This design comes from an exercise in tuning for small area, a short achievable clock period and few clock cycles on the open sky130 flow, not from production work.
Where RTL was checked, it was by simulation tests only, not by an equivalence proof against the original.
Not every run is shown, and edits may drop behaviour that the tests do not exercise.
No functional check of the RTL was part of runs 2 to 5, 8 and 9.

## design/flow/config.mk

```make
export PLATFORM = sky130hd
export DESIGN_NAME = gift_shop_part1
export DESIGN_NICKNAME = gift_shop_part1
export VERILOG_FILES = /design/flow/design.v
export SDC_FILE = /design/flow/constraint.sdc
export NUM_CORES = 4
export LEC_CHECK = 0
export CAP_MARGIN = 20
export CORE_MARGIN = 2
export CORE_UTILIZATION = 40
export PLACE_DENSITY = 0.6
export SLEW_MARGIN = 20
```

## design/flow/design.v

```verilog
module gift_shop_part1(
    input clk, 
    input rst,
    input [31:0] data_in,   
    input valid_in,         
    output ready,       
    output reg finished,
    output reg [63:0] result
);
    localparam LENGTH = 34; 
    localparam HEX_LENGTH = 40;
    reg [1:0] word_cnt;
    reg [79:0] range_buffer;
    reg range_ready;
    wire [HEX_LENGTH-1:0] range_start_in;
    wire [HEX_LENGTH-1:0] range_end_in;
    assign range_start_in = range_buffer[79:40];
    assign range_end_in = range_buffer[39:0];
    assign ready = !rst;  
    reg stage1_valid;
    reg [HEX_LENGTH-1:0] stage1_range_start;
    reg [HEX_LENGTH-1:0] stage1_range_end;
    reg [31:0] stage1_start_len;
    reg [31:0] stage1_end_len;
    reg stage2_valid;
    reg [HEX_LENGTH-1:0] stage2_range_start;
    reg [HEX_LENGTH-1:0] stage2_range_end;
    reg [31:0] stage2_start_len;
    reg stage3_valid;
    reg [39:0] stage3_high_nibbles_start, stage3_high_nibbles_end;
    reg [39:0] stage3_low_nibbles_start,  stage3_low_nibbles_end;
    reg [31:0] stage3_half_len;
    reg stage4_valid;
    reg [31:0] stage4_half_len;
    reg [319:0] stage4_t_fstart, stage4_t_fend;
    reg [319:0] stage4_t_sstart, stage4_t_send;
    reg stage5_valid;
    reg [31:0] stage5_half_len;
    reg [159:0] stage5_L1_fstart, stage5_L1_fend;
    reg [159:0] stage5_L1_sstart, stage5_L1_send;
    reg stage6_valid;
    reg [31:0] stage6_half_len;
    reg [31:0] stage6_f_start, stage6_f_end;
    reg [31:0] stage6_s_start, stage6_s_end;
    reg stage7_valid;
    reg stage7_range_valid;
    reg [31:0] stage7_half_start;
    reg [31:0] stage7_half_end;
    reg [31:0] stage7_half_len;
    wire [31:0] stage2_half_len_wire;
    reg stage8_valid;
    reg stage8_range_valid;
    reg [31:0] stage8_mul_const;
    reg [31:0] stage8_sum_const;
    reg [31:0] stage8_addition;
    reg [31:0] stage8_half_len;
    wire [31:0] stage7_sub_const;
    reg stage10_valid, stage10_range_valid;
    reg [63:0] stage10_prod_mid;    
    reg [31:0] stage10_addition_q; 
    reg [31:0] stage10_half_len_q;
    reg stage9_valid, stage9_range_valid;
    reg [63:0] stage9_prod_partial;
    reg [31:0] stage9_addition_q;
    reg [31:0] stage9_half_len_q;
    reg [63:0] stage12_factor;
    reg  stage11_valid;
    reg stage11_range_valid;
    reg [63:0] stage11_immediate_sum;
    reg [31:0] stage11_half_len;
    reg stage12_valid, stage12_range_valid;
    reg [63:0] stage12_immediate_sum;
    reg stage13_valid, stage13_range_valid;
    reg [63:0] stage13_prod_partial;
    reg stage14_valid;
    reg stage14_range_valid;
    reg [63:0] stage14_result;
    reg [63:0] sum;
    reg [31:0] ranges_completed;
    function [31:0] length;
        input [HEX_LENGTH-1:0] number;
        begin
            if(number[39:36] != 0) length = 32'd10;
            else if(number[35:32] != 0) length = 32'd9;
            else if(number[31:28] != 0) length = 32'd8;
            else if(number[27:24] != 0) length = 32'd7;
            else if(number[23:20] != 0) length = 32'd6;
            else if(number[19:16] != 0) length = 32'd5;
            else if(number[15:12] != 0) length = 32'd4;
            else if(number[11:8] != 0) length = 32'd3;
            else if(number[7:4] != 0) length = 32'd2;
            else length = 32'd1;
        end
    endfunction
    function [319:0] extract_decimal_stage1; 
        input [39:0] bcd;
        input [31:0] num_digits;
        reg [31:0] t0, t1, t2, t3, t4, t5, t6, t7, t8, t9;
        begin
            t0 = (num_digits >= 1) ? bcd[3:0] : 32'd0;
            t1 = (num_digits >= 2) ? bcd[7:4] * 10 : 32'd0;
            t2 = (num_digits >= 3) ? bcd[11:8] * 100 : 32'd0;
            t3 = (num_digits >= 4) ? bcd[15:12] * 1000 : 32'd0;
            t4 = (num_digits >= 5) ? bcd[19:16] * 10000 : 32'd0;
            t5 = (num_digits >= 6) ? bcd[23:20] * 100000 : 32'd0;
            t6 = (num_digits >= 7) ? bcd[27:24] * 1000000 : 32'd0;
            t7 = (num_digits >= 8) ? bcd[31:28] * 10000000 : 32'd0;
            t8 = (num_digits >= 9) ? bcd[35:32] * 100000000 : 32'd0;
            t9 = (num_digits >= 10) ? bcd[39:36] * 1000000000 : 32'd0;
            extract_decimal_stage1 = {t9, t8, t7, t6, t5, t4, t3, t2, t1, t0};
        end
    endfunction
    function [159:0] extract_decimal_stage2; 
        input [319:0] stage1_output;  
        reg [31:0] t0, t1, t2, t3, t4, t5, t6, t7, t8, t9;
        reg [31:0] sum_L1_0, sum_L1_1, sum_L1_2, sum_L1_3, sum_L1_4;
        begin
            t0 = stage1_output[31:0];
            t1 = stage1_output[63:32];
            t2 = stage1_output[95:64];
            t3 = stage1_output[127:96];
            t4 = stage1_output[159:128];
            t5 = stage1_output[191:160];
            t6 = stage1_output[223:192];
            t7 = stage1_output[255:224];
            t8 = stage1_output[287:256];
            t9 = stage1_output[319:288];
            sum_L1_0 = t0 + t1;
            sum_L1_1 = t2 + t3;
            sum_L1_2 = t4 + t5;
            sum_L1_3 = t6 + t7;
            sum_L1_4 = t8 + t9;
            extract_decimal_stage2 = {sum_L1_4, sum_L1_3, sum_L1_2, sum_L1_1, sum_L1_0};
        end
    endfunction
    function [31:0] extract_decimal_stage3;
        input [159:0] stage2_output; 
        reg [31:0] sum_L1_0, sum_L1_1, sum_L1_2, sum_L1_3, sum_L1_4;
        reg [31:0] sum_L2_0, sum_L2_1, sum_L2_2;
        begin
            sum_L1_0 = stage2_output[31:0];
            sum_L1_1 = stage2_output[63:32];
            sum_L1_2 = stage2_output[95:64];
            sum_L1_3 = stage2_output[127:96];
            sum_L1_4 = stage2_output[159:128];
            sum_L2_0 = sum_L1_0 + sum_L1_1;
            sum_L2_1 = sum_L1_2 + sum_L1_3;
            sum_L2_2 = sum_L1_4;
            extract_decimal_stage3 = sum_L2_0 + sum_L2_1 + sum_L2_2;
        end
    endfunction
    function [63:0] power_ten;
        input [31:0] exp;
        begin
            case(exp)
                0: power_ten = 64'd1;
                1: power_ten = 64'd10;
                2: power_ten = 64'd100;
                3: power_ten = 64'd1000;
                4: power_ten = 64'd10000;
                5: power_ten = 64'd100000;
                default: power_ten = 64'd1;
            endcase
        end
    endfunction
    localparam CHUNK1 = 2'd0;
    localparam CHUNK2 = 2'd1;
    localparam CHUNK3 = 2'd2;
    always @(posedge clk) begin
        if (rst) begin
            word_cnt <= 0;
            range_ready <= 0;
        end else begin
            range_ready <= 0;
            if (valid_in && ready) begin
                case(word_cnt)
                    CHUNK1: begin
                        range_buffer[31:0] <= data_in;
                        word_cnt <= 2'd1;
                    end
                    CHUNK2: begin
                        range_buffer[63:32] <= data_in;
                        word_cnt <= 2'd2;
                    end
                    CHUNK3: begin
                        range_buffer[79:64] <= data_in[15:0];
                        range_ready <= 1;
                        word_cnt <= 2'd0;
                    end
                endcase
            end
        end
    end
    always @(posedge clk) begin
        if (rst) begin
            stage1_valid <= 0;
        end else begin
            if (range_ready) begin
                stage1_valid <= 1;
                stage1_range_start <= range_start_in;
                stage1_range_end <= range_end_in;
                stage1_start_len <= length(range_start_in);
                stage1_end_len <= length(range_end_in);
            end else begin
                stage1_valid <= 0;
            end
        end
    end
    always @(posedge clk) begin
        if (rst) begin
            stage2_valid <= 0;
        end else begin
            if (stage1_valid) begin
                if (stage1_start_len[0] == 1'b1 && stage1_end_len[0] == 1'b1 && 
                    stage1_start_len >= stage1_end_len) begin
                    stage2_range_start <= 40'h0000000002;
                    stage2_range_end <= 40'h0000000001;
                    stage2_start_len <= 32'd2;
                    stage2_valid <= 1;
                end else begin
                    if (stage1_start_len[0] == 1'b1) begin
                        stage2_range_start <= 40'h1 << (stage1_start_len << 2);
                        stage2_start_len <= stage1_start_len + 1;
                    end else begin
                        stage2_range_start <= stage1_range_start;
                        stage2_start_len <= stage1_start_len;
                    end
                    if (stage1_end_len[0] == 1'b1) begin 
                        stage2_range_end <= 40'h9999999999;
                    end else begin
                        stage2_range_end <= stage1_range_end;
                    end
                    stage2_valid <= 1;
                end
            end else begin
                stage2_valid <= 0;
            end
        end
    end
    assign stage2_half_len_wire = stage2_start_len >> 1;
    always @(posedge clk) begin
        if (rst) begin
            stage3_valid <= 0;
        end else begin
            stage3_valid <= stage2_valid;
            if (stage2_valid) begin
                stage3_half_len <= stage2_half_len_wire;
                stage3_high_nibbles_start <= stage2_range_start >> (stage2_half_len_wire << 2);
                stage3_high_nibbles_end <= stage2_range_end >> (stage2_half_len_wire << 2);
                stage3_low_nibbles_start <= stage2_range_start;
                stage3_low_nibbles_end <= stage2_range_end;
            end
        end
    end
    always @(posedge clk) begin
        if (rst) begin
            stage4_valid <= 0;
        end else begin
            stage4_valid <= stage3_valid;
            if (stage3_valid) begin
                stage4_half_len <= stage3_half_len;
                stage4_t_fstart <= extract_decimal_stage1(stage3_high_nibbles_start, stage3_half_len);
                stage4_t_fend <= extract_decimal_stage1(stage3_high_nibbles_end, stage3_half_len);
                stage4_t_sstart <= extract_decimal_stage1(stage3_low_nibbles_start, stage3_half_len);
                stage4_t_send <= extract_decimal_stage1(stage3_low_nibbles_end, stage3_half_len);
            end
        end
    end
    always @(posedge clk) begin
        if (rst) begin
            stage5_valid <= 0;
        end else begin
            stage5_valid <= stage4_valid;
            if (stage4_valid) begin
                stage5_half_len <= stage4_half_len;
                stage5_L1_fstart <= extract_decimal_stage2(stage4_t_fstart);
                stage5_L1_fend <= extract_decimal_stage2(stage4_t_fend);
                stage5_L1_sstart <= extract_decimal_stage2(stage4_t_sstart);
                stage5_L1_send <= extract_decimal_stage2(stage4_t_send);
            end
        end
    end
    always @(posedge clk) begin
        if (rst) begin
            stage6_valid <= 0;
        end else begin
            stage6_valid <= stage5_valid;
            if (stage5_valid) begin
                stage6_half_len <= stage5_half_len;
                stage6_f_start <= extract_decimal_stage3(stage5_L1_fstart);
                stage6_f_end <= extract_decimal_stage3(stage5_L1_fend);
                stage6_s_start <= extract_decimal_stage3(stage5_L1_sstart);
                stage6_s_end <= extract_decimal_stage3(stage5_L1_send);
            end
        end
    end
    always @(posedge clk) begin
        if (rst) begin
            stage7_valid <= 0;
            stage7_range_valid <= 0;
        end else begin
            stage7_valid <= stage6_valid;
            stage7_range_valid <= stage6_valid;
            if (stage6_valid) begin
                stage7_half_len <= stage6_half_len;
                stage7_half_start <= (stage6_s_start > stage6_f_start) ? (stage6_f_start + 1) : stage6_f_start;
                stage7_half_end <= (stage6_s_end < stage6_f_end) ? (stage6_f_end - 1) : stage6_f_end;
            end
        end
    end 
    assign stage7_sub_const = stage7_half_end - stage7_half_start;
    always @(posedge clk) begin
        if (rst) begin
            stage8_valid <= 0;
            stage8_range_valid <= 0;
        end else begin
            stage8_range_valid <= stage7_range_valid;
            if (stage7_valid && (stage7_half_end >= stage7_half_start)) begin
                stage8_sum_const <= stage7_half_start + stage7_half_end;
                stage8_half_len <= stage7_half_len;
                if (stage7_sub_const[0]) begin
                    stage8_addition <= 0;
                    stage8_mul_const <= (stage7_sub_const >> 1) + 1;
                end else begin
                    stage8_addition <= (stage7_half_start + stage7_half_end) >> 1;
                    stage8_mul_const <= stage7_sub_const >> 1;
                end
                stage8_valid <= 1;
            end else begin
                stage8_valid <= 0;
            end
        end
    end
    always @(posedge clk) begin
        if (rst) begin
            stage9_valid <= 0;
            stage9_range_valid <= 0;
        end else begin
            stage9_valid <= stage8_valid;
            stage9_range_valid <= stage8_range_valid;
            if (stage8_valid) begin
                stage9_prod_partial <= stage8_mul_const * stage8_sum_const;
                stage9_addition_q <= stage8_addition;
                stage9_half_len_q <= stage8_half_len;
            end
        end
    end
    always @(posedge clk) begin
        if (rst) begin
            stage10_valid <= 0;
            stage10_range_valid <= 0;
        end else begin
            stage10_valid <= stage9_valid;
            stage10_range_valid <= stage9_range_valid;
            if (stage9_valid) begin
                stage10_prod_mid <= stage9_prod_partial;
                stage10_addition_q <= stage9_addition_q;
                stage10_half_len_q <= stage9_half_len_q;
            end
        end
    end
    always @(posedge clk) begin
        if (rst) begin
            stage11_valid <= 0;
            stage11_range_valid <= 0;
        end else begin
            stage11_valid <= stage10_valid;
            stage11_range_valid <= stage10_range_valid;
            if (stage10_valid) begin
                stage11_immediate_sum <= stage10_prod_mid + stage10_addition_q;
                stage11_half_len <= stage10_half_len_q;
            end
        end
    end
    always @(posedge clk) begin
        if(rst) begin
            stage12_valid <= 0;
            stage12_range_valid <= 0;
        end else begin
            stage12_valid <= stage11_valid;
            stage12_range_valid <= stage11_range_valid;
            stage12_immediate_sum <= stage11_immediate_sum;
            stage12_factor <= power_ten(stage11_half_len) + 1;
        end
    end
    always @(posedge clk) begin
        if (rst) begin
            stage13_valid <= 0;
            stage13_range_valid <= 0;
        end else begin
            stage13_valid <= stage12_valid;
            stage13_range_valid <= stage12_range_valid;
            if (stage12_valid) begin
                stage13_prod_partial <= stage12_immediate_sum * stage12_factor;
            end
        end
    end
    always @(posedge clk) begin
        if (rst) begin
            stage14_valid <= 0;
            stage14_range_valid <= 0;
        end else begin
            stage14_valid <= stage13_valid;
            stage14_range_valid <= stage13_range_valid;
            if (stage13_valid) begin
                stage14_result <= stage13_prod_partial;
            end
        end
    end
    always @(posedge clk) begin
        if (rst) begin
            sum <= 0;
            finished <= 0;
            result <= 0;
            ranges_completed <= 0;
        end else begin
            if (stage14_valid) begin
                sum <= sum + stage14_result;
            end
            if (stage14_range_valid) begin
                ranges_completed <= ranges_completed + 1;
            end
            if (ranges_completed == LENGTH - 1 && stage14_range_valid && !finished) begin
                finished <= 1;
                result <= sum + (stage14_valid ? stage14_result : 64'd0);
            end
        end
    end
endmodule
```

## design/flow/run.sh

```bash
#!/bin/bash
# synth_recipe.tcl (not shown) runs the flow's synth.tcl, then flattens the netlist and writes it again
# the make line also repeats each setting of config.mk as NAME=value (left out here)
make -C /OpenROAD-flow-scripts/flow DESIGN_CONFIG=/design/flow/config.mk WORK_HOME=/design/flow/orfs CLKGATE_MAP_FILE= SYNTH_SCRIPT=/design/flow/synth_recipe.tcl finish
```

## design/flow/constraint.sdc

```tcl
create_clock -name core_clock -period 10.0 [get_ports {clk}]
set_input_delay 2.0000 -clock core_clock [delete_from_list [all_inputs] [get_ports {clk}]]
set_output_delay 2.0000 -clock core_clock [all_outputs]
set_load 0.01 [all_outputs]
```

run_1/port_trees.png
The bar under the picture is 200 um long.
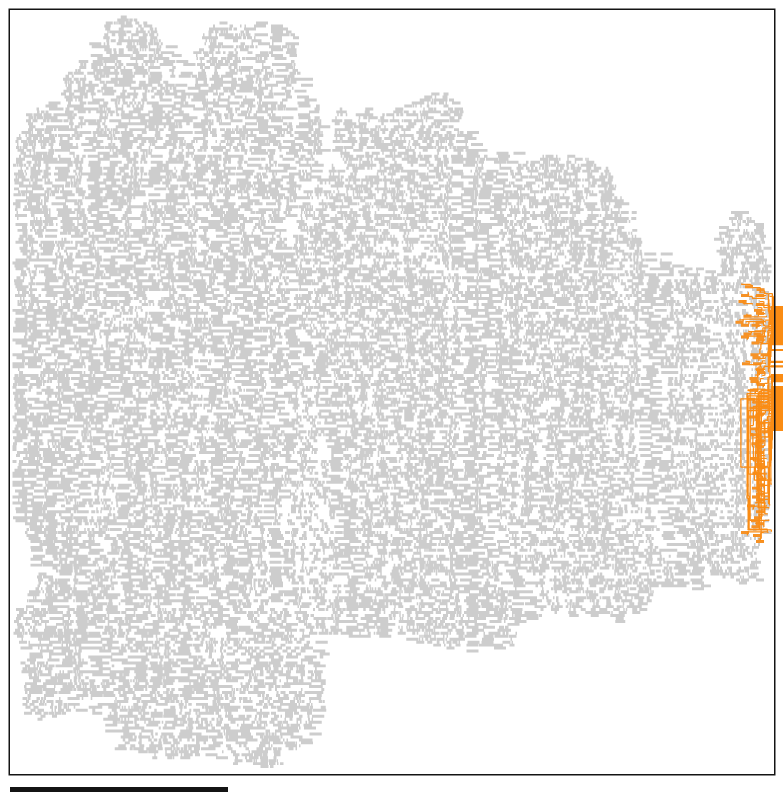
| port | colour | bits | direction | edge | end cells | wire |
|---|---|---|---|---|---|---|
| `result` | orange | 64 | output | east | 64 | 3570 um |

run_1/routed.png
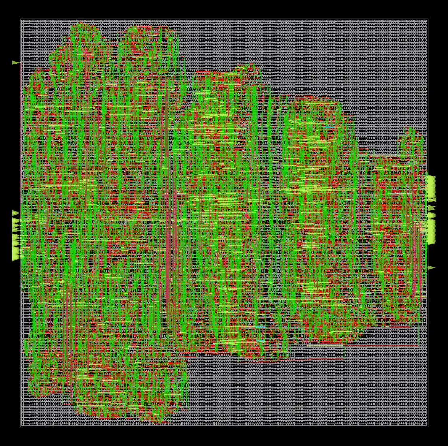
routed len/inst: 18.2 um
detailed-routed wire length on met2: 216000 um
Global Route Usage Sum: 18.3%
vias: 124k
met3 routed WL: 18000 um

==> out/metrics.yaml, run 1 <==
synthTopCellsByCount: "inv_1 (2555), ha_1 (2174), edfxtp_1 (2107), fa_1 (1870), nand2_1 (1508)"
status: "timing/DRC/antenna clean"
cts.htree.levels: 5
grt_pass1_vias: 129367
synth_edf_count: 2107
grt_pass1_wl_um: 717000
finalHoldViolations: 0
synth_top_area_share_pct: 32.5
clk_latency_ns: 0.97
route.detailed.drc: 0
crit_type: "flip-flop to flip-flop"
syn_to_final_growth_pct: 8.87
cp-start-kind: "flip-flop"
synth_area_mm2: 0.195
synth_simple_gate_area_share_pct: 12.9
first_iter_violations: 6766
drt_wl_total_um: 449000
initial_utilization_pct: 40.1
portBuffers: 100
synthArstFlopShare_pct: 0
num_io_pins: 101
grt_overflow: 0
cts.repair.resized: 0
die_area_mm2: 0.492
final_area_mm2: 0.212
synth_top_area_cell: "edfxtp_1"
die_h_um: 701
fin_util_pct: 43.7
synthAdderAreaFrac_pct: 33.2
syn_avg_cell_area_um2: 10.7
timing.hold.ws_ns: 0.399
layout-drive-gt1-share_pct: 4.09
worst_pin_slew_ns: 1.15
grt_max_degree: 162
firstDrtPassIters: 7
timing.rr.start: "stage12_factor[2]"
ys_top_cells_by_area: "edfxtp_1 (33%), fa_1 (19%), ha_1 (14%)"
post-place-ws_ns: 0.512
crit_path_end_kind: "flip-flop"
yosys_warnings: 1
timing.rr.end: "stage13_prod_partial[58]"
dpl.hpwl_um: 357000
cts_buffers: 270
core_area_mm2: 0.485
cts_tree: "yes"
whs_endpoint: "stage6_s_start[0]"
relSlewSlack_pct: 23.4
postCtsHoldBufs: 0
critical-path-slowest-cell: "edfxtp_1"
Testbench counts for the RTL of run 1, summed over its fixed seeds: cycles 7,488.
run_1/m4.png
The bar under the picture is 200 um long. Supply wires on this layer in grey.
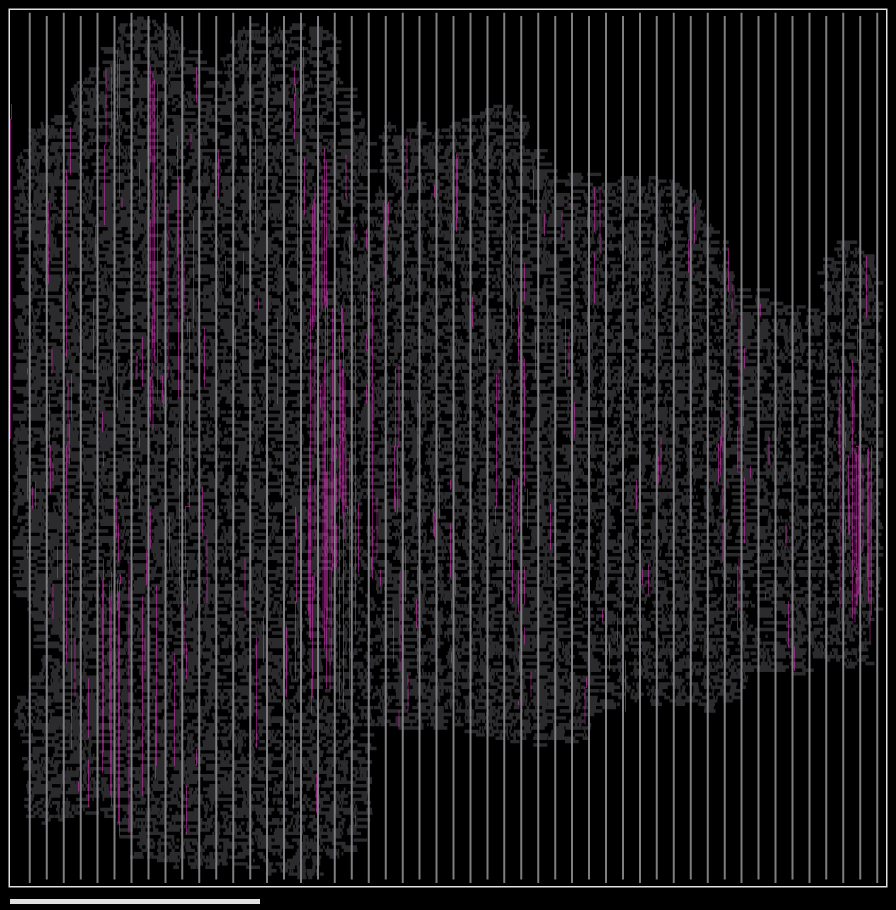
wire length on this layer: 17700 um
share of all routed wire: 3.9%
main direction: vertical
longest straight run: 267 um

run 1: stage by stage:
step | std cells | TNS, ns
global placement | 24255 | 0
floorplan | 18133 | -778.37
CTS | 24736 | 0
finish | 24748 | 0
global route | 24740 | 0
detailed placement | 24255 | 0
run 1: critical path: cells and delay by family (launching register included):
family / cells / cell delay [ns]
AOI/OAI and AO/OA: 10 / 2.30
xor gates and xnor gates: 1 / 0.17
adders and majority gates: 11 / 4.75
buffers and inverters: 6 / 0.57
DFF: 1 / 0.92
and+or+nand+nor: 2 / 0.49
run 1: cell families (layout without fill, tap and decap cells):
group	Yosys count	in the layout
simple gates	5067	5067
fa+ha+maj	4044	4044
buf+inv	3155	3310
compound gates	2394	2394
flops	2292	2292
xor+xnor	1057	1057
mux	123	123
other cells	1	11
run 1: layout by cell type (no fill, tap or decap), types with 60 or more instances in the layout:
cell             instances
xnor2_1                745
nand2b_1               110
a211oi_1                80
nor4_1                  64
nor3_1                 192
a21o_1                 364
nand2_1               1508
nor2_1                 990
inv_1                 2555
edfxtp_1              2107
and3_1                 105
clkbuf_16              276
buf_4                  163
and2_1                1227
or3_1                   60
clkdlybuf4s50_1         99
xor2_1                 311
fa_1                  1870
or2_2                   61
nand3_1                216
o21a_1                  99
nor2b_1                324
a21oi_1                790
o21bai_1               142
dfxtp_1                184
mux2i_1                107
o21ai_0                407
a31oi_1                 85
nand4_1                 85
ha_1                  2174
run 1: per-layer routing:
layer  GRT usage (%)  wire [um]  part of all wire [%]  vias to the layer above
li1                -          -                     -                    60203
met1            23.7     197000                    44                    61033
met2            31.7     216000                    48                     2292
met3            1.97      18000                   4.0                      666
met4            6.60      17700                   3.9                        6
met5               0         40                0.0089                        -
run 1: final cells by class:
| cell class | instances | area, um^2 |
|---|---|---|
| fillers | 45679 | 273000 |
| multi-input cells | 12686 | 116000 |
| flip-flops and latches | 2292 | 67000 |
| inverters | 2559 | 9610 |
| well taps | 6450 | 8070 |
| clock buffers | 325 | 7130 |
| repair buffers | 270 | 2360 |
| clock inverters | 156 | 1670 |
| diodes | 10 | 25.0 |
run 1: registers in the layout (all words and copies together) (netlist names), 64 cells and up:
name,count
stage4_t_fstart,141
range_buffer,80
stage13_prod_partial,64
stage4_t_fend,141
stage10_prod_mid,64
stage4_t_sstart,141
stage5_L1_send,87
stage5_L1_fend,87
stage11_immediate_sum,64
stage14_result,64
stage9_prod_partial,64
result,64
stage4_t_send,141
stage5_L1_fstart,87
stage12_immediate_sum,64
stage5_L1_sstart,87
sum,64
run 1: worst max path at each step:
stage | endpoint | cells past startpoint | from | slack [ns]
6_report | stage13_prod_partial[58] | 30 | stage12_factor[2] | 0.51
5_1_grt | stage13_prod_partial[61] | 31 | stage12_factor[2] | 0.09
4_1_cts | stage13_prod_partial[58] | 30 | stage12_factor[2] | 0.50
3_5_place_dp | stage13_prod_partial[58] | 30 | stage12_factor[2] | 0.51
3_3_place_gp | stage13_prod_partial[58] | 30 | stage12_factor[2] | 0.64
2_1_floorplan | stage4_half_len[0] | 4 | rst | -1.26
==> run 2: a larger rewrite; changed files in full <==
==> design/flow/design.v <==
module gift_shop_part1(
    input clk,
    input rst,
    input [31:0] data_in,
    input valid_in,
    output ready,
    output reg finished,
    output [63:0] result
);
    assign ready = !rst;
    reg [1:0]  wc;
    reg [31:0] r0;       
    reg [31:0] r1;       
    reg [15:0] r2;       
    reg eph, sph;        
    reg m1, m2, m3;      
    reg [16:0] b_r;
    reg [2:0]  k_r;
    reg [37:0] z;
    reg [53:0] acc;
    reg [5:0]  rcnt;
    assign result = {10'd0, acc};
    function [16:0] pow10;
        input [2:0] e;
        case (e)
            3'd0: pow10 = 17'd1;
            3'd1: pow10 = 17'd10;
            3'd2: pow10 = 17'd100;
            3'd3: pow10 = 17'd1000;
            3'd4: pow10 = 17'd10000;
            default: pow10 = 17'd100000;
        endcase
    endfunction
    wire [39:0] un = eph ? {r1[7:0], r0} : {r2, r1[31:8]};
    reg  [3:0]  nd;
    integer i;
    always @* begin
        nd = 4'd1;
        for (i = 1; i < 10; i = i + 1)
            if (un[4*i +: 4] != 4'd0) nd = i + 1;
    end
    wire [2:0]  ku = eph ? nd[3:1] : k_r;
    wire [39:0] ush = un >> {ku, 2'b00};
    reg  [19:0] hmask;
    always @* begin
        case (ku)
            3'd1: hmask = 20'h0000f;
            3'd2: hmask = 20'h000ff;
            3'd3: hmask = 20'h00fff;
            3'd4: hmask = 20'h0ffff;
            3'd5: hmask = 20'hfffff;
            default: hmask = 20'h00000;
        endcase
    end
    wire [19:0] hh = ush[19:0] & hmask;
    wire [19:0] ll = un[19:0] & hmask;
    wire lt = ll < hh;
    wire gt = ll > hh;
    wire [16:0] hb = hh[3:0] + hh[7:4] * 4'd10 + hh[11:8] * 7'd100
                   + hh[15:12] * 10'd1000 + hh[19:16] * 14'd10000;
    wire [16:0] b_e = nd[0] ? pow10(nd[3:1]) - 17'd1 : hb - lt;
    wire [16:0] a_s = (nd == {k_r, 1'b0}) ? hb + gt : pow10(k_r - 3'd1);
    wire zero_s = (k_r == 3'd0) || (nd > {k_r, 1'b0});
    wire [17:0] u = a_s + b_r;
    wire [16:0] v = b_r + 17'd1 - a_s;
    wire [17:0] p_s = u[0] ? u : {1'b0, u[17:1]};
    wire [16:0] q_s = zero_s ? 17'd0 : (u[0] ? {1'b0, v[16:1]} : v);
    wire [16:0] mx = m3 ? z[33:17] : z[16:0];
    wire [17:0] my = m1 ? z[34:17] : {1'b0, pow10(z[37:35])};
    wire [34:0] pr = mx * my;
    always @(posedge clk) begin
        if (rst) begin
            wc <= 2'd0;
            eph <= 1'b0;
            sph <= 1'b0;
            m1 <= 1'b0;
            m2 <= 1'b0;
            m3 <= 1'b0;
            acc <= 54'd0;
            rcnt <= 6'd0;
            finished <= 1'b0;
        end else begin
            eph <= valid_in && wc == 2'd1;
            sph <= valid_in && wc == 2'd2;
            m1 <= sph;
            m2 <= m1;
            m3 <= m2;
            if (valid_in) wc <= (wc == 2'd2) ? 2'd0 : wc + 2'd1;
            if ((m1 || m2 || m3) && !finished)
                acc <= acc + (m3 ? {2'b0, pr, 17'd0} : {19'd0, pr});
            if (m3) rcnt <= rcnt + 6'd1;
            if (m3 && rcnt == 6'd33) finished <= 1'b1;
        end
        if (valid_in && wc == 2'd0) r0 <= data_in;
        if (valid_in && wc == 2'd1) r1 <= data_in;
        if (valid_in && wc == 2'd2) r2 <= data_in[15:0];
        if (eph) begin
            b_r <= b_e;
            k_r <= nd[3:1];
        end
        if (sph) z <= {k_r, p_s, q_s};
        if (m1) z[34:0] <= {2'b0, pr[32:0]};
    end
endmodule
==> run 2 against run 1 <==
Still clean on timing, DRC and antenna. First-iteration DRC count down 72%. Clock skew shrank 0.061 ns. Worst setup slack worse by 0.061 ns. Critical path depth up 5. Critical path type unchanged. Highest routed layer is now met4.
==> out/metrics.yaml, run 2 <==
status: "timing/DRC/antenna clean"
synth_top_area_share_pct: 18.7  # -14 points
top_register: "acc"
crit_path_end_kind: "flip-flop"
grt_max_degree: 60  # -63%
cp-start-kind: "flip-flop"
worst_pin_slew_ns: 0.819  # -0.329 ns
grt_pass1_wl_um: 137000  # -81%
timing.hold.ws_ns: 0.477  # +0.0781 ns
layout_common_cells: "nand2_1 (497), inv_1 (414), ha_1 (303)"
cp_top_family: "adder cells"
synth_edf_count: 133  # -94%
ys_top_cells_by_area: "fa_1 (19%), edfxtp_1 (14%), ha_1 (14%)"
postCtsHoldBufs: 0  # unchanged
synthArstFlopShare_pct: 0  # unchanged
grt_overflow: 0  # unchanged
vias: 24174  # -81%
grt.total_usage_pct: 23.7  # +5.4 points
antennaDiodeCount: 0  # -10
cts.htree.levels: 1  # -4
core_area_mm2: 0.0703  # -86%
syn_to_final_growth_pct: 13.1
syn_avg_cell_area_um2: 8.46  # -21%
post-place-ws_ns: -0.0378  # -0.550 ns
first_iter_violations: 1883  # -72%
final_area_mm2: 0.0322  # -85%
largest_reg_flops: 54
whs_endpoint: "acc[2]"
reg.largest.list: "acc x54, z x38"
==> run 2: changes by cell type after synthesis, moves of 726 or more <==
cell	before	now
inv_1	2555	414
ha_1	2174	308
and2_1	1228	50
edfxtp_1	2107	133
fa_1	1870	266
nor2_1	993	267
nand2_1	1508	497
==> run 2: worst max path at each step <==
| stage | startpoint | to | slack [ns] |
|---|---|---|---|
| after floorplan | eph | z[15] | 0.18 |
| after global placement | r1[25] | z[15] | 0.11 |
| after detailed placement | r1[25] | z[15] | -0.04 |
| after CTS | r1[25] | z[15] | 0.08 |
| after global routing | r1[13] | z[15] | -0.04 |
| final | r1[25] | z[15] | 0.45 |
==> run 2: logic make-up after synthesis <==
logic type | after synthesis | synth area share, %
simple gates | 1113 | 17.7
compound gates | 662 | 15.1
fa+ha+maj | 574 | 32.2
buf+inv | 565 | 7.64
flops | 206 | 19.2
xor+xnor | 149 | 4.58
mux | 95 | 3.57
other cells | 1 | 0.0132
==> run 2: routing by layer <==
metal	wire [um]	vias up	track usage, %
met5	0	-	0
met4	3140	0	7.57
met3	4270	139	1.94
met2	42100	706	40.0
met1	38400	11746	32.1
li1	-	11583	-
==> run 2: worst min-delay path, cell delays in order, from the launching register on <==
cell,delay [ns]
dfxtp_1,0.32
nand2_1,0.06
a21oi_1,0.05
==> run 2: what timing repair did <==
| item | 4_1_cts | 5_1_grt |
|---|---|---|
| buffers inserted | 0 | 13 |
| pin swaps | 0 | 14 |
| setup endpoints to repair | 1 | 25 |
| gates resized for setup | 1 | 58 |
==> run 2: layout make-up <==
class / instances / area, um^2 / area share [%]
multi-input cells: 2603 / 21100 / 65.7
flip-flops and latches: 206 / 5470 / 17.0
repair buffers: 229 / 1970 / 6.12
inverters: 417 / 1570 / 4.86
well taps: 940 / 1180 / 3.65
clock buffers: 33 / 717 / 2.23
clock inverters: 13 / 159 / 0.493
==> run 2: through the flow <==
stage                     std cells  setup TNS, ns
after CTS                      4428              0
after global placement         4382              0
final                          4441              0
after global routing           4441        -0.0777
after floorplan                3374              0
after detailed placement       4382        -0.0378
run_2/ff_map.png
Other sequential cells in the stronger grey, the rest of the logic in the fainter grey.
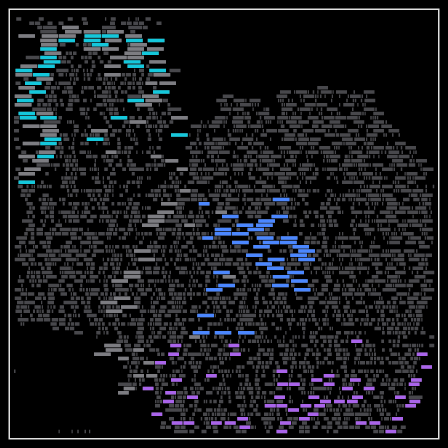
| signal | colour | sequential cells |
|---|---|---|
| `acc` | purple | 54 |
| `r1` | cyan | 32 |
| `z` | blue | 38 |
not coloured: 82

run_2/ir_map.png
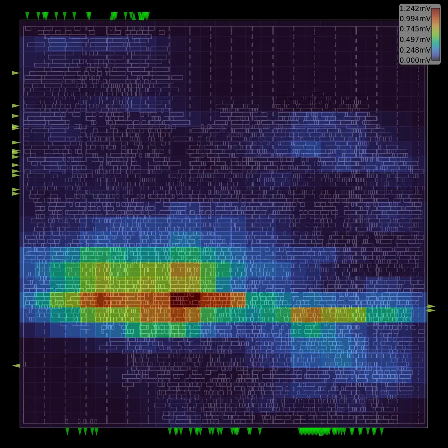

run_2/routed.png
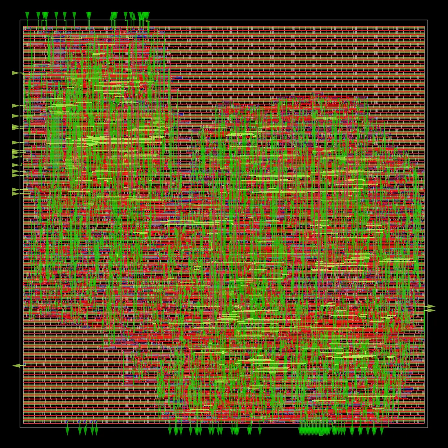
top layer in use: met4
final wirelength: 87900 um

--- run 3 (diff from run 2) ---
==> design/flow/design.v (replaced) <==
module gift_shop_part1(
    input clk,
    input rst,
    input [31:0] data_in,
    input valid_in,
    output ready,
    output reg finished,
    output [63:0] result
);
    assign ready = !rst;
    reg [1:0]  wc;
    reg [31:0] r0;       
    reg [31:0] r1;       
    reg [15:0] r2;       
    reg eph, sph, s2, m1, m2, m3, m4;
    reg [16:0] b_r;      
    reg [16:0] c_r;      
    reg [2:0]  k_r;
    reg        zero_r;
    reg [37:0] z;        
    reg [34:0] pp;       
    reg [53:0] acc;
    reg [5:0]  rcnt;
    assign result = {10'd0, acc};
    function [16:0] pow10;
        input [2:0] e;
        case (e)
            3'd0: pow10 = 17'd1;
            3'd1: pow10 = 17'd10;
            3'd2: pow10 = 17'd100;
            3'd3: pow10 = 17'd1000;
            3'd4: pow10 = 17'd10000;
            default: pow10 = 17'd100000;
        endcase
    endfunction
    function [16:0] nines;
        input [2:0] e;
        case (e)
            3'd1: nines = 17'd9;
            3'd2: nines = 17'd99;
            3'd3: nines = 17'd999;
            3'd4: nines = 17'd9999;
            3'd5: nines = 17'd99999;
            default: nines = 17'd0;
        endcase
    endfunction
    wire [39:0] un = eph ? {r1[7:0], r0} : {r2, r1[31:8]};
    reg  [3:0]  nd;
    integer i;
    always @* begin
        nd = 4'd1;
        for (i = 1; i < 10; i = i + 1)
            if (un[4*i +: 4] != 4'd0) nd = i + 1;
    end
    wire [2:0] ku = eph ? nd[3:1] : k_r;
    reg  [19:0] hh, ll;
    always @* begin
        case (ku)
            3'd1: begin hh = {16'd0, un[7:4]};    ll = {16'd0, un[3:0]};  end
            3'd2: begin hh = {12'd0, un[15:8]};   ll = {12'd0, un[7:0]};  end
            3'd3: begin hh = {8'd0,  un[23:12]};  ll = {8'd0,  un[11:0]}; end
            3'd4: begin hh = {4'd0,  un[31:16]};  ll = {4'd0,  un[15:0]}; end
            3'd5: begin hh = un[39:20];           ll = un[19:0];          end
            default: begin hh = 20'd0; ll = 20'd0; end
        endcase
    end
    wire lt = ll < hh;
    wire gt = ll > hh;
    wire f  = eph ? lt : !gt;
    wire [16:0] hconv = hh[3:0] + hh[7:4] * 4'd10 + hh[11:8] * 7'd100
                      + hh[15:12] * 10'd1000 + hh[19:16] * 14'd10000 - f;
    wire [3:0] k2 = {k_r, 1'b0};
    wire use_alt = eph ? nd[0] : (nd != k2);
    wire [16:0] alt = nines(eph ? nd[3:1] : k_r - 3'd1);
    wire [16:0] ures = use_alt ? alt : hconv;
    wire zero_s = (k_r == 3'd0) || (nd > k2);
    wire [17:0] u = b_r + c_r + 18'd1;
    wire [16:0] v = b_r - c_r;
    wire [17:0] p_s = u[0] ? u : {1'b0, u[17:1]};
    wire [16:0] q_s = zero_r ? 17'd0 : (u[0] ? {1'b0, v[16:1]} : v);
    wire [16:0] mx = m1 ? z[16:0] : m2 ? pp[16:0] : z[33:17];
    wire [17:0] my = m1 ? z[34:17] : {1'b0, pow10(z[37:35])};
    wire [34:0] pr = mx * my;
    always @(posedge clk) begin
        if (rst) begin
            wc <= 2'd0;
            eph <= 1'b0;
            sph <= 1'b0;
            s2 <= 1'b0;
            m1 <= 1'b0;
            m2 <= 1'b0;
            m3 <= 1'b0;
            m4 <= 1'b0;
            acc <= 54'd0;
            rcnt <= 6'd0;
            finished <= 1'b0;
        end else begin
            eph <= valid_in && wc == 2'd1;
            sph <= valid_in && wc == 2'd2;
            s2 <= sph;
            m1 <= s2;
            m2 <= m1;
            m3 <= m2;
            m4 <= m3;
            if (valid_in) wc <= (wc == 2'd2) ? 2'd0 : wc + 2'd1;
            if ((m2 || m3 || m4) && !finished)
                acc <= acc + (m4 ? {2'b0, pp, 17'd0} : {19'd0, pp});
            if (m4) rcnt <= rcnt + 6'd1;
            if (m4 && rcnt == 6'd33) finished <= 1'b1;
        end
        if (valid_in && wc == 2'd0) r0 <= data_in;
        if (valid_in && wc == 2'd1) r1 <= data_in;
        if (valid_in && wc == 2'd2) r2 <= data_in[15:0];
        if (eph) begin
            b_r <= ures;
            k_r <= nd[3:1];
        end
        if (sph) begin
            c_r <= ures;
            zero_r <= zero_s;
        end
        if (s2) z <= {k_r, p_s, q_s};
        if (m2) z[33:17] <= {1'b0, pp[32:17]};
        pp <= pr;
    end
endmodule
==> run 3 against run 2 <==
Utilization is 1.3 points lower. Via count is 9.7% lower. Flip-flop and latch count grew 55. Still clean. Wire length shrank 10%. Hold slack worse by 0.021 ns. Largest cell class unchanged. Worst setup slack better by 0.80 ns. Cell count decreased by 6.6%. Critical path type unchanged. Die area decreased by 0.43%. First-iteration DRC count decreased by 19%. Count of clock-buffer cells in the layout increased by 5.
==> out/metrics.yaml, run 3 <==
synth_top_area_share_pct: 19.0  # +0.29 points
final_cells: 4149  # -6.6%
synth_xor_xnor_area_share_pct: 3.86  # -0.72 points
syn_avg_cell_area_um2: 9.01  # +6.5%
reg.largest.list: "acc x54, z x38, pp x35"
timing.hold.ws_ns: 0.457  # -0.0208 ns
grt.total_usage_pct: 21.7  # -2.0 points
synth_edf_count: 152  # +14%
final_area_mm2: 0.0313  # -2.9%
cp-start-kind: "flip-flop"
grt_max_degree: 70  # +17%
synthAdderAreaFrac_pct: 32.4  # +0.18 points
synthMuxAreaShare_pct: 4.43  # +0.86 points
post_cts_buffers: 0  # unchanged
syn_to_final_growth_pct: 10.2
cts.repair.resized: 0  # -1
dr.max_layer_used: "met4"
cts.htree.levels: 1  # unchanged
layout_common_cells: "inv_1 (415), nand2_1 (409), ha_1 (304)"
vias: 21820  # -9.7%
wl_met1_um: 35300  # -7.9%
core_area_mm2: 0.0701  # -0.17%
ys_top_cells_by_area: "fa_1 (19%), edfxtp_1 (16%), ha_1 (13%)"
status: "timing/DRC/antenna clean"
synth_simple_gate_area_share_pct: 15.4  # -2.3 points
worst_pin_slew_ns: 1.10  # +0.277 ns
largest_reg_flops: 54  # unchanged
synth_top_family_by_area: "adder cells"
fin_tns_setup_ns: 0  # unchanged
postCtsHoldBufs: 0  # unchanged
antennaDiodeCount: 0  # unchanged
synth_compound_area_share_pct: 12.7  # -2.4 points
first_iter_violations: 1525  # -19%
wl_met2_um: 37500  # -11%
top_register: "acc"
post-place-ws_ns: 1.30  # +1.34 ns
==> run 3: final timing paths <==
path	from	to	slack (ns)
worst min register to register	m3	m4	0.46
worst min-delay path	m3	m4	0.46
worst max register to register	r2[4]	b_r[16]	1.25
worst max-delay path	r2[4]	b_r[16]	1.25
==> run 3: area by class of cell <==
cell class / count / area (um^2) / area share [%]
Sequential cell: 261 / 6750 / 21.6
Inverter: 417 / 1570 / 5.01
Clock buffer: 38 / 821 / 2.63
Clock inverter: 16 / 204 / 0.653
Multi-Input combinational cell: 2353 / 19600 / 62.7
Timing Repair Buffer: 124 / 1150 / 3.68
Tap cell: 940 / 1180 / 3.76
==> run 3: metal layers <==
| metal | vias to the layer above | GRT usage, % |
|---|---|---|
| met3 | 120 | 2.42 |
| li1 | 10606 | - |
| met1 | 10565 | 29.3 |
| met4 | 0 | 5.96 |
| met5 | - | 0 |
| met2 | 529 | 36.8 |
==> run 3: logic make-up (layout without fill, tap and decap cells) <==
kind of cell | after synthesis | count (layout)
adders and majority gates | 573 | 573
xor gates and xnor gates | 125 | 125
and+or+nand+nor | 960 | 960
other | 1 | 10
DFF | 261 | 261
AOI/OAI and AO/OA | 575 | 575
muxes | 110 | 110
buffers and inverters | 542 | 595
==> run 3: worst max-delay path, stage by stage (launching register included) <==
cell and delay, ns:
edfxtp_1 0.39, or4_1 0.60, o31ai_1 0.55, o21ai_1 0.21, a22oi_2 0.79, nor2_1 0.11, a211oi_2 0.56, inv_1 0.16
fa_1 0.55, fa_1 0.56, inv_1 0.04, ha_1 0.32, nor2b_1 0.14, o21ai_0 0.15, nand2b_1 0.10, xnor2_1 0.13
ha_1 0.30, fa_1 0.53, inv_1 0.04, ha_1 0.29, ha_1 0.36, and3_1 0.18, a2111oi_0 0.63, o21bai_1 0.11
a21oi_1 0.22, o21ai_0 0.14, xnor2_1 0.16, o21ai_0 0.10
run_3/ff_map.png
Other sequential cells in the stronger grey, the rest of the logic in the fainter grey.
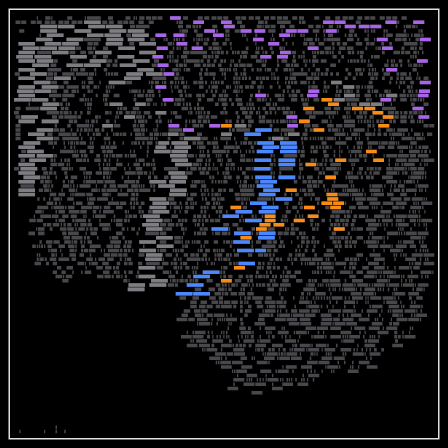
| signal | colour | sequential cells |
|---|---|---|
| `pp` | orange | 35 |
| `z` | blue | 38 |
| `acc` | purple | 54 |
Seq area share: 21.6%
Final Core Density: 44.6%

run_3/closeup.png
The bar under the picture is 10 um long. Region (120, 120) to (150, 150) um. Cells in grey, sequential cells in the stronger grey; small squares are vias.
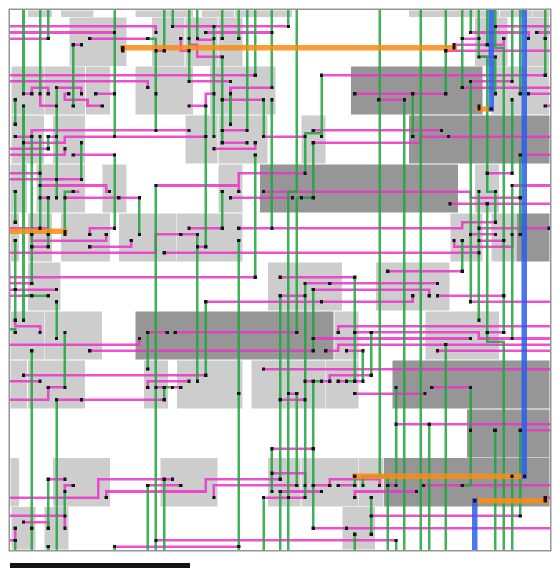
| layer | colour |
|---|---|
| M3 | orange |
| M2 | green |
| M4 | blue |
| M1 | magenta |
most frequent: nor2_1 (7), xnor2_1 (7)
netlist names of flops here include: `z` (5), `pp` (2)
sequential cells in the window: 7
cells with their middle in the window: 54

run_3/port_trees.png
The bar under the picture is 100 um long.
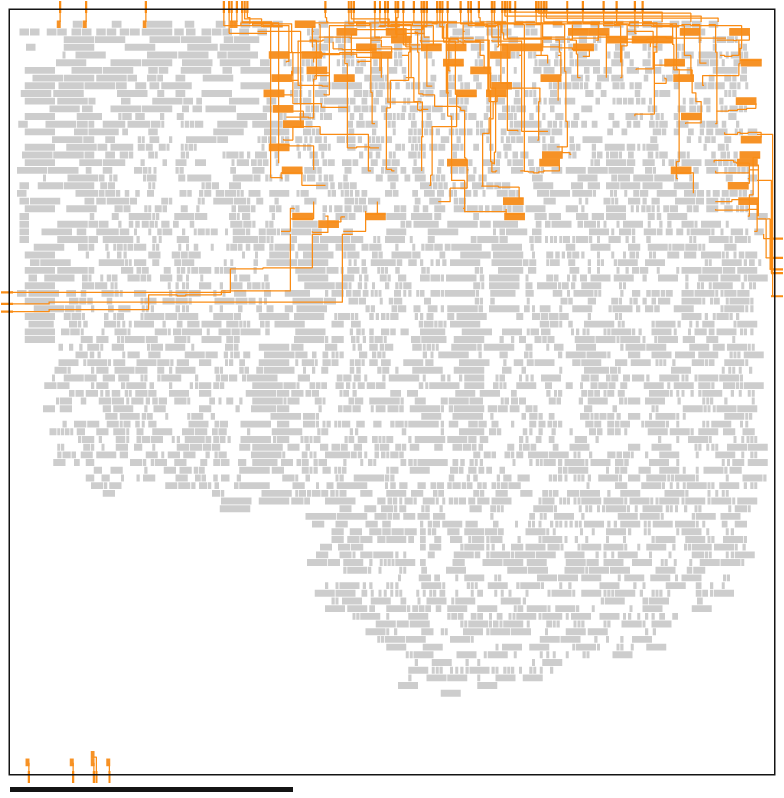
| port | colour | bits | direction | edge | end cells | wire |
|---|---|---|---|---|---|---|
| `result` | orange | 64 | output | 51 north, 5 east, 5 south, 3 west | 64 | 4270 um |

--- run 4 (changed files replaced; the others as in run 3) ---
==> design/flow/design.v <==
module gift_shop_part1(
    input clk,
    input rst,
    input [31:0] data_in,
    input valid_in,
    output ready,
    output reg finished,
    output [63:0] result
);
    assign ready = !rst;
    reg [1:0]  wc;
    reg [31:0] ra, rb;
    reg eph, sph, m1, m2, m3, m4;
    reg [2:0]  kz;
    reg [17:0] zu;
    reg [16:0] zv;
    reg [15:0] th;
    reg [34:0] pp;
    reg [53:0] acc;
    reg [5:0]  rcnt;
    assign result = {10'd0, acc};
    function [16:0] nines;
        input [2:0] e;
        case (e)
            3'd1: nines = 17'd9;
            3'd2: nines = 17'd99;
            3'd3: nines = 17'd999;
            3'd4: nines = 17'd9999;
            3'd5: nines = 17'd99999;
            default: nines = 17'd0;
        endcase
    endfunction
    function [16:0] hfac;    
        input [2:0] e;
        case (e)
            3'd1: hfac = 17'd11;
            3'd2: hfac = 17'd101;
            3'd3: hfac = 17'd1001;
            3'd4: hfac = 17'd10001;
            default: hfac = 17'd100001;
        endcase
    endfunction
    function [6:0] m10; input [3:0] d;
        case (d) 4'd0: m10 = 0; 4'd1: m10 = 10; 4'd2: m10 = 20; 4'd3: m10 = 30; 4'd4: m10 = 40;
        4'd5: m10 = 50; 4'd6: m10 = 60; 4'd7: m10 = 70; 4'd8: m10 = 80; default: m10 = 90; endcase
    endfunction
    function [9:0] m100; input [3:0] d;
        case (d) 4'd0: m100 = 0; 4'd1: m100 = 100; 4'd2: m100 = 200; 4'd3: m100 = 300; 4'd4: m100 = 400;
        4'd5: m100 = 500; 4'd6: m100 = 600; 4'd7: m100 = 700; 4'd8: m100 = 800; default: m100 = 900; endcase
    endfunction
    function [13:0] m1000; input [3:0] d;
        case (d) 4'd0: m1000 = 0; 4'd1: m1000 = 1000; 4'd2: m1000 = 2000; 4'd3: m1000 = 3000; 4'd4: m1000 = 4000;
        4'd5: m1000 = 5000; 4'd6: m1000 = 6000; 4'd7: m1000 = 7000; 4'd8: m1000 = 8000; default: m1000 = 9000; endcase
    endfunction
    function [16:0] m10000; input [3:0] d;
        case (d) 4'd0: m10000 = 0; 4'd1: m10000 = 10000; 4'd2: m10000 = 20000; 4'd3: m10000 = 30000; 4'd4: m10000 = 40000;
        4'd5: m10000 = 50000; 4'd6: m10000 = 60000; 4'd7: m10000 = 70000; 4'd8: m10000 = 80000; default: m10000 = 90000; endcase
    endfunction
    wire [16:0] b_in = ra[16:0];
    wire [2:0]  k_in = ra[19:17];
    wire [39:0] un = eph ? {rb[7:0], ra} : {ra[31:24], rb[7:0], rb[31:8]};
    reg  [3:0]  nd;
    integer i;
    always @* begin
        nd = 4'd1;
        for (i = 1; i < 10; i = i + 1)
            if (un[4*i +: 4] != 4'd0) nd = i + 1;
    end
    wire [2:0] ku = eph ? nd[3:1] : k_in;
    reg  [19:0] hh, ll;
    always @* begin
        case (ku)
            3'd1: begin hh = {16'd0, un[7:4]};    ll = {16'd0, un[3:0]};  end
            3'd2: begin hh = {12'd0, un[15:8]};   ll = {12'd0, un[7:0]};  end
            3'd3: begin hh = {8'd0,  un[23:12]};  ll = {8'd0,  un[11:0]}; end
            3'd4: begin hh = {4'd0,  un[31:16]};  ll = {4'd0,  un[15:0]}; end
            3'd5: begin hh = un[39:20];           ll = un[19:0];          end
            default: begin hh = 20'd0; ll = 20'd0; end
        endcase
    end
    wire [20:0] cmp = {1'b0, ll} + {1'b0, ~hh} + {20'd0, eph};
    wire f = !cmp[20];
    wire [3:0] k2 = {k_in, 1'b0};
    wire use_alt = eph ? nd[0] : (nd != k2);
    wire zero_s = (k_in == 3'd0) || (nd > k2);
    wire [2:0] kalt = eph ? nd[3:1] : k_in - 3'd1;
    reg [19:0] hd;
    always @* begin
        case (kalt)
            3'd1: hd = 20'h00009;
            3'd2: hd = 20'h00099;
            3'd3: hd = 20'h00999;
            3'd4: hd = 20'h09999;
            3'd5: hd = 20'h99999;
            default: hd = 20'h00000;
        endcase
        if (!use_alt) hd = hh;
    end
    wire fx = f && !use_alt;
    wire [16:0] v0 = {13'd0, hd[3:0]};
    wire [16:0] v1 = {10'd0, m10(hd[7:4])};
    wire [16:0] v2 = {7'd0, m100(hd[11:8])};
    wire [16:0] v3 = {3'd0, m1000(hd[15:12])};
    wire [16:0] v4 = m10000(hd[19:16]);
    wire [16:0] xb = eph ? 17'h1ffff : b_in;
    wire [17:0] u_s = {1'b0, xb} + v0 + v1 + v2 + v3 + v4 + {17'd0, !fx};
    wire [16:0] v_s0 = b_in - (v0 + v1 + v2 + v3 + v4) + {16'd0, fx};
    wire [16:0] v_s = zero_s ? 17'd0 : v_s0;
    wire [16:0] ures = u_s[16:0];
    wire [16:0] mx = m1 ? zv : m2 ? pp[17:1] : {1'b0, th};
    wire [17:0] my = m1 ? zu : {1'b0, hfac(kz)};
    wire [34:0] pr = mx * my;
    always @(posedge clk) begin
        if (rst) begin
            wc <= 2'd0;
            eph <= 1'b0;
            sph <= 1'b0;
            m1 <= 1'b0;
            m2 <= 1'b0;
            m3 <= 1'b0;
            m4 <= 1'b0;
            acc <= 54'd0;
            rcnt <= 6'd0;
            finished <= 1'b0;
        end else begin
            eph <= valid_in && wc == 2'd1;
            sph <= valid_in && wc == 2'd2;
            m1 <= sph;
            m2 <= m1;
            m3 <= m2;
            m4 <= m3;
            if (valid_in) wc <= (wc == 2'd2) ? 2'd0 : wc + 2'd1;
            if ((m3 || m4) && !finished)
                acc <= acc + (m4 ? {2'b0, pp[34:0], 17'd0} : {19'd0, pp});
            if (m4) rcnt <= rcnt + 6'd1;
            if (m4 && rcnt == 6'd33) finished <= 1'b1;
        end
        if (valid_in && wc == 2'd0) ra <= data_in;
        if (valid_in && wc == 2'd1) rb <= data_in;
        if (valid_in && wc == 2'd2) begin
            rb[7:0] <= data_in[7:0];
            ra[31:24] <= data_in[15:8];
        end
        if (eph) ra[19:0] <= {nd[3:1], ures};
        if (sph) kz <= k_in;
        zu <= u_s;
        zv <= v_s;
        th <= pp[33:18];
        pp <= pr;
    end
endmodule
==> design/flow/config.mk <==
export PLATFORM = sky130hd
export DESIGN_NAME = gift_shop_part1
export DESIGN_NICKNAME = gift_shop_part1
export VERILOG_FILES = /design/flow/design.v
export SDC_FILE = /design/flow/constraint.sdc
export NUM_CORES = 4
export LEC_CHECK = 0
export CAP_MARGIN = 20
export CORE_MARGIN = 2
export CORE_UTILIZATION = 40
export PLACE_DENSITY = 0.6
export SETUP_SLACK_MARGIN = 5
export SLEW_MARGIN = 20
==> run 4 against run 3 <==
Worst setup slack better by 1.4 ns. Still clean. Critical path depth is 5 higher. Clock skew is 0.026 ns higher. Sequential share of layout area is 6.6 points lower. Hold slack worse by 0.081 ns. Register-to-register slack better by 1.4 ns. Highest routed layer is now met5. Critical path type unchanged.
==> out/metrics.yaml, run 4 <==
cp_top_family: "compound AO/OA/AOI/OAI gates"
synth_xor_xnor_area_share_pct: 3.41  # -0.45 points
synth_edf_count: 67  # -56%
synthMuxAreaShare_pct: 4.80  # +0.37 points
dp_cells: 3961
layout_common_cells: "inv_1 (385), nand2_1 (372), fa_1 (270)"
synthAdderAreaFrac_pct: 35.3  # +2.9 points
final_cells: 4246  # +2.3%
syn_avg_cell_area_um2: 8.73  # -3.1%
fin_util_pct: 50.9  # +6.4 points
grt.total_usage_pct: 25.0  # +3.3 points
largest_reg_flops: 54  # unchanged
synth_compound_area_share_pct: 12.7  # +0.057 points
grt_pass1_vias: 23606
ys_top_cells_by_area: "fa_1 (22%), ha_1 (14%), dfxtp_1 (12%)"
final_area_mm2: 0.0341  # +9.1%
synth_top_family_by_area: "adder cells"
worst_pin_slew_ns: 1.06  # -0.0356 ns
post-place-ws_ns: 1.90  # +0.594 ns
timing.final.crit_period_ns: 7.33
slowest_delay_ns: 0.60  # -0.19 ns
synth_top_area_share_pct: 21.8  # +2.8 points
critical-path-slowest-cell: "or4_4"
core_area_mm2: 0.0669  # -4.6%
cts.sinks: 222
postCtsHoldBufs: 0  # unchanged
synth_seq_area_share_pct: 19.0
status: "timing/DRC/antenna clean"
route.detailed.drc: 0
cp_num_buf_inv: 6  # +3
first_iter_violations: 1985  # +30%
timing.hold.ws_ns: 0.376  # -0.0812 ns
## run 4: cell types whose count changed after synthesis, moves of 20 or more
cell and change:
mux2_2 +20, nor2_1 -32, edfxtp_1 -85, dfxtp_1 +46, fa_1 +24, o21ai_0 -54
## run 4: path summary, 6_finish.rpt
kind | startpoint | end | slack, ns | depth (start not counted)
worst min register to register | pp[21] | th[3] | 0.38 | 0
worst max-delay path | rb[26] | zv[14] | 2.67 | 32
worst min-delay path | pp[21] | th[3] | 0.38 | 0
worst max register to register | rb[26] | zv[14] | 2.67 | 32
## run 4: layout make-up
type	count	area (um^2)	share of cell area (%)
clock inverters	17	248	0.727
flip-flops and latches	222	5130	15.0
well taps	873	1090	3.20
diodes	1	2.50	0.00734
multi-input cells	2325	21900	64.3
inverters	425	1620	4.74
repair buffers	352	3400	9.98
clock buffers	31	692	2.03
## run 4: routing by layer
layer  track usage, %  share of wire, %  vias to the layer above
li1                 -                 -                    10842
met1             31.9                41                    11484
met2             43.3                48                      799
met3             2.49               5.3                      233
met4             10.6               4.9                        2
met5                0             0.014                        -
## run 4: timing repair
action                                  CTS  global route
endpoints found under the setup margin   81            79
gates resized for setup                 266           107
buffers inserted                        161            68
cloned                                    6             1
pin swaps                               179           146
## run 4: cells by family after synthesis
group / Yosys count
buffers and inverters: 552
AOI/OAI and AO/OA: 534
and+or+nand+nor: 973
muxes: 115
adders and majority gates: 584
xor gates and xnor gates: 105
DFF: 222
other: 1
run_4/ir_map.png
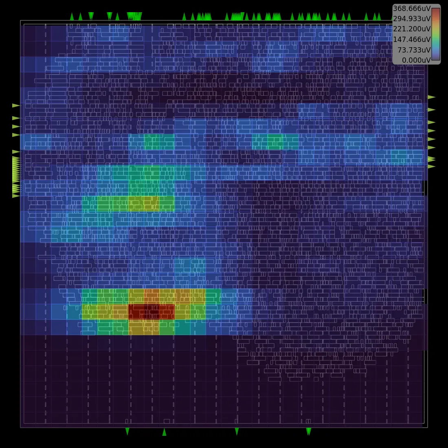

run_4/port_trees.png
The bar under the picture is 100 um long.
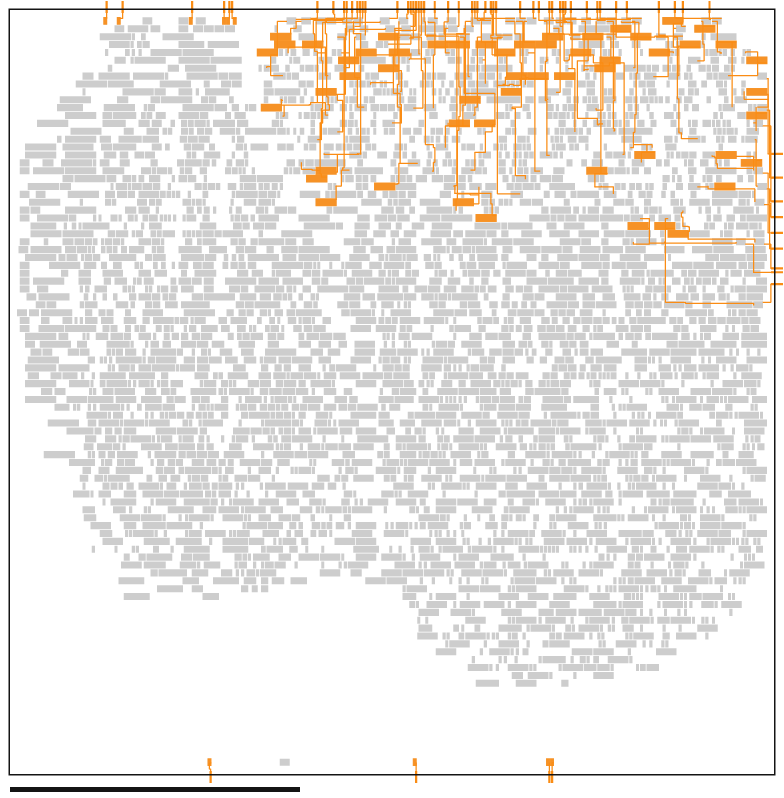
Boundary Pins: 101
Port Buf Inserts: 90

run_4/m4.png
The bar under the picture is 100 um long. Supply wires on this layer in grey.
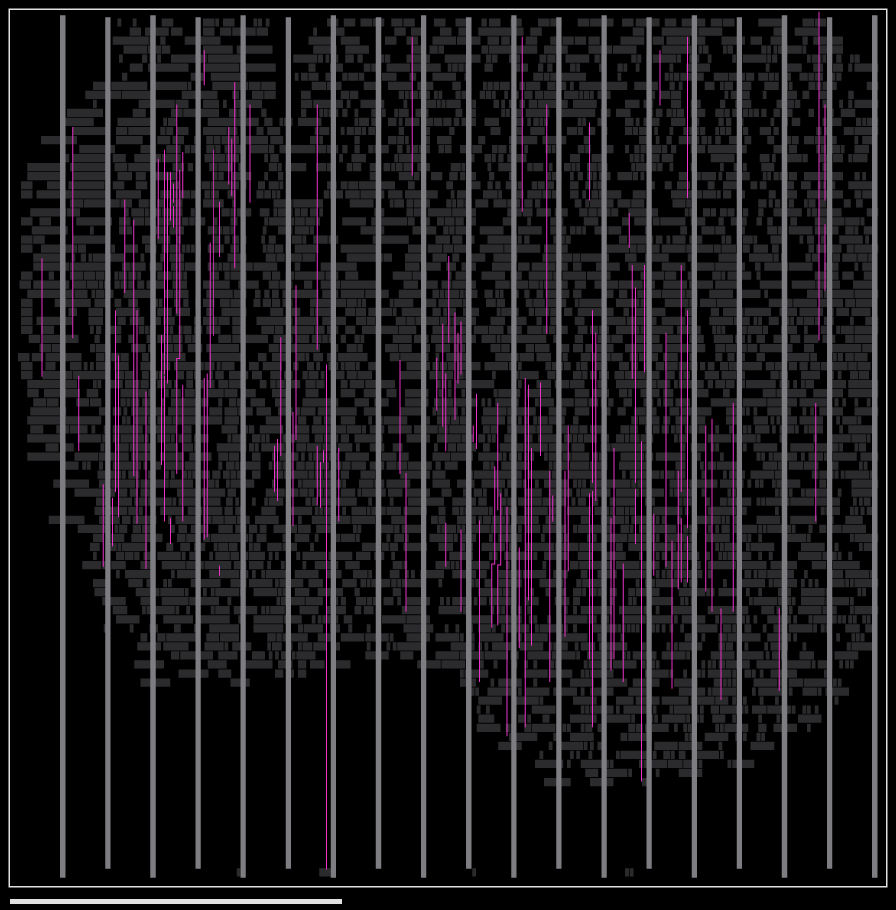
vias: 23.4k

--- run 5 (diff from run 4) ---
--- a/design/flow/config.mk
+++ b/design/flow/config.mk
@@ -9,5 +9,4 @@
 export CORE_MARGIN = 2
 export CORE_UTILIZATION = 40
 export PLACE_DENSITY = 0.6
-export SETUP_SLACK_MARGIN = 5
 export SLEW_MARGIN = 20
==> run 5 against run 4 <==
Still clean. Die area did not move. Cell count fell by 5.3%.
==> out/metrics.yaml, run 5 <==
grt.total_usage_pct: 23.7  # -1.4 points
core_area_mm2: 0.0669  # unchanged
largest_reg_flops: 54  # unchanged
ys_types: 87
critical-path-slowest-cell: "or4_1"
status: "timing/DRC/antenna clean"
synth_seq_area_share_pct: 19.0  # unchanged
ys_top_cells_by_area: "fa_1 (22%), ha_1 (14%), dfxtp_1 (12%)"
slowest_delay_ns: 0.59  # about the same
reg.largest.list: "acc x54, pp x35"
die_h_um: 264
dpl.hpwl_um: 66100
r2r_slack_ns: 1.24  # -1.43 ns
detail_route.wl_per_cell_um: 20.3
fin_util_pct: 44.3  # -6.7 points
nets: 3747
postCtsHoldBufs: 0  # unchanged
worst_pin_slew_ns: 1.12  # +0.0572 ns
num_io_pins: 101  # unchanged
portBuffers: 90  # unchanged
finalSetupViolations: 0
antennaDiodeCount: 0  # -1
synth_ff_type: "dfxtp_1"
synth_top_area_share_pct: 21.8  # unchanged
layout_common_cells: "inv_1 (423), nand2_1 (411), fa_1 (293)"
cts.sinks: 222  # unchanged
cts.repair.resized: 0  # -100%
synth_edf_count: 67  # unchanged
synthCells: 3086
syn_avg_cell_area_um2: 8.73  # unchanged
timing.final.crit_period_ns: 8.76  # +1.43 ns
grt_overflow: 0
timing.hold.ws_ns: 0.364  # -0.0119 ns
post_cts_buffers: 0  # -100%
final_area_mm2: 0.0296  # -13%
grt_pass1_vias: 22063  # -6.5%
post-route-period-util_pct: 87.6
hold_class: "flip-flop to flip-flop"
route.detailed.drc: 0  # unchanged
first_iter_violations: 1497  # -25%
place_congestion: 0.959
-- run 5: cell counts after synthesis --
Identical to the previous run, type by type.
-- run 5: area by class of cell --
type / count / area [um^2] / share of cell area, %
sequential: 222 / 5120 / 17.3
tap: 873 / 1090 / 3.69
inverter: 425 / 1600 / 5.39
clock buffer: 31 / 699 / 2.36
timing repair buffer: 133 / 1220 / 4.11
multi-input combinational: 2321 / 19700 / 66.6
clock inverter: 14 / 158 / 0.532
-- run 5: worst paths after layout --
check | startpoint | end | depth (start not counted)
worst max-delay path | rb[21] | ra[14] | 32
worst min register to register | pp[32] | th[14] | 0
worst min-delay path | pp[32] | th[14] | 0
worst max register to register | rb[21] | ra[14] | 32
-- run 5: cells by family after synthesis --
group,count (synthesis),synth area share [%]
muxes,115,4.80
and+or+nand+nor,973,16.8
other,1,0.0139
xor gates and xnor gates,105,3.41
buffers and inverters,552,7.94
AOI/OAI and AO/OA,534,12.7
DFF,222,19.0
adders and majority gates,584,35.3
-- run 5: metal layers --
metal	global-route usage (%)	wire length [um]	vias to the layer above
met2	40.0	39000	668
met4	6.16	2350	0
met5	0	0	-
li1	-	-	10378
met3	2.00	3940	135
met1	32.5	36500	10775
-- run 5: worst max-delay path: cells and delay by family, from the launching register on --
| family | cells | cell delay, ns |
|---|---|---|
| AO/OA/AOI/OAI | 12 | 2.82 |
| adder cells (fa/ha/maj) | 6 | 2.47 |
| AND/OR/NAND/NOR | 5 | 1.46 |
| buffers and inverters | 7 | 0.89 |
| flip-flops | 1 | 0.46 |
| multiplexers | 1 | 0.26 |
| XOR/XNOR | 1 | 0.16 |
-- run 5: metrics by stage --
step | instances | setup WS [ns]
final | 4019 | 1.24
after global routing | 4019 | 0.626
after CTS | 4019 | 1.39
after detailed placement | 3974 | 1.40
after global placement | 3974 | 1.63
after floorplan | 3095 | 2.29
run_5/m4.png
The bar under the picture is 100 um long. Supply wires on this layer in grey.
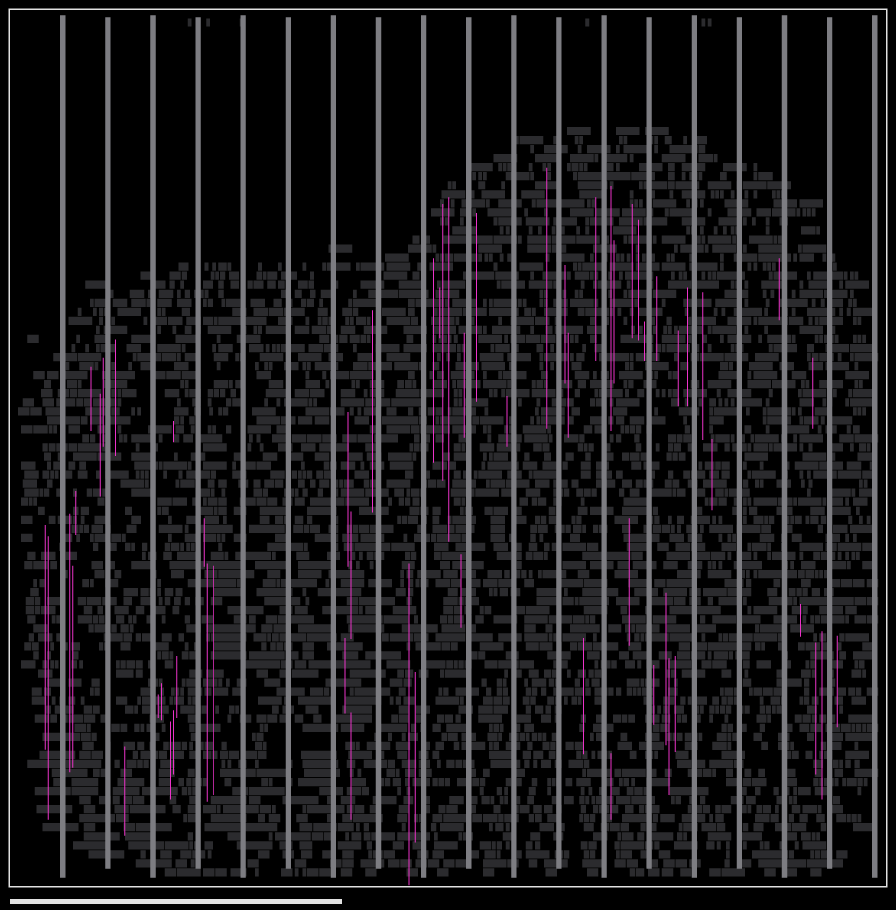
final wirelength: 81700 um
vias: 22.0k

run_5/routed.png
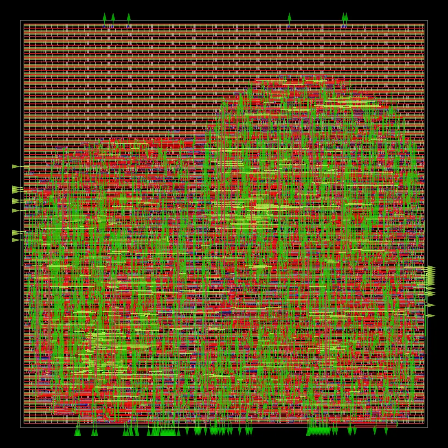
detailed-routed wire length on met2: 39000 um
met3 routed WL: 3940 um

run_5/ir_map.png
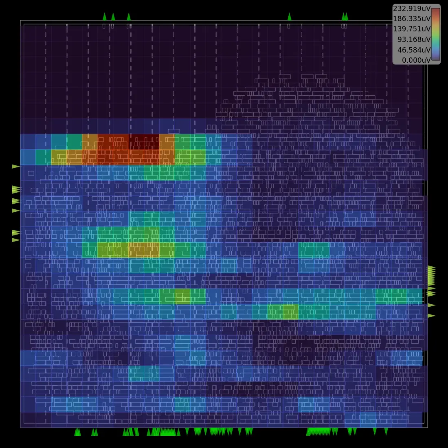

==> run 6: too many edits to list; what changed since run 5 <==
design/flow/design.v: 151 -> 1112 lines; modules unchanged: 0
  gift_shop_part1: edited, 151 -> 202 lines
  tree_w: new, 88 lines
  mul_cs: new, 822 lines
==> module tree_w as of run 6 <==
module tree_w(input [17:0] v0, input [6:0] v1, input [9:0] v2, input [13:0] v3, input [16:0] v4, output [17:0] ws, output [17:0] wc);
  wire tw_s0 = v4[0] ^ v3[0];
  wire tw_c0 = v4[0] & v3[0];
  wire tw_s1 = v4[1] ^ v3[1] ^ v2[1];
  wire tw_c1 = (v4[1] & v3[1]) | (v4[1] & v2[1]) | (v3[1] & v2[1]);
  wire tw_s2 = v4[2] ^ v3[2] ^ v2[2];
  wire tw_c2 = (v4[2] & v3[2]) | (v4[2] & v2[2]) | (v3[2] & v2[2]);
  wire tw_s3 = v4[3] ^ v3[3] ^ v2[3];
  wire tw_c3 = (v4[3] & v3[3]) | (v4[3] & v2[3]) | (v3[3] & v2[3]);
  wire tw_s4 = v4[4] ^ v3[4] ^ v2[4];
  wire tw_c4 = (v4[4] & v3[4]) | (v4[4] & v2[4]) | (v3[4] & v2[4]);
  wire tw_s5 = v4[5] ^ v3[5] ^ v2[5];
  wire tw_c5 = (v4[5] & v3[5]) | (v4[5] & v2[5]) | (v3[5] & v2[5]);
  wire tw_s6 = v4[6] ^ v3[6] ^ v2[6];
  wire tw_c6 = (v4[6] & v3[6]) | (v4[6] & v2[6]) | (v3[6] & v2[6]);
  wire tw_s7 = v4[7] ^ v3[7];
  wire tw_c7 = v4[7] & v3[7];
  wire tw_s8 = v4[8] ^ v3[8];
  wire tw_c8 = v4[8] & v3[8];
  wire tw_s9 = v4[9] ^ v3[9];
  wire tw_c9 = v4[9] & v3[9];
  wire tw_s10 = v2[0] ^ v1[0];
  wire tw_c10 = v2[0] & v1[0];
  wire tw_s11 = v1[1] ^ v0[1] ^ tw_s1;
  wire tw_c11 = (v1[1] & v0[1]) | (v1[1] & tw_s1) | (v0[1] & tw_s1);
  wire tw_s12 = v1[2] ^ v0[2] ^ tw_s2;
  wire tw_c12 = (v1[2] & v0[2]) | (v1[2] & tw_s2) | (v0[2] & tw_s2);
  wire tw_s13 = v1[3] ^ v0[3] ^ tw_s3;
  wire tw_c13 = (v1[3] & v0[3]) | (v1[3] & tw_s3) | (v0[3] & tw_s3);
  wire tw_s14 = v1[4] ^ v0[4] ^ tw_s4;
  wire tw_c14 = (v1[4] & v0[4]) | (v1[4] & tw_s4) | (v0[4] & tw_s4);
  wire tw_s15 = v1[5] ^ v0[5] ^ tw_s5;
  wire tw_c15 = (v1[5] & v0[5]) | (v1[5] & tw_s5) | (v0[5] & tw_s5);
  wire tw_s16 = v1[6] ^ v0[6] ^ tw_s6;
  wire tw_c16 = (v1[6] & v0[6]) | (v1[6] & tw_s6) | (v0[6] & tw_s6);
  wire tw_s17 = v2[7] ^ v0[7] ^ tw_s7;
  wire tw_c17 = (v2[7] & v0[7]) | (v2[7] & tw_s7) | (v0[7] & tw_s7);
  wire tw_s18 = v2[8] ^ v0[8] ^ tw_s8;
  wire tw_c18 = (v2[8] & v0[8]) | (v2[8] & tw_s8) | (v0[8] & tw_s8);
  wire tw_s19 = v2[9] ^ v0[9] ^ tw_s9;
  wire tw_c19 = (v2[9] & v0[9]) | (v2[9] & tw_s9) | (v0[9] & tw_s9);
  wire tw_s20 = v4[10] ^ v3[10] ^ v0[10];
  wire tw_c20 = (v4[10] & v3[10]) | (v4[10] & v0[10]) | (v3[10] & v0[10]);
  wire tw_s21 = v4[11] ^ v3[11];
  wire tw_c21 = v4[11] & v3[11];
  wire tw_s22 = v4[12] ^ v3[12];
  wire tw_c22 = v4[12] & v3[12];
  wire tw_s23 = v4[13] ^ v3[13];
  wire tw_c23 = v4[13] & v3[13];
  wire tw_s24 = v0[0] ^ tw_s0;
  wire tw_c24 = v0[0] & tw_s0;
  wire tw_s25 = tw_c0 ^ tw_s11 ^ tw_c10;
  wire tw_c25 = (tw_c0 & tw_s11) | (tw_c0 & tw_c10) | (tw_s11 & tw_c10);
  wire tw_s26 = tw_c1 ^ tw_s12 ^ tw_c11;
  wire tw_c26 = (tw_c1 & tw_s12) | (tw_c1 & tw_c11) | (tw_s12 & tw_c11);
  wire tw_s27 = tw_c2 ^ tw_s13 ^ tw_c12;
  wire tw_c27 = (tw_c2 & tw_s13) | (tw_c2 & tw_c12) | (tw_s13 & tw_c12);
  wire tw_s28 = tw_c3 ^ tw_s14 ^ tw_c13;
  wire tw_c28 = (tw_c3 & tw_s14) | (tw_c3 & tw_c13) | (tw_s14 & tw_c13);
  wire tw_s29 = tw_c4 ^ tw_s15 ^ tw_c14;
  wire tw_c29 = (tw_c4 & tw_s15) | (tw_c4 & tw_c14) | (tw_s15 & tw_c14);
  wire tw_s30 = tw_c5 ^ tw_s16 ^ tw_c15;
  wire tw_c30 = (tw_c5 & tw_s16) | (tw_c5 & tw_c15) | (tw_s16 & tw_c15);
  wire tw_s31 = tw_c6 ^ tw_s17 ^ tw_c16;
  wire tw_c31 = (tw_c6 & tw_s17) | (tw_c6 & tw_c16) | (tw_s17 & tw_c16);
  wire tw_s32 = tw_c7 ^ tw_s18 ^ tw_c17;
  wire tw_c32 = (tw_c7 & tw_s18) | (tw_c7 & tw_c17) | (tw_s18 & tw_c17);
  wire tw_s33 = tw_c8 ^ tw_s19 ^ tw_c18;
  wire tw_c33 = (tw_c8 & tw_s19) | (tw_c8 & tw_c18) | (tw_s19 & tw_c18);
  wire tw_s34 = tw_c9 ^ tw_s20 ^ tw_c19;
  wire tw_c34 = (tw_c9 & tw_s20) | (tw_c9 & tw_c19) | (tw_s20 & tw_c19);
  wire tw_s35 = v0[11] ^ tw_s21 ^ tw_c20;
  wire tw_c35 = (v0[11] & tw_s21) | (v0[11] & tw_c20) | (tw_s21 & tw_c20);
  wire tw_s36 = v0[12] ^ tw_s22 ^ tw_c21;
  wire tw_c36 = (v0[12] & tw_s22) | (v0[12] & tw_c21) | (tw_s22 & tw_c21);
  wire tw_s37 = v0[13] ^ tw_s23 ^ tw_c22;
  wire tw_c37 = (v0[13] & tw_s23) | (v0[13] & tw_c22) | (tw_s23 & tw_c22);
  wire tw_s38 = v4[14] ^ v0[14] ^ tw_c23;
  wire tw_c38 = (v4[14] & v0[14]) | (v4[14] & tw_c23) | (v0[14] & tw_c23);
  wire tw_s39 = v4[15] ^ v0[15];
  wire tw_c39 = v4[15] & v0[15];
  wire tw_s40 = v4[16] ^ v0[16];
  wire tw_c40 = v4[16] & v0[16];
  wire [17:0] tw_ra = {tw_c40, tw_c39, tw_c38, tw_c37, tw_c36, tw_c35, tw_c34, tw_c33, tw_c32, tw_c31, tw_c30, tw_c29, tw_c28, tw_c27, tw_c26, tw_c25, tw_c24, tw_s24};
  wire [17:0] tw_rb = {v0[17], tw_s40, tw_s39, tw_s38, tw_s37, tw_s36, tw_s35, tw_s34, tw_s33, tw_s32, tw_s31, tw_s30, tw_s29, tw_s28, tw_s27, tw_s26, tw_s25, tw_s10};
  assign ws = tw_ra;
  assign wc = tw_rb;
endmodule
==> run 6 against run 5 <==
Design area grew 7.1%. Fmax grew 61%. Clock skew grew 0.013 ns. Critical endpoint is now ready.
==> out/metrics.yaml, run 6 <==
synth_top_area_share_pct: 24.0  # +2.3 points
timing.hold.ws_ns: 0.401  # +0.0376 ns
synthCells: 3031  # -1.8%
largest_reg_flops: 54  # unchanged
status: "timing/DRC/antenna clean"
slowest_delay_ns: 0.53  # -0.06 ns
synth_simple_gate_area_share_pct: 17.2  # +0.38 points
finalSetupViolations: 0  # unchanged
holdPathStages: 0  # unchanged
grt_overflow: 0  # unchanged
critical-path-slowest-cell: "clkdlybuf4s50_1"
cts.repair.resized: 0  # unchanged
cts.sinks: 334  # +50%
place_congestion: 0.941  # -1.9%
final_cells: 4025  # +0.15%
num_io_pins: 101  # unchanged
dp_cells: 3955  # -0.48%
syn_avg_cell_area_um2: 9.48  # +8.5%
synth_xor_xnor_area_share_pct: 2.53  # -0.88 points
synth_edf_count: 142  # +110%
nets: 3577  # -4.5%
detail_route.wl_per_cell_um: 21.5  # +5.6%
layout_common_cells: "inv_1 (442), fa_1 (345), nand2_1 (341)"
final_area_mm2: 0.0317  # +7.1%
hold_class: "flip-flop to flip-flop"
ys_types: 78  # -10%
reg.largest.list: "acc x54, scs x34, scc x33"
synth_ff_type: "dfxtp_1"
portBuffers: 90  # unchanged
post-place-ws_ns: 4.61  # +3.21 ns
Testbench counts for the RTL of run 6, summed over its fixed seeds: cycles 7,040.
run 6: changes by cell type after synthesis, sizes merged, moves of 38 or more:
cell    delta
ha       -141
and2     +131
edfxtp    +75
nor2      -73
nand2     -71
nand2b    +56
a21oi     -52
fa        +52
a22oi     +40
mux2i     -38
run 6: worst paths after layout:
check,from,to,slack (ns)
setup / recovery,rst,ready,4.55
hold reg to reg,zp,z2,0.40
hold / removal,zp,z2,0.40
setup reg to reg,s2p3,acc[53],4.63
run 6: area by class of cell:
cell class	instances	area, um^2	share of cell area [%]
clock inverter	21	213	0.670
sequential	334	8120	25.6
timing repair buffer	110	1050	3.30
tap	950	1190	3.75
multi-input combinational	2119	18400	58.0
clock buffer	49	1110	3.50
inverter	442	1660	5.23
run 6: routing by layer:
metal | vias to the layer above | wire length, um | track usage, %
li1 | 9942 | - | -
met4 | 0 | 2600 | 6.75
met2 | 824 | 37900 | 37.0
met1 | 10808 | 39200 | 34.1
met3 | 169 | 6730 | 4.75
met5 | - | 0 | 0
run 6: kinds of logic after synthesis:
group | after synthesis
xor+xnor | 83
flops | 334
simple gates | 980
buf+inv | 587
fa+ha+maj | 498
other cells | 1
mux | 60
compound gates | 488
run 6: critical path: cells and delay by family:
| family | cells | cell delay (ns) |
|---|---|---|
| buffers and inverters | 4 | 1.42 |
run_6/ff_map.png
Other sequential cells in the stronger grey, the rest of the logic in the fainter grey.
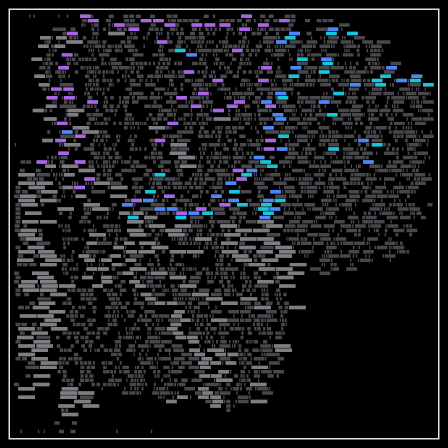
| signal | colour | sequential cells |
|---|---|---|
| `scc` | cyan | 33 |
| `scs` | blue | 34 |
| `acc` | purple | 54 |
not coloured: 213
Seq area share: 25.6%

run_6/port_trees.png
The bar under the picture is 100 um long.
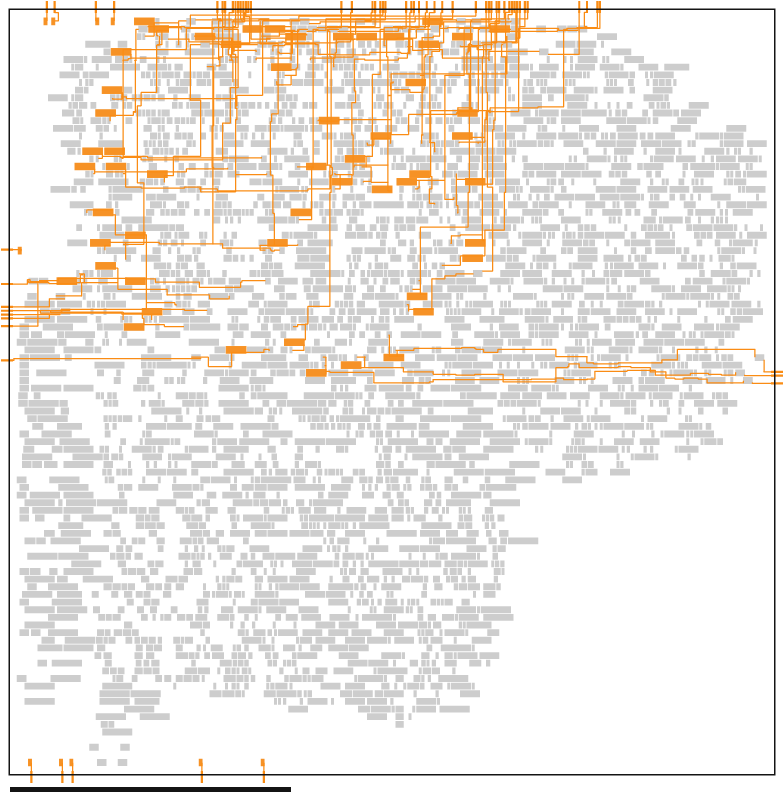

run_6/m4.png
The bar under the picture is 100 um long. Supply wires on this layer in grey.
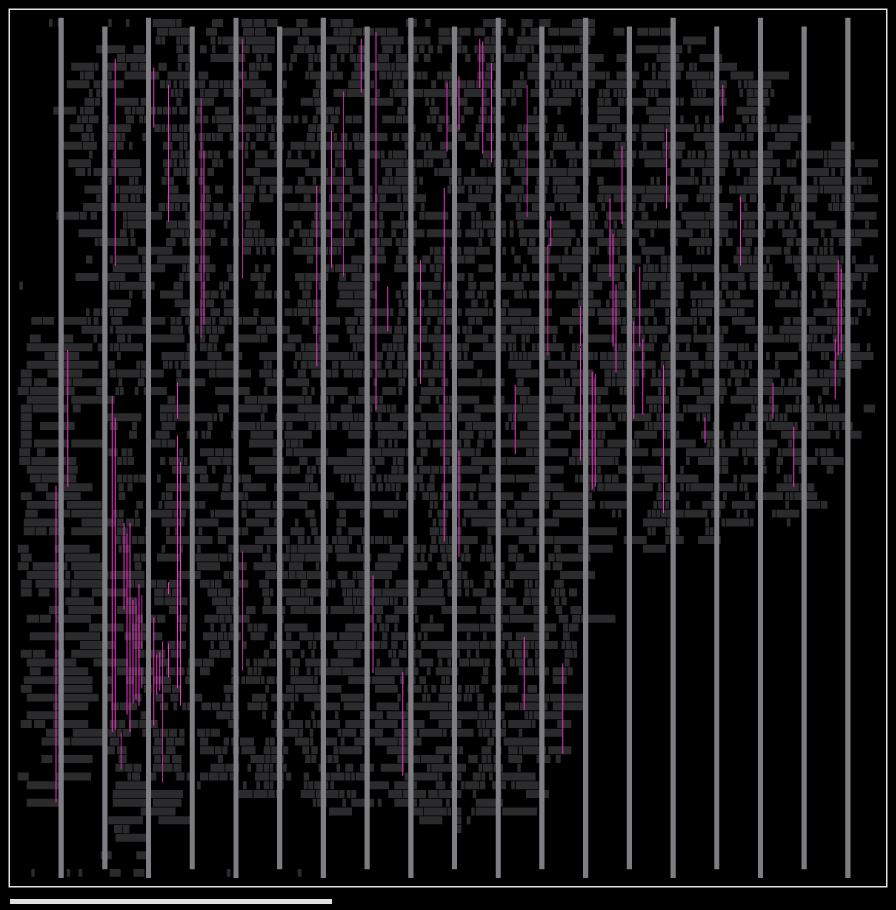
final wirelength: 86400 um
vias: 21.7k

--- run 7 (diff from run 6) ---
--- a/design/flow/config.mk
+++ b/design/flow/config.mk
@@ -9,4 +9,5 @@
 export CORE_MARGIN = 2
 export CORE_UTILIZATION = 40
 export PLACE_DENSITY = 0.6
+export SETUP_SLACK_MARGIN = 5
 export SLEW_MARGIN = 20
==> run 7 against run 6 <==
Critical endpoint unchanged. Fmax rose by 12%. Hold slack improved by 0.0070 ns. Cell count barely moved.
==> out/metrics.yaml, run 7 <==
status: "timing/DRC/antenna clean"
synthTopCellsByCount: "inv_1 (442), fa_1 (345), nand2_1 (341), dfxtp_1 (192), and2_1 (181)"
crit_required_ns: 8.00
vias: 21762  # +0.087%
grt_pass1_vias: 22272
cts.sinks: 334  # unchanged
hold_class: "flip-flop to flip-flop"
synth_edf_count: 142  # unchanged
synth_xor_xnor_area_share_pct: 2.53  # unchanged
crit_start: "rst"
place_congestion: 0.941  # unchanged
worst_pin_slew_ns: 1.05
timing.hold.ws_ns: 0.408  # +0.00696 ns
post-place-ws_ns: 4.61  # unchanged
timing.rr.start: "xr[10]"
synth_simple_gate_area_share_pct: 17.2  # unchanged
cts_tree: "yes"
timing.rr.end: "scc[18]"
synth_most_common_cell: "inv_1"
dpl.hpwl_um: 66400
layout_common_cells: "inv_1 (442), fa_1 (345), nand2_1 (341)"
cts_buffers: 40
final_area_mm2: 0.0318  # +0.24%
synth_top_area_share_pct: 24.0  # unchanged
num_io_pins: 101  # unchanged
ys_types: 78  # unchanged
reg.largest.list: "acc x54, scs x34, scc x33"
grt_overflow: 0  # unchanged
dp_cells: 3955  # unchanged
finalSetupViolations: 0  # unchanged
synthMuxAreaShare_pct: 2.27
final_cells: 4027  # +0.050%
synthCells: 3031  # unchanged
setup.worst_path.end: "ready"
cp.arrival_ns: 2.87
syn_avg_cell_area_um2: 9.48  # unchanged
nets: 3578  # +0.028%
largest_reg_flops: 54  # unchanged
synth_ff_type: "dfxtp_1"
portBuffers: 90  # unchanged
final_antenna_net_count: 0
r2r_slack_ns: 5.26  # +0.63 ns
==> run 7: cell types whose count changed in the layout (fill, tap and decap cells not counted), sizes merged <==
cell / before / now
dlygate4sd2: 0 / 1
clkdlybuf4s50: 89 / 88
diode: 0 / 1
buf: 21 / 22
==> run 7: repair_timing <==
item	CTS	global route
setup endpoints to repair	5	5
buffers inserted	0	1
hold endpoints to repair	0	0
pin swaps	0	0
gates resized for setup	9	4
==> run 7: cells by family after synthesis <==
kind of cell    Yosys count
compound gates          488
xor+xnor                 83
fa+ha+maj               498
buf+inv                 587
flops                   334
mux                      60
other cells               1
simple gates            980
==> run 7: worst min-delay path by stage <==
stage,startpoint,to,slack [ns],depth (start not counted)
4_1_cts,zp,z2,0.41,0
2_1_floorplan,zp,z2,0.32,0
5_1_grt,zp,z2,0.42,0
3_5_place_dp,zp,z2,0.39,0
3_3_place_gp,zp,z2,0.39,0
6_report,zp,z2,0.41,0
==> run 7: worst max-delay path, cell delays in order <==
cell and delay, ns:
buf_6 0.23, inv_1 0.11, buf_8 0.19, dlygate4sd2_1 0.31
==> run 7: layout make-up <==
cell class                 count  area (um^2)
fill                        6869        39400
multi-input combinational   2119        18400
sequential                   334         8120
inverter                     442         1660
tap                          950         1190
clock buffer                  49         1110
timing repair buffer         111         1110
clock inverter                21          213
antenna                        1         2.50
==> run 7: routing by layer <==
metal  wire length (um)  GRT usage [%]
met2              38100           37.0
met5                  0              0
met4               2610           6.75
met1              39000           34.1
met3               6890           4.77
run_7/port_trees.png
The bar under the picture is 100 um long.
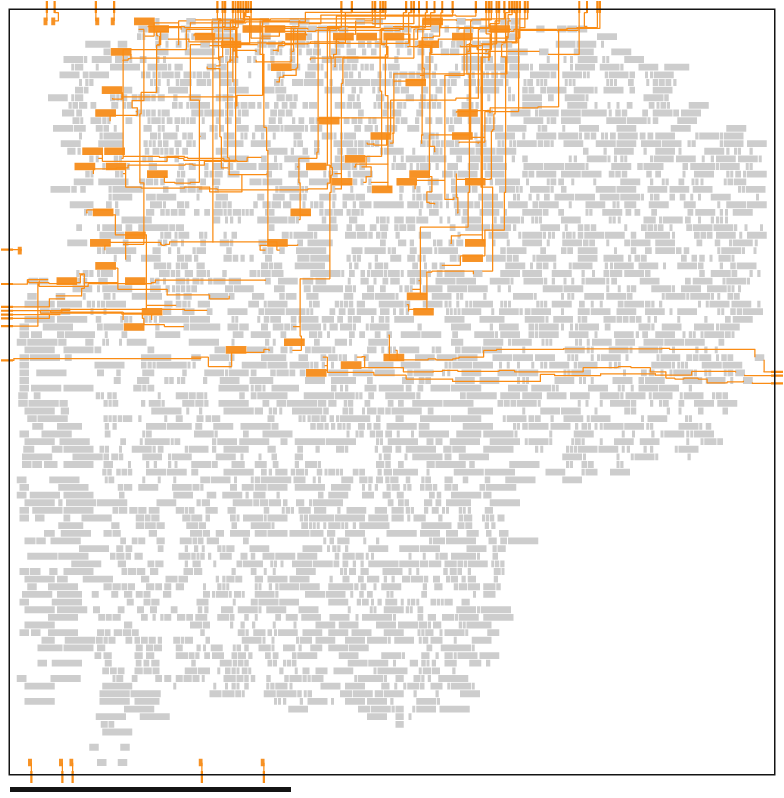
| port | colour | bits | direction | edge | end cells | wire |
|---|---|---|---|---|---|---|
| `result` | orange | 64 | output | 48 north, 8 west, 5 south, 3 east | 64 | 5440 um |

run_7/ir_map.png
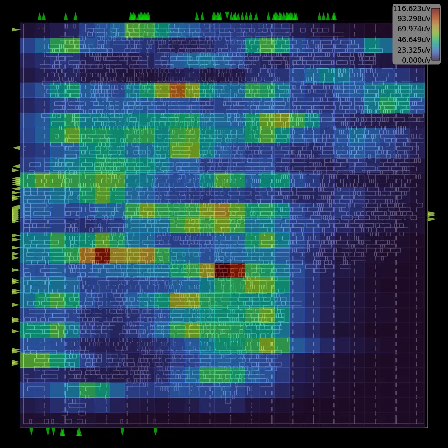

run_7/routed.png
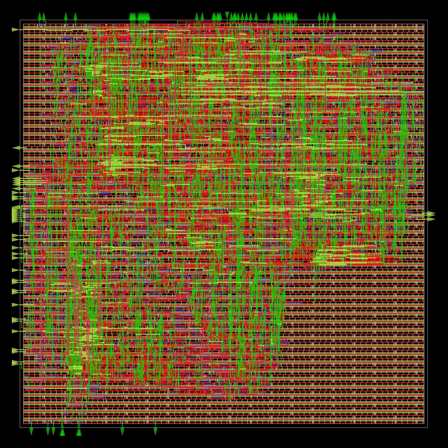
Global Route Usage Sum: 23.9%
routed len/inst: 21.5 um
final wirelength: 86600 um
detailed-routed wire length on met2: 38100 um

## Run 8: large edit since run 7, in outline
design/flow/design.v: 1112 -> 1528 lines; modules unchanged: 2
  gift_shop_part1: edited, 202 -> 209 lines
  padd54: new, 248 lines
  padd18: new, 60 lines
  padd17: new, 57 lines
  cout20: new, 44 lines
==> module cout20 as of run 8 <==
module cout20(input [19:0] a, input [19:0] b, input ci, output co);
  wire [19:0] p0 = a ^ b;
  wire [19:0] g0 = a & b;
  wire gc0 = g0[0] | (p0[0] & ci);
  wire cg0 = g0[1] | (p0[1] & gc0);
  wire cp0 = p0[1] & p0[0];
  wire cg1 = g0[3] | (p0[3] & g0[2]);
  wire cp1 = p0[3] & p0[2];
  wire cg2 = g0[5] | (p0[5] & g0[4]);
  wire cp2 = p0[5] & p0[4];
  wire cg3 = g0[7] | (p0[7] & g0[6]);
  wire cp3 = p0[7] & p0[6];
  wire cg4 = g0[9] | (p0[9] & g0[8]);
  wire cp4 = p0[9] & p0[8];
  wire cg5 = g0[11] | (p0[11] & g0[10]);
  wire cp5 = p0[11] & p0[10];
  wire cg6 = g0[13] | (p0[13] & g0[12]);
  wire cp6 = p0[13] & p0[12];
  wire cg7 = g0[15] | (p0[15] & g0[14]);
  wire cp7 = p0[15] & p0[14];
  wire cg8 = g0[17] | (p0[17] & g0[16]);
  wire cp8 = p0[17] & p0[16];
  wire cg9 = g0[19] | (p0[19] & g0[18]);
  wire cp9 = p0[19] & p0[18];
  wire cg10 = cg1 | (cp1 & cg0);
  wire cp10 = cp1 & cp0;
  wire cg11 = cg3 | (cp3 & cg2);
  wire cp11 = cp3 & cp2;
  wire cg12 = cg5 | (cp5 & cg4);
  wire cp12 = cp5 & cp4;
  wire cg13 = cg7 | (cp7 & cg6);
  wire cp13 = cp7 & cp6;
  wire cg14 = cg9 | (cp9 & cg8);
  wire cp14 = cp9 & cp8;
  wire cg15 = cg11 | (cp11 & cg10);
  wire cp15 = cp11 & cp10;
  wire cg16 = cg13 | (cp13 & cg12);
  wire cp16 = cp13 & cp12;
  wire cg17 = cg16 | (cp16 & cg15);
  wire cp17 = cp16 & cp15;
  wire cg18 = cg14 | (cp14 & cg17);
  wire cp18 = cp14 & cp17;
  assign co = cg18;
endmodule
==> module padd18 as of run 8 <==
module padd18(input [17:0] a, input [17:0] b, input ci, output [17:0] y);
  wire [17:0] p0 = a ^ b;
  wire [17:0] g0 = a & b;
  wire gc0 = g0[0] | (p0[0] & ci);
  wire ng0 = g0[1] | (p0[1] & gc0);
  wire ng1 = g0[3] | (p0[3] & g0[2]);
  wire np1 = p0[3] & p0[2];
  wire ng2 = g0[5] | (p0[5] & g0[4]);
  wire np2 = p0[5] & p0[4];
  wire ng3 = g0[7] | (p0[7] & g0[6]);
  wire np3 = p0[7] & p0[6];
  wire ng4 = g0[9] | (p0[9] & g0[8]);
  wire np4 = p0[9] & p0[8];
  wire ng5 = g0[11] | (p0[11] & g0[10]);
  wire np5 = p0[11] & p0[10];
  wire ng6 = g0[13] | (p0[13] & g0[12]);
  wire np6 = p0[13] & p0[12];
  wire ng7 = g0[15] | (p0[15] & g0[14]);
  wire np7 = p0[15] & p0[14];
  wire ng8 = g0[17] | (p0[17] & g0[16]);
  wire np8 = p0[17] & p0[16];
  wire ng9 = g0[2] | (p0[2] & ng0);
  wire ng10 = ng1 | (np1 & ng0);
  wire ng11 = g0[6] | (p0[6] & ng2);
  wire np11 = p0[6] & np2;
  wire ng12 = ng3 | (np3 & ng2);
  wire np12 = np3 & np2;
  wire ng13 = g0[10] | (p0[10] & ng4);
  wire np13 = p0[10] & np4;
  wire ng14 = ng5 | (np5 & ng4);
  wire np14 = np5 & np4;
  wire ng15 = g0[14] | (p0[14] & ng6);
  wire np15 = p0[14] & np6;
  wire ng16 = ng7 | (np7 & ng6);
  wire np16 = np7 & np6;
  wire ng17 = g0[4] | (p0[4] & ng10);
  wire ng18 = ng2 | (np2 & ng10);
  wire ng19 = ng11 | (np11 & ng10);
  wire ng20 = ng12 | (np12 & ng10);
  wire ng21 = g0[12] | (p0[12] & ng14);
  wire np21 = p0[12] & np14;
  wire ng22 = ng6 | (np6 & ng14);
  wire np22 = np6 & np14;
  wire ng23 = ng15 | (np15 & ng14);
  wire np23 = np15 & np14;
  wire ng24 = ng16 | (np16 & ng14);
  wire np24 = np16 & np14;
  wire ng25 = g0[8] | (p0[8] & ng20);
  wire ng26 = ng4 | (np4 & ng20);
  wire ng27 = ng13 | (np13 & ng20);
  wire ng28 = ng14 | (np14 & ng20);
  wire ng29 = ng21 | (np21 & ng20);
  wire ng30 = ng22 | (np22 & ng20);
  wire ng31 = ng23 | (np23 & ng20);
  wire ng32 = ng24 | (np24 & ng20);
  wire ng33 = g0[16] | (p0[16] & ng32);
  wire ng34 = ng8 | (np8 & ng32);
  wire [17:0] cc = {ng33, ng32, ng31, ng30, ng29, ng28, ng27, ng26, ng25, ng20, ng19, ng18, ng17, ng10, ng9, ng0, gc0, ci};
  assign y = p0 ^ cc;
endmodule
==> module padd17 as of run 8 <==
module padd17(input [16:0] a, input [16:0] b, input ci, output [16:0] y);
  wire [16:0] p0 = a ^ b;
  wire [16:0] g0 = a & b;
  wire gc0 = g0[0] | (p0[0] & ci);
  wire ng0 = g0[1] | (p0[1] & gc0);
  wire ng1 = g0[3] | (p0[3] & g0[2]);
  wire np1 = p0[3] & p0[2];
  wire ng2 = g0[5] | (p0[5] & g0[4]);
  wire np2 = p0[5] & p0[4];
  wire ng3 = g0[7] | (p0[7] & g0[6]);
  wire np3 = p0[7] & p0[6];
  wire ng4 = g0[9] | (p0[9] & g0[8]);
  wire np4 = p0[9] & p0[8];
  wire ng5 = g0[11] | (p0[11] & g0[10]);
  wire np5 = p0[11] & p0[10];
  wire ng6 = g0[13] | (p0[13] & g0[12]);
  wire np6 = p0[13] & p0[12];
  wire ng7 = g0[15] | (p0[15] & g0[14]);
  wire np7 = p0[15] & p0[14];
  wire ng8 = g0[2] | (p0[2] & ng0);
  wire ng9 = ng1 | (np1 & ng0);
  wire ng10 = g0[6] | (p0[6] & ng2);
  wire np10 = p0[6] & np2;
  wire ng11 = ng3 | (np3 & ng2);
  wire np11 = np3 & np2;
  wire ng12 = g0[10] | (p0[10] & ng4);
  wire np12 = p0[10] & np4;
  wire ng13 = ng5 | (np5 & ng4);
  wire np13 = np5 & np4;
  wire ng14 = g0[14] | (p0[14] & ng6);
  wire np14 = p0[14] & np6;
  wire ng15 = ng7 | (np7 & ng6);
  wire np15 = np7 & np6;
  wire ng16 = g0[4] | (p0[4] & ng9);
  wire ng17 = ng2 | (np2 & ng9);
  wire ng18 = ng10 | (np10 & ng9);
  wire ng19 = ng11 | (np11 & ng9);
  wire ng20 = g0[12] | (p0[12] & ng13);
  wire np20 = p0[12] & np13;
  wire ng21 = ng6 | (np6 & ng13);
  wire np21 = np6 & np13;
  wire ng22 = ng14 | (np14 & ng13);
  wire np22 = np14 & np13;
  wire ng23 = ng15 | (np15 & ng13);
  wire np23 = np15 & np13;
  wire ng24 = g0[8] | (p0[8] & ng19);
  wire ng25 = ng4 | (np4 & ng19);
  wire ng26 = ng12 | (np12 & ng19);
  wire ng27 = ng13 | (np13 & ng19);
  wire ng28 = ng20 | (np20 & ng19);
  wire ng29 = ng21 | (np21 & ng19);
  wire ng30 = ng22 | (np22 & ng19);
  wire ng31 = ng23 | (np23 & ng19);
  wire ng32 = g0[16] | (p0[16] & ng31);
  wire [16:0] cc = {ng31, ng30, ng29, ng28, ng27, ng26, ng25, ng24, ng19, ng18, ng17, ng16, ng9, ng8, ng0, gc0, ci};
  assign y = p0 ^ cc;
endmodule
==> run 8 against run 7 <==
Register-to-register slack improved by 0.06 ns. Cell count is 12% lower. Still clean. Critical endpoint unchanged. Highest routed layer unchanged.
==> out/metrics.yaml, run 8 <==
status: "timing/DRC/antenna clean"
largest_reg_flops: 54  # unchanged
final_area_mm2: 0.0301  # -5.3%
syn_avg_cell_area_um2: 10.6  # +11%
portBuffers: 90  # unchanged
reg.largest.list: "acc x54, scs x34, scc x33"
crit_required_ns: 8.00  # about the same
synthCells: 2559  # -16%
synth_top_area_share_pct: 26.5  # +2.5 points
place_congestion: 0.904  # -3.9%
final_cells: 3524  # -12%
cts.sinks: 335  # +0.30%
multi_input_comb_area_mm2: 0.0170  # -7.9%
grt.total_usage_pct: 21.9  # -2.1 points
final_antenna_net_count: 0  # unchanged
dpl.hpwl_um: 57400  # -14%
synth_most_common_cell: "inv_1"
hold_path.startpoint: "zp"
finalSetupViolations: 0  # unchanged
layout_common_cells: "inv_1 (367), fa_1 (358), and2_1 (336)"
r2r_slack_ns: 5.32  # +0.06 ns
drt_wl_total_um: 74900  # -13%
nFillCells: 6252  # -9.0%
cts_buffers: 38  # -5.0%
cp.arrival_ns: 2.92  # +0.05 ns
synth_edf_count: 161  # +13%
vias: 18576  # -15%
timing.rr.start: "s2p3"
whs_endpoint: "z2"
## run 8: routing by layer
layer / vias up / share of wire [%] / global-route usage [%]
li1: 8453 / - / -
met1: 9417 / 40 / 26.1
met2: 540 / 50 / 38.7
met3: 166 / 5.0 / 3.72
met4: 0 / 5.1 / 9.61
met5: - / 0 / 0
## run 8: metrics by stage
stage          setup WS (ns)  hold WS, ns
2_1_floorplan           5.76        0.323
3_3_place_gp            4.27        0.374
6_report                5.08        0.373
3_5_place_dp            4.21        0.359
4_1_cts                 5.02        0.375
5_1_grt                 5.02        0.386
## run 8: timing repair
item                                    in CTS  in global routing
hold endpoints to repair                     0                  0
endpoints found under the setup margin       2                  9
buffers inserted                             0                  1
gates resized for setup                      8                  4
## run 8: critical path, cell delays in order
cell and delay [ns]:
clkbuf_4 0.23, inv_2 0.14, clkdlybuf4s50_1 0.54
## run 8: how the worst max path moves through the flow
stage	startpoint	cells past startpoint	end	slack, ns
floorplan	valid_in	2	ra[0]	5.76
global placement	rst	3	ready	4.27
detailed placement	rst	3	ready	4.21
CTS	rst	3	ready	5.02
global route	s2p1	15	acc[53]	5.02
finish	rst	3	ready	5.08
## run 8: logic make-up after synthesis
family / synth area share, %
and+or+nand+nor: 15.6
other: 0.0139
DFF: 30.8
adders and majority gates: 33.6
muxes: 2.50
xor gates and xnor gates: 2.53
AOI/OAI and AO/OA: 8.20
buffers and inverters: 6.69
## run 8: layout make-up
cell class | count | area share, %
clock buffer | 50 | 3.62
tap | 873 | 3.63
multi-input combinational | 1765 | 56.3
inverter | 370 | 4.61
timing repair buffer | 112 | 3.61
sequential | 335 | 27.6
clock inverter | 19 | 0.569
run_8/routed.png
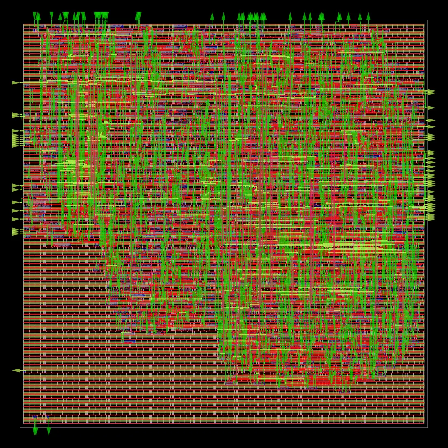
detailed-routed wire length on met2: 37300 um
met3 routed WL: 3730 um

run_8/port_trees.png
The bar under the picture is 100 um long.
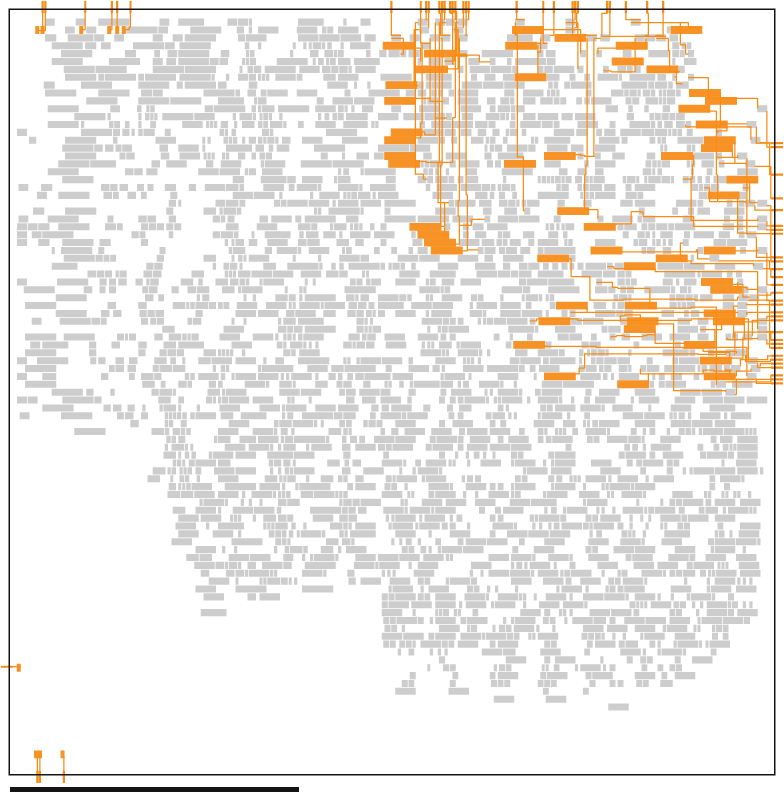

run_8/m4.png
The bar under the picture is 100 um long. Supply wires on this layer in grey.
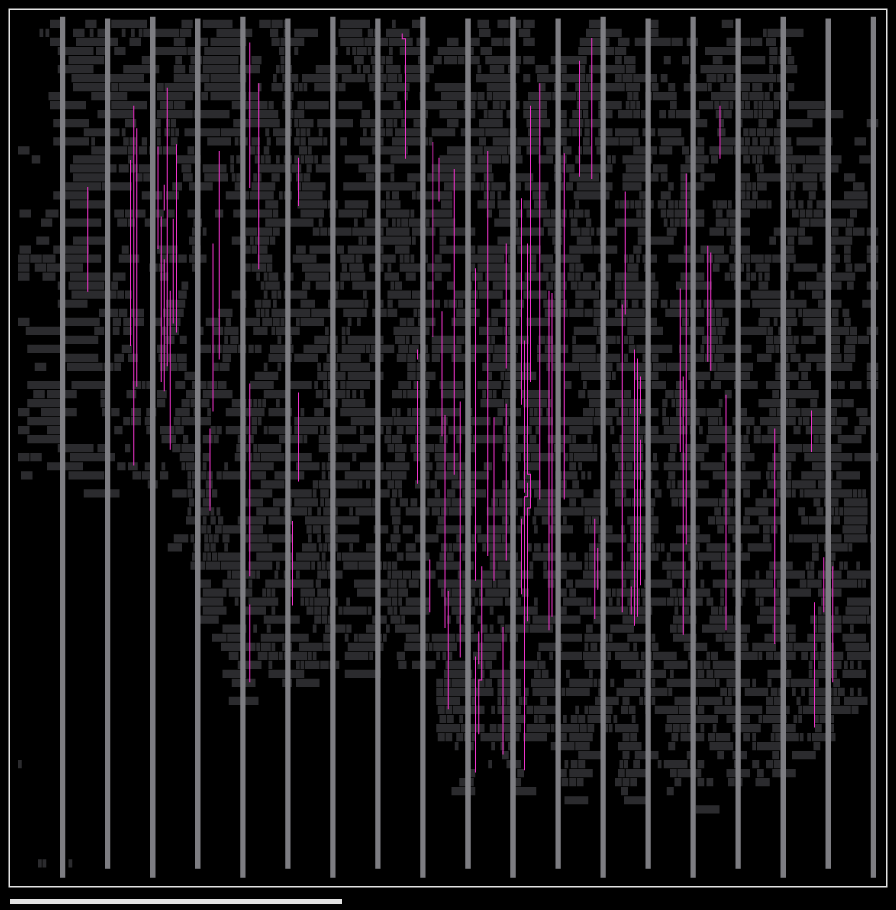
nets with wire on the layer: 60
wire length on this layer: 3820 um

--- run 9 (diff from run 8) ---
--- a/design/flow/design.v
+++ b/design/flow/design.v
@@ -134,33 +134,16 @@
     always @(posedge clk) begin
         if (rst) begin
             wc <= 2'd0;
-            eph <= 1'b0;
             sph <= 1'b0;
-            sele <= 5'd0;
-            sels <= 5'd0;
-            e2 <= 1'b0;
             s2 <= 1'b0;
-            nsel <= 4'd0;
-            altp <= 1'b0;
             s1p1 <= 1'b0; s1p2 <= 1'b0; s1p3 <= 1'b0;
             s2p1 <= 1'b0; s2p2 <= 1'b0; s2p3 <= 1'b0;
             defer3 <= 1'b0;
             fresh <= 1'b1;
-            rcnt <= 6'd0;
             finished <= 1'b0;
         end else begin
-            eph <= valid_in && wc == 2'd1;
             sph <= valid_in && wc == 2'd2;
-            e2 <= eph;
             s2 <= sph;
-            for (j = 1; j <= 5; j = j + 1) begin
-                sele[j] <= valid_in && wc == 2'd1 && !alte && kn == j;
-                sels[j] <= valid_in && wc == 2'd2 && !alts && kn == j;
-            end
-            for (j = 1; j <= 4; j = j + 1)
-                nsel[j] <= valid_in && (wc == 2'd1 ? alte : wc == 2'd2 ? alts : 1'b0) && knine == j;
-            altp <= valid_in && (wc == 2'd1 ? alte : wc == 2'd2 ? alts : 1'b0);
-            zp <= (ke == 3'd0) || (ndc > k2);
             if (valid_in) wc <= (wc == 2'd2) ? 2'd0 : wc + 2'd1;
             s1p1 <= load1;
             s1p2 <= load2;
@@ -170,9 +153,20 @@
             s2p3 <= s1p3;
             defer3 <= want3 && load1;
             if ((s2p2 || s2p3) && !finished) fresh <= 1'b0;
-            if (s2p3) rcnt <= rcnt + 6'd1;
             if (s2p3 && rcnt == 6'd33) finished <= 1'b1;
         end
+        eph <= valid_in && wc == 2'd1;
+        e2 <= eph;
+        for (j = 1; j <= 5; j = j + 1) begin
+            sele[j] <= valid_in && wc == 2'd1 && !alte && kn == j;
+            sels[j] <= valid_in && wc == 2'd2 && !alts && kn == j;
+        end
+        for (j = 1; j <= 4; j = j + 1)
+            nsel[j] <= valid_in && (wc == 2'd1 ? alte : wc == 2'd2 ? alts : 1'b0) && knine == j;
+        altp <= valid_in && (wc == 2'd1 ? alte : wc == 2'd2 ? alts : 1'b0);
+        zp <= (ke == 3'd0) || (ndc > k2);
+        if (fresh) rcnt <= 6'd0;
+        else if (s2p3) rcnt <= rcnt + 6'd1;
         if (valid_in && wc == 2'd0) ra <= data_in;
         if (valid_in && wc == 2'd1) begin
             rb <= data_in;
==> run 9 against run 8 <==
Highest routed layer unchanged. Largest cell class unchanged. Utilization increased by 0.16 points. Worst setup slack lost 0.015 ns.
==> out/metrics.yaml, run 9 <==
reg.largest.list: "acc x54, scs x34, scc x33"
synth_edf_count: 160  # -0.62%
cp.arrival_ns: 2.93  # about the same
nFillCells: 6189  # -1.0%
final_antenna_net_count: 0  # unchanged
layout_common_cells: "fa_1 (358), inv_1 (355), and2_1 (342)"
fin_util_pct: 45.1
fin_ws_ns: 5.07  # -0.0155 ns
cp_num_buf_inv: 3  # unchanged
slowest_delay_ns: 0.53  # about the same
synthCells: 2519  # -1.6%
grt.total_usage_pct: 22.0  # +0.13 points
postCtsHoldBufs: 0
crit_required_ns: 8.00  # about the same
finalSetupViolations: 0  # unchanged
finalHoldViolations: 0
place_congestion: 0.955  # +5.5%
cp_top_family: "buffers and inverters"
die_area_mm2: 0.0694
timing.final.crit_period_ns: 4.93
cts_buffers: 40  # +5.3%
portBuffers: 90  # unchanged
post-place-ws_ns: 4.65  # +0.436 ns
critical-path-slowest-cell: "clkdlybuf4s50_1"
drt_wl_total_um: 74900  # about the same
multi_input_comb_area_mm2: 0.0169  # -0.37%
syn_avg_cell_area_um2: 10.7  # +1.1%
status: "timing/DRC/antenna clean"
synth_top_area_share_pct: 26.6  # +0.12 points
crit_chain: "clkdlybuf4s15_2 -> inv_1 -> clkdlybuf4s50_1"
synth_most_common_cell: "fa_1"
cts.sinks: 335  # unchanged
run 9: changes by cell type in the layout (fill, tap and decap cells not counted), moves of 5 or more:
cell       before  now
nor2_1        104   86
nor3_1         25   10
inv_1         367  355
buf_4          18   29
xor2_1         31   41
a21oi_1        73   65
nor2b_1        48   56
nand3_1        28   21
and2_1        336  342
clkbuf_8        3    8
nand2_1       138  143
nand4_1        11   16
o2111ai_1       6    1
run 9: worst paths after layout:
kind / startpoint / endpoint / slack [ns] / cells after the start
max: rst / ready / 5.07 / 3
min: zp / z2 / 0.34 / 0
max reg2reg: s2p3 / acc[53] / 5.32 / 13
min reg2reg: zp / z2 / 0.34 / 0
run 9: layer usage:
| layer | GRT usage, % | vias to the layer above | part of all wire (%) | wire length (um) |
|---|---|---|---|---|
| met1 | 26.2 | 9301 | 40 | 29900 |
| met3 | 2.60 | 150 | 4.4 | 3300 |
| li1 | - | 8344 | - | - |
| met2 | 39.9 | 546 | 51 | 38300 |
| met4 | 9.75 | 0 | 4.5 | 3360 |
| met5 | 0 | - | 0 | 0 |
run 9: kinds of logic (layout without fill, tap and decap cells):
family	count (synthesis)	after routing	synth area share, %
multiplexers	56	56	2.27
AND/OR/NAND/NOR	758	758	15.5
buffers and inverters	454	555	6.53
AO/OA/AOI/OAI	319	319	8.34
adder cells (fa/ha/maj)	511	511	33.7
XOR/XNOR	85	85	2.77
other	1	10	0.0139
flip-flops	335	335	30.9
run 9: cell type report:
cell class              instances  area share (%)
repair buffers                124            3.94
flip-flops and latches        335            27.6
inverters                     357            4.44
multi-input cells            1739            56.0
well taps                     873            3.62
clock buffers                  55            3.84
clock inverters                19           0.572
run 9: stage by stage:
step                hold slack (ns)  cell area (um^2)
CTS                           0.341             30100
floorplan                     0.310             26900
detailed placement            0.313             28800
global route                  0.345             30200
finish                        0.338             30200
global placement              0.325             28800
run 9: timing repair:
item / in CTS / in global routing
pin swaps: 0 / 0
gates resized for setup: 3 / 4
endpoints found under the setup margin: 1 / 13
setup buffers: 0 / 1
run_9/closeup.png
The bar under the picture is 10 um long. Region (117, 117) to (147, 147) um. Cells in grey, sequential cells in the stronger grey; small squares are vias.
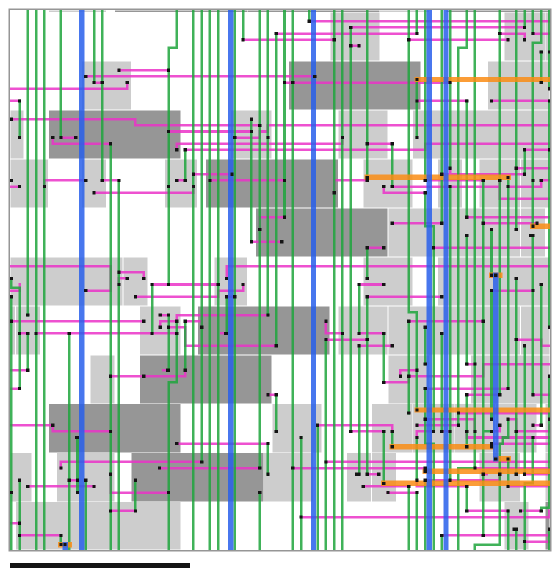

run_9/routed.png
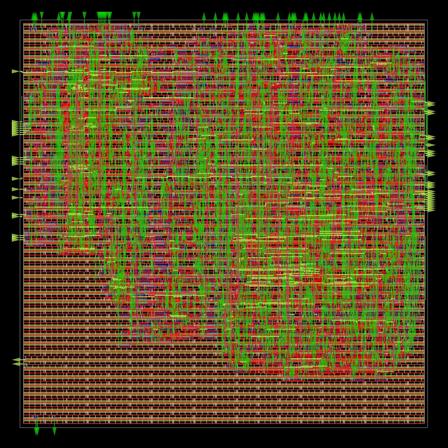
Post-Route M1 WL: 29900 um
routed len/inst: 21.4 um
vias: 18.3k

run_9/port_trees.png
The bar under the picture is 100 um long.
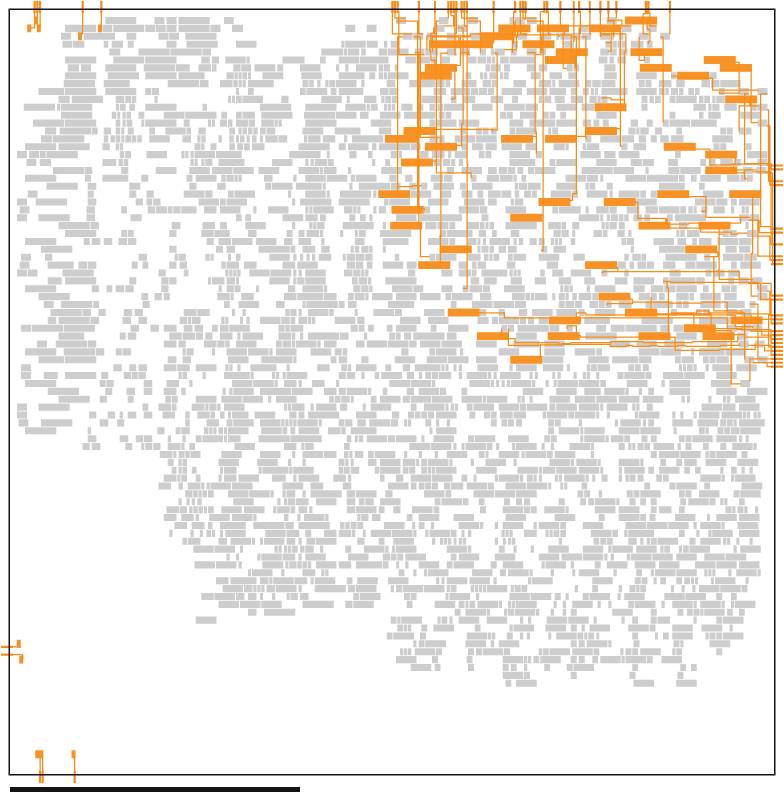
| port | colour | bits | direction | edge | end cells | wire |
|---|---|---|---|---|---|---|
| `result` | orange | 64 | output | 34 north, 25 east, 3 south, 2 west | 64 | 3070 um |


==> layout pictures side by side <==
Where the registers sit.
Other sequential cells in the stronger grey, the rest of the logic in the fainter grey.
Plate I
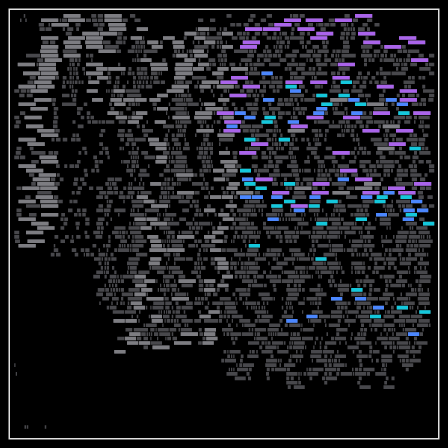
Plate II
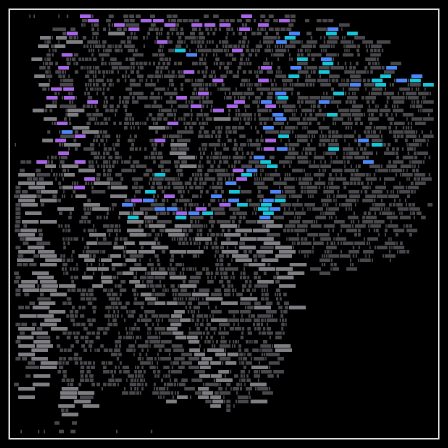
Plate III
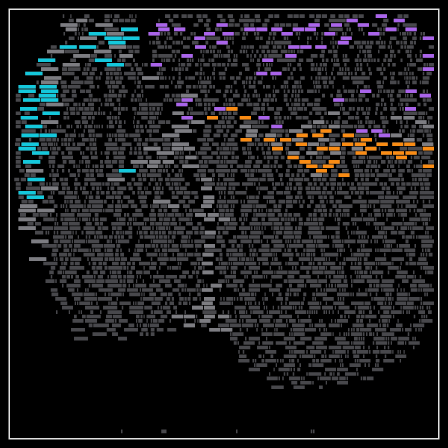
Plate IV
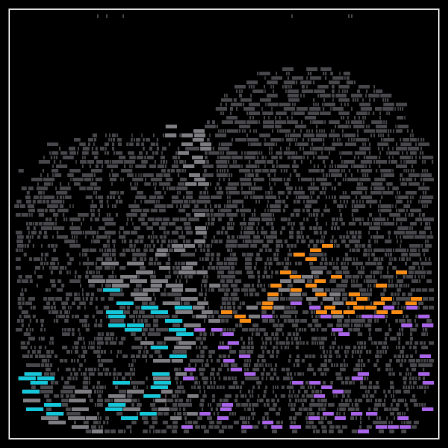
run 7 -> Plate II
run 9 -> Plate I
run 4 -> Plate III
run 5 -> Plate IV


==> notes/layouts.md <==
Pictures saved along the way, in no particular order.

Signal wires on met4.
The bar under the picture is 100 um long. Supply wires on this layer in grey.
panel A
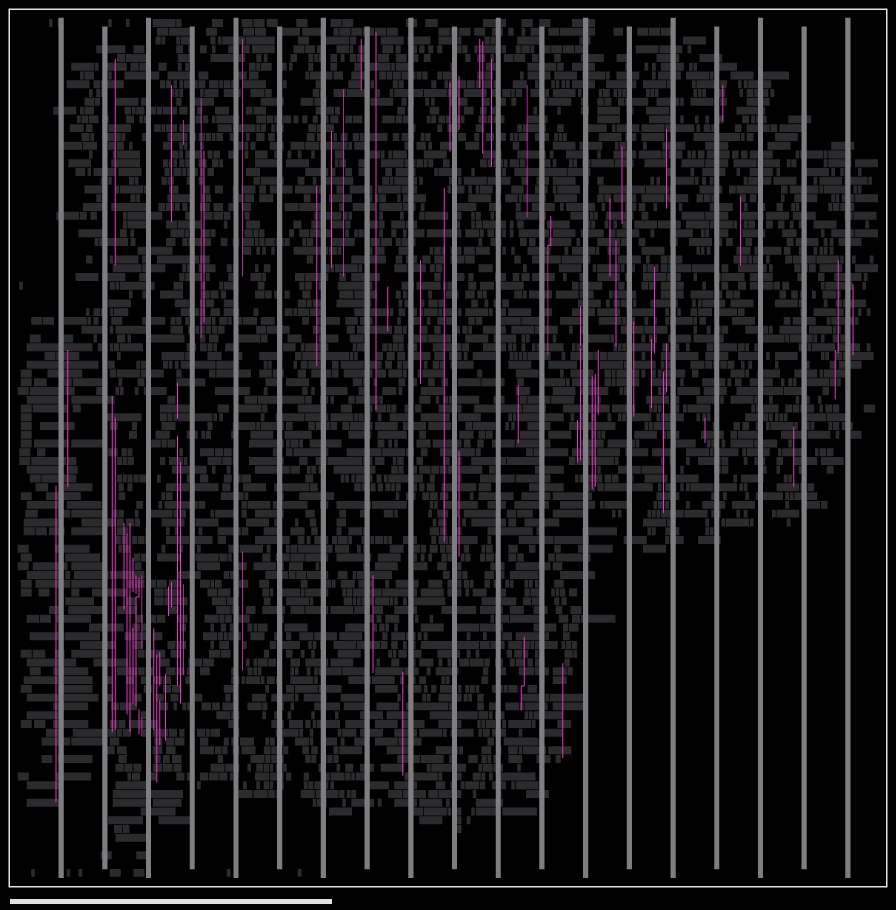
panel B
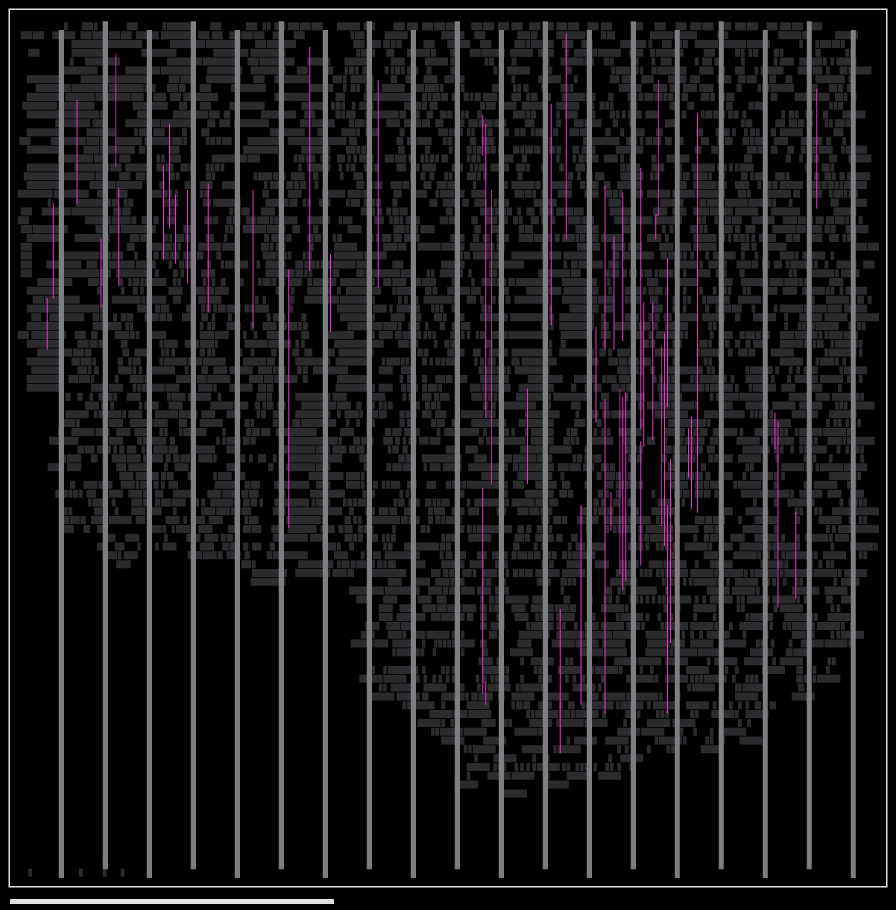
panel C
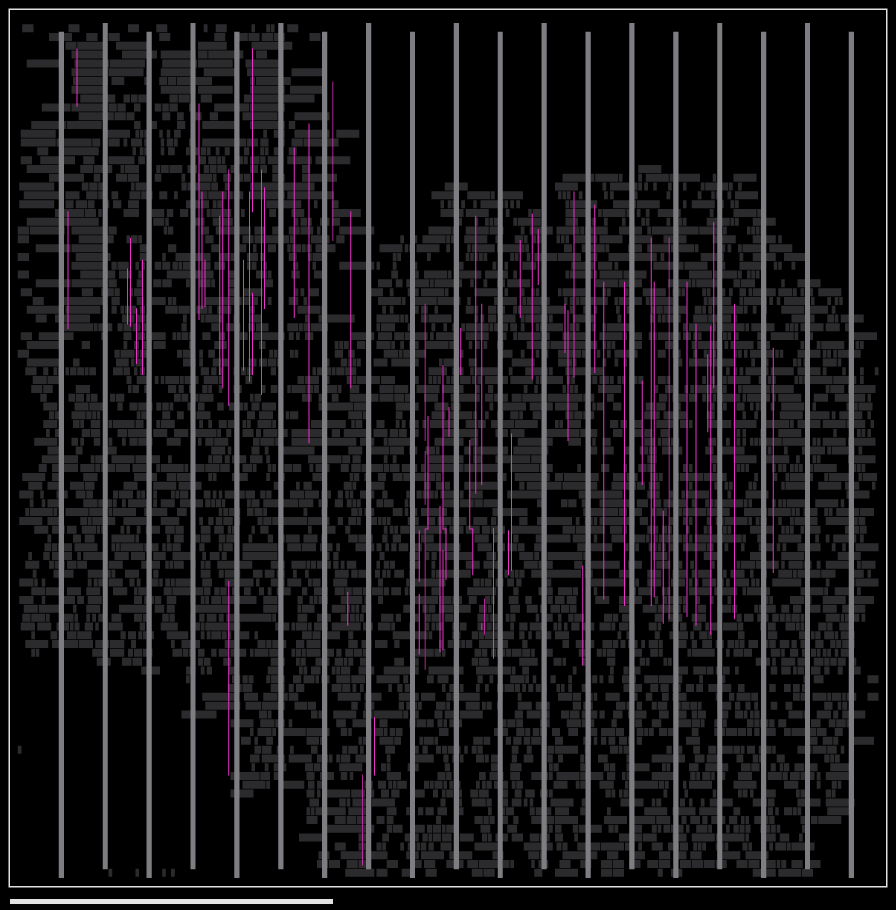
panel D
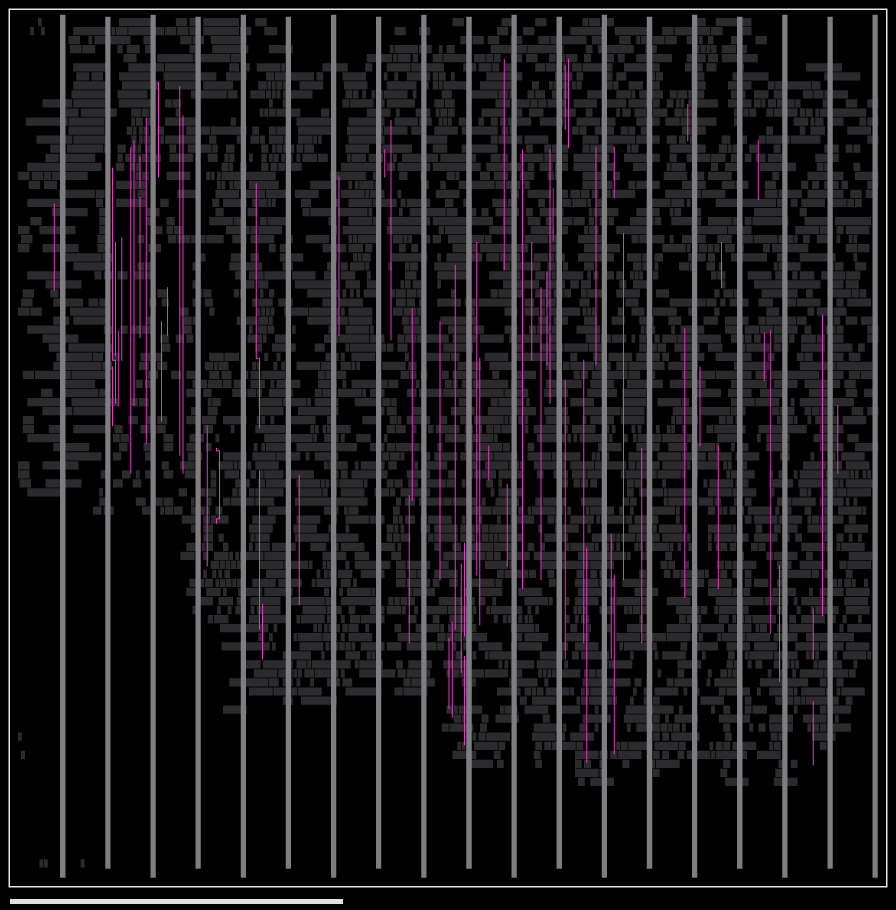
For run 2, see panel C.
For run 9, see panel D.
For run 7, see panel A.
For run 3, see panel B.

Key to panel D:
wire length on this layer: 3360 um
share of all routed wire: 4.5%

## what the ideal ports hide
The results above use ideal ports. As a check the final layouts listed here were re-extracted and re-timed, cells and wires unchanged.
Step 1 (the two cells are an assumption about what drives the block):
set clk [get_ports {clk}]
set_driving_cell -lib_cell sky130_fd_sc_hd__clkbuf_16 $clk
set_driving_cell -lib_cell sky130_fd_sc_hd__buf_2 [delete_from_list [all_inputs] $clk]
Step 2 times the ports against the registers' clock, not the clock port: input delays grow and output delays shrink by t, the midpoint of the rising clock arrivals with the driver on.
Slacks: ideal / step 1 / step 2; pairs: ideal / step 1.
run | t (ns) | slack for setup (ns) | worst setup path after step 2
run 1 | 1.022 | 0.512 / 0.512 / 0.512 | register to register
run 2 | 0.615 | 0.451 / 0.451 / 0.451 | register to register
run 3 | 0.627 | 1.250 / 1.250 / 1.250 | register to register
run 4 | 0.623 | 2.666 / 2.666 / 2.666 | register to register
run 5 | 0.601 | 1.239 / 1.239 / 1.239 | register to register
run 6 | 0.633 | 4.546 / 4.513 / 4.513 | input to output
run 7 | 0.633 | 5.127 / 5.082 / 4.819 | input to register
run 8 | 0.627 | 5.083 / 5.060 / 5.017 | input to register
run 9 | 0.619 | 5.068 / 5.047 / 4.829 | input to register
After both steps setup and hold are still met in every run listed. The setup slack of run 7, which loses most, moves by -0.045 ns with the drivers and by -0.308 ns with both steps.
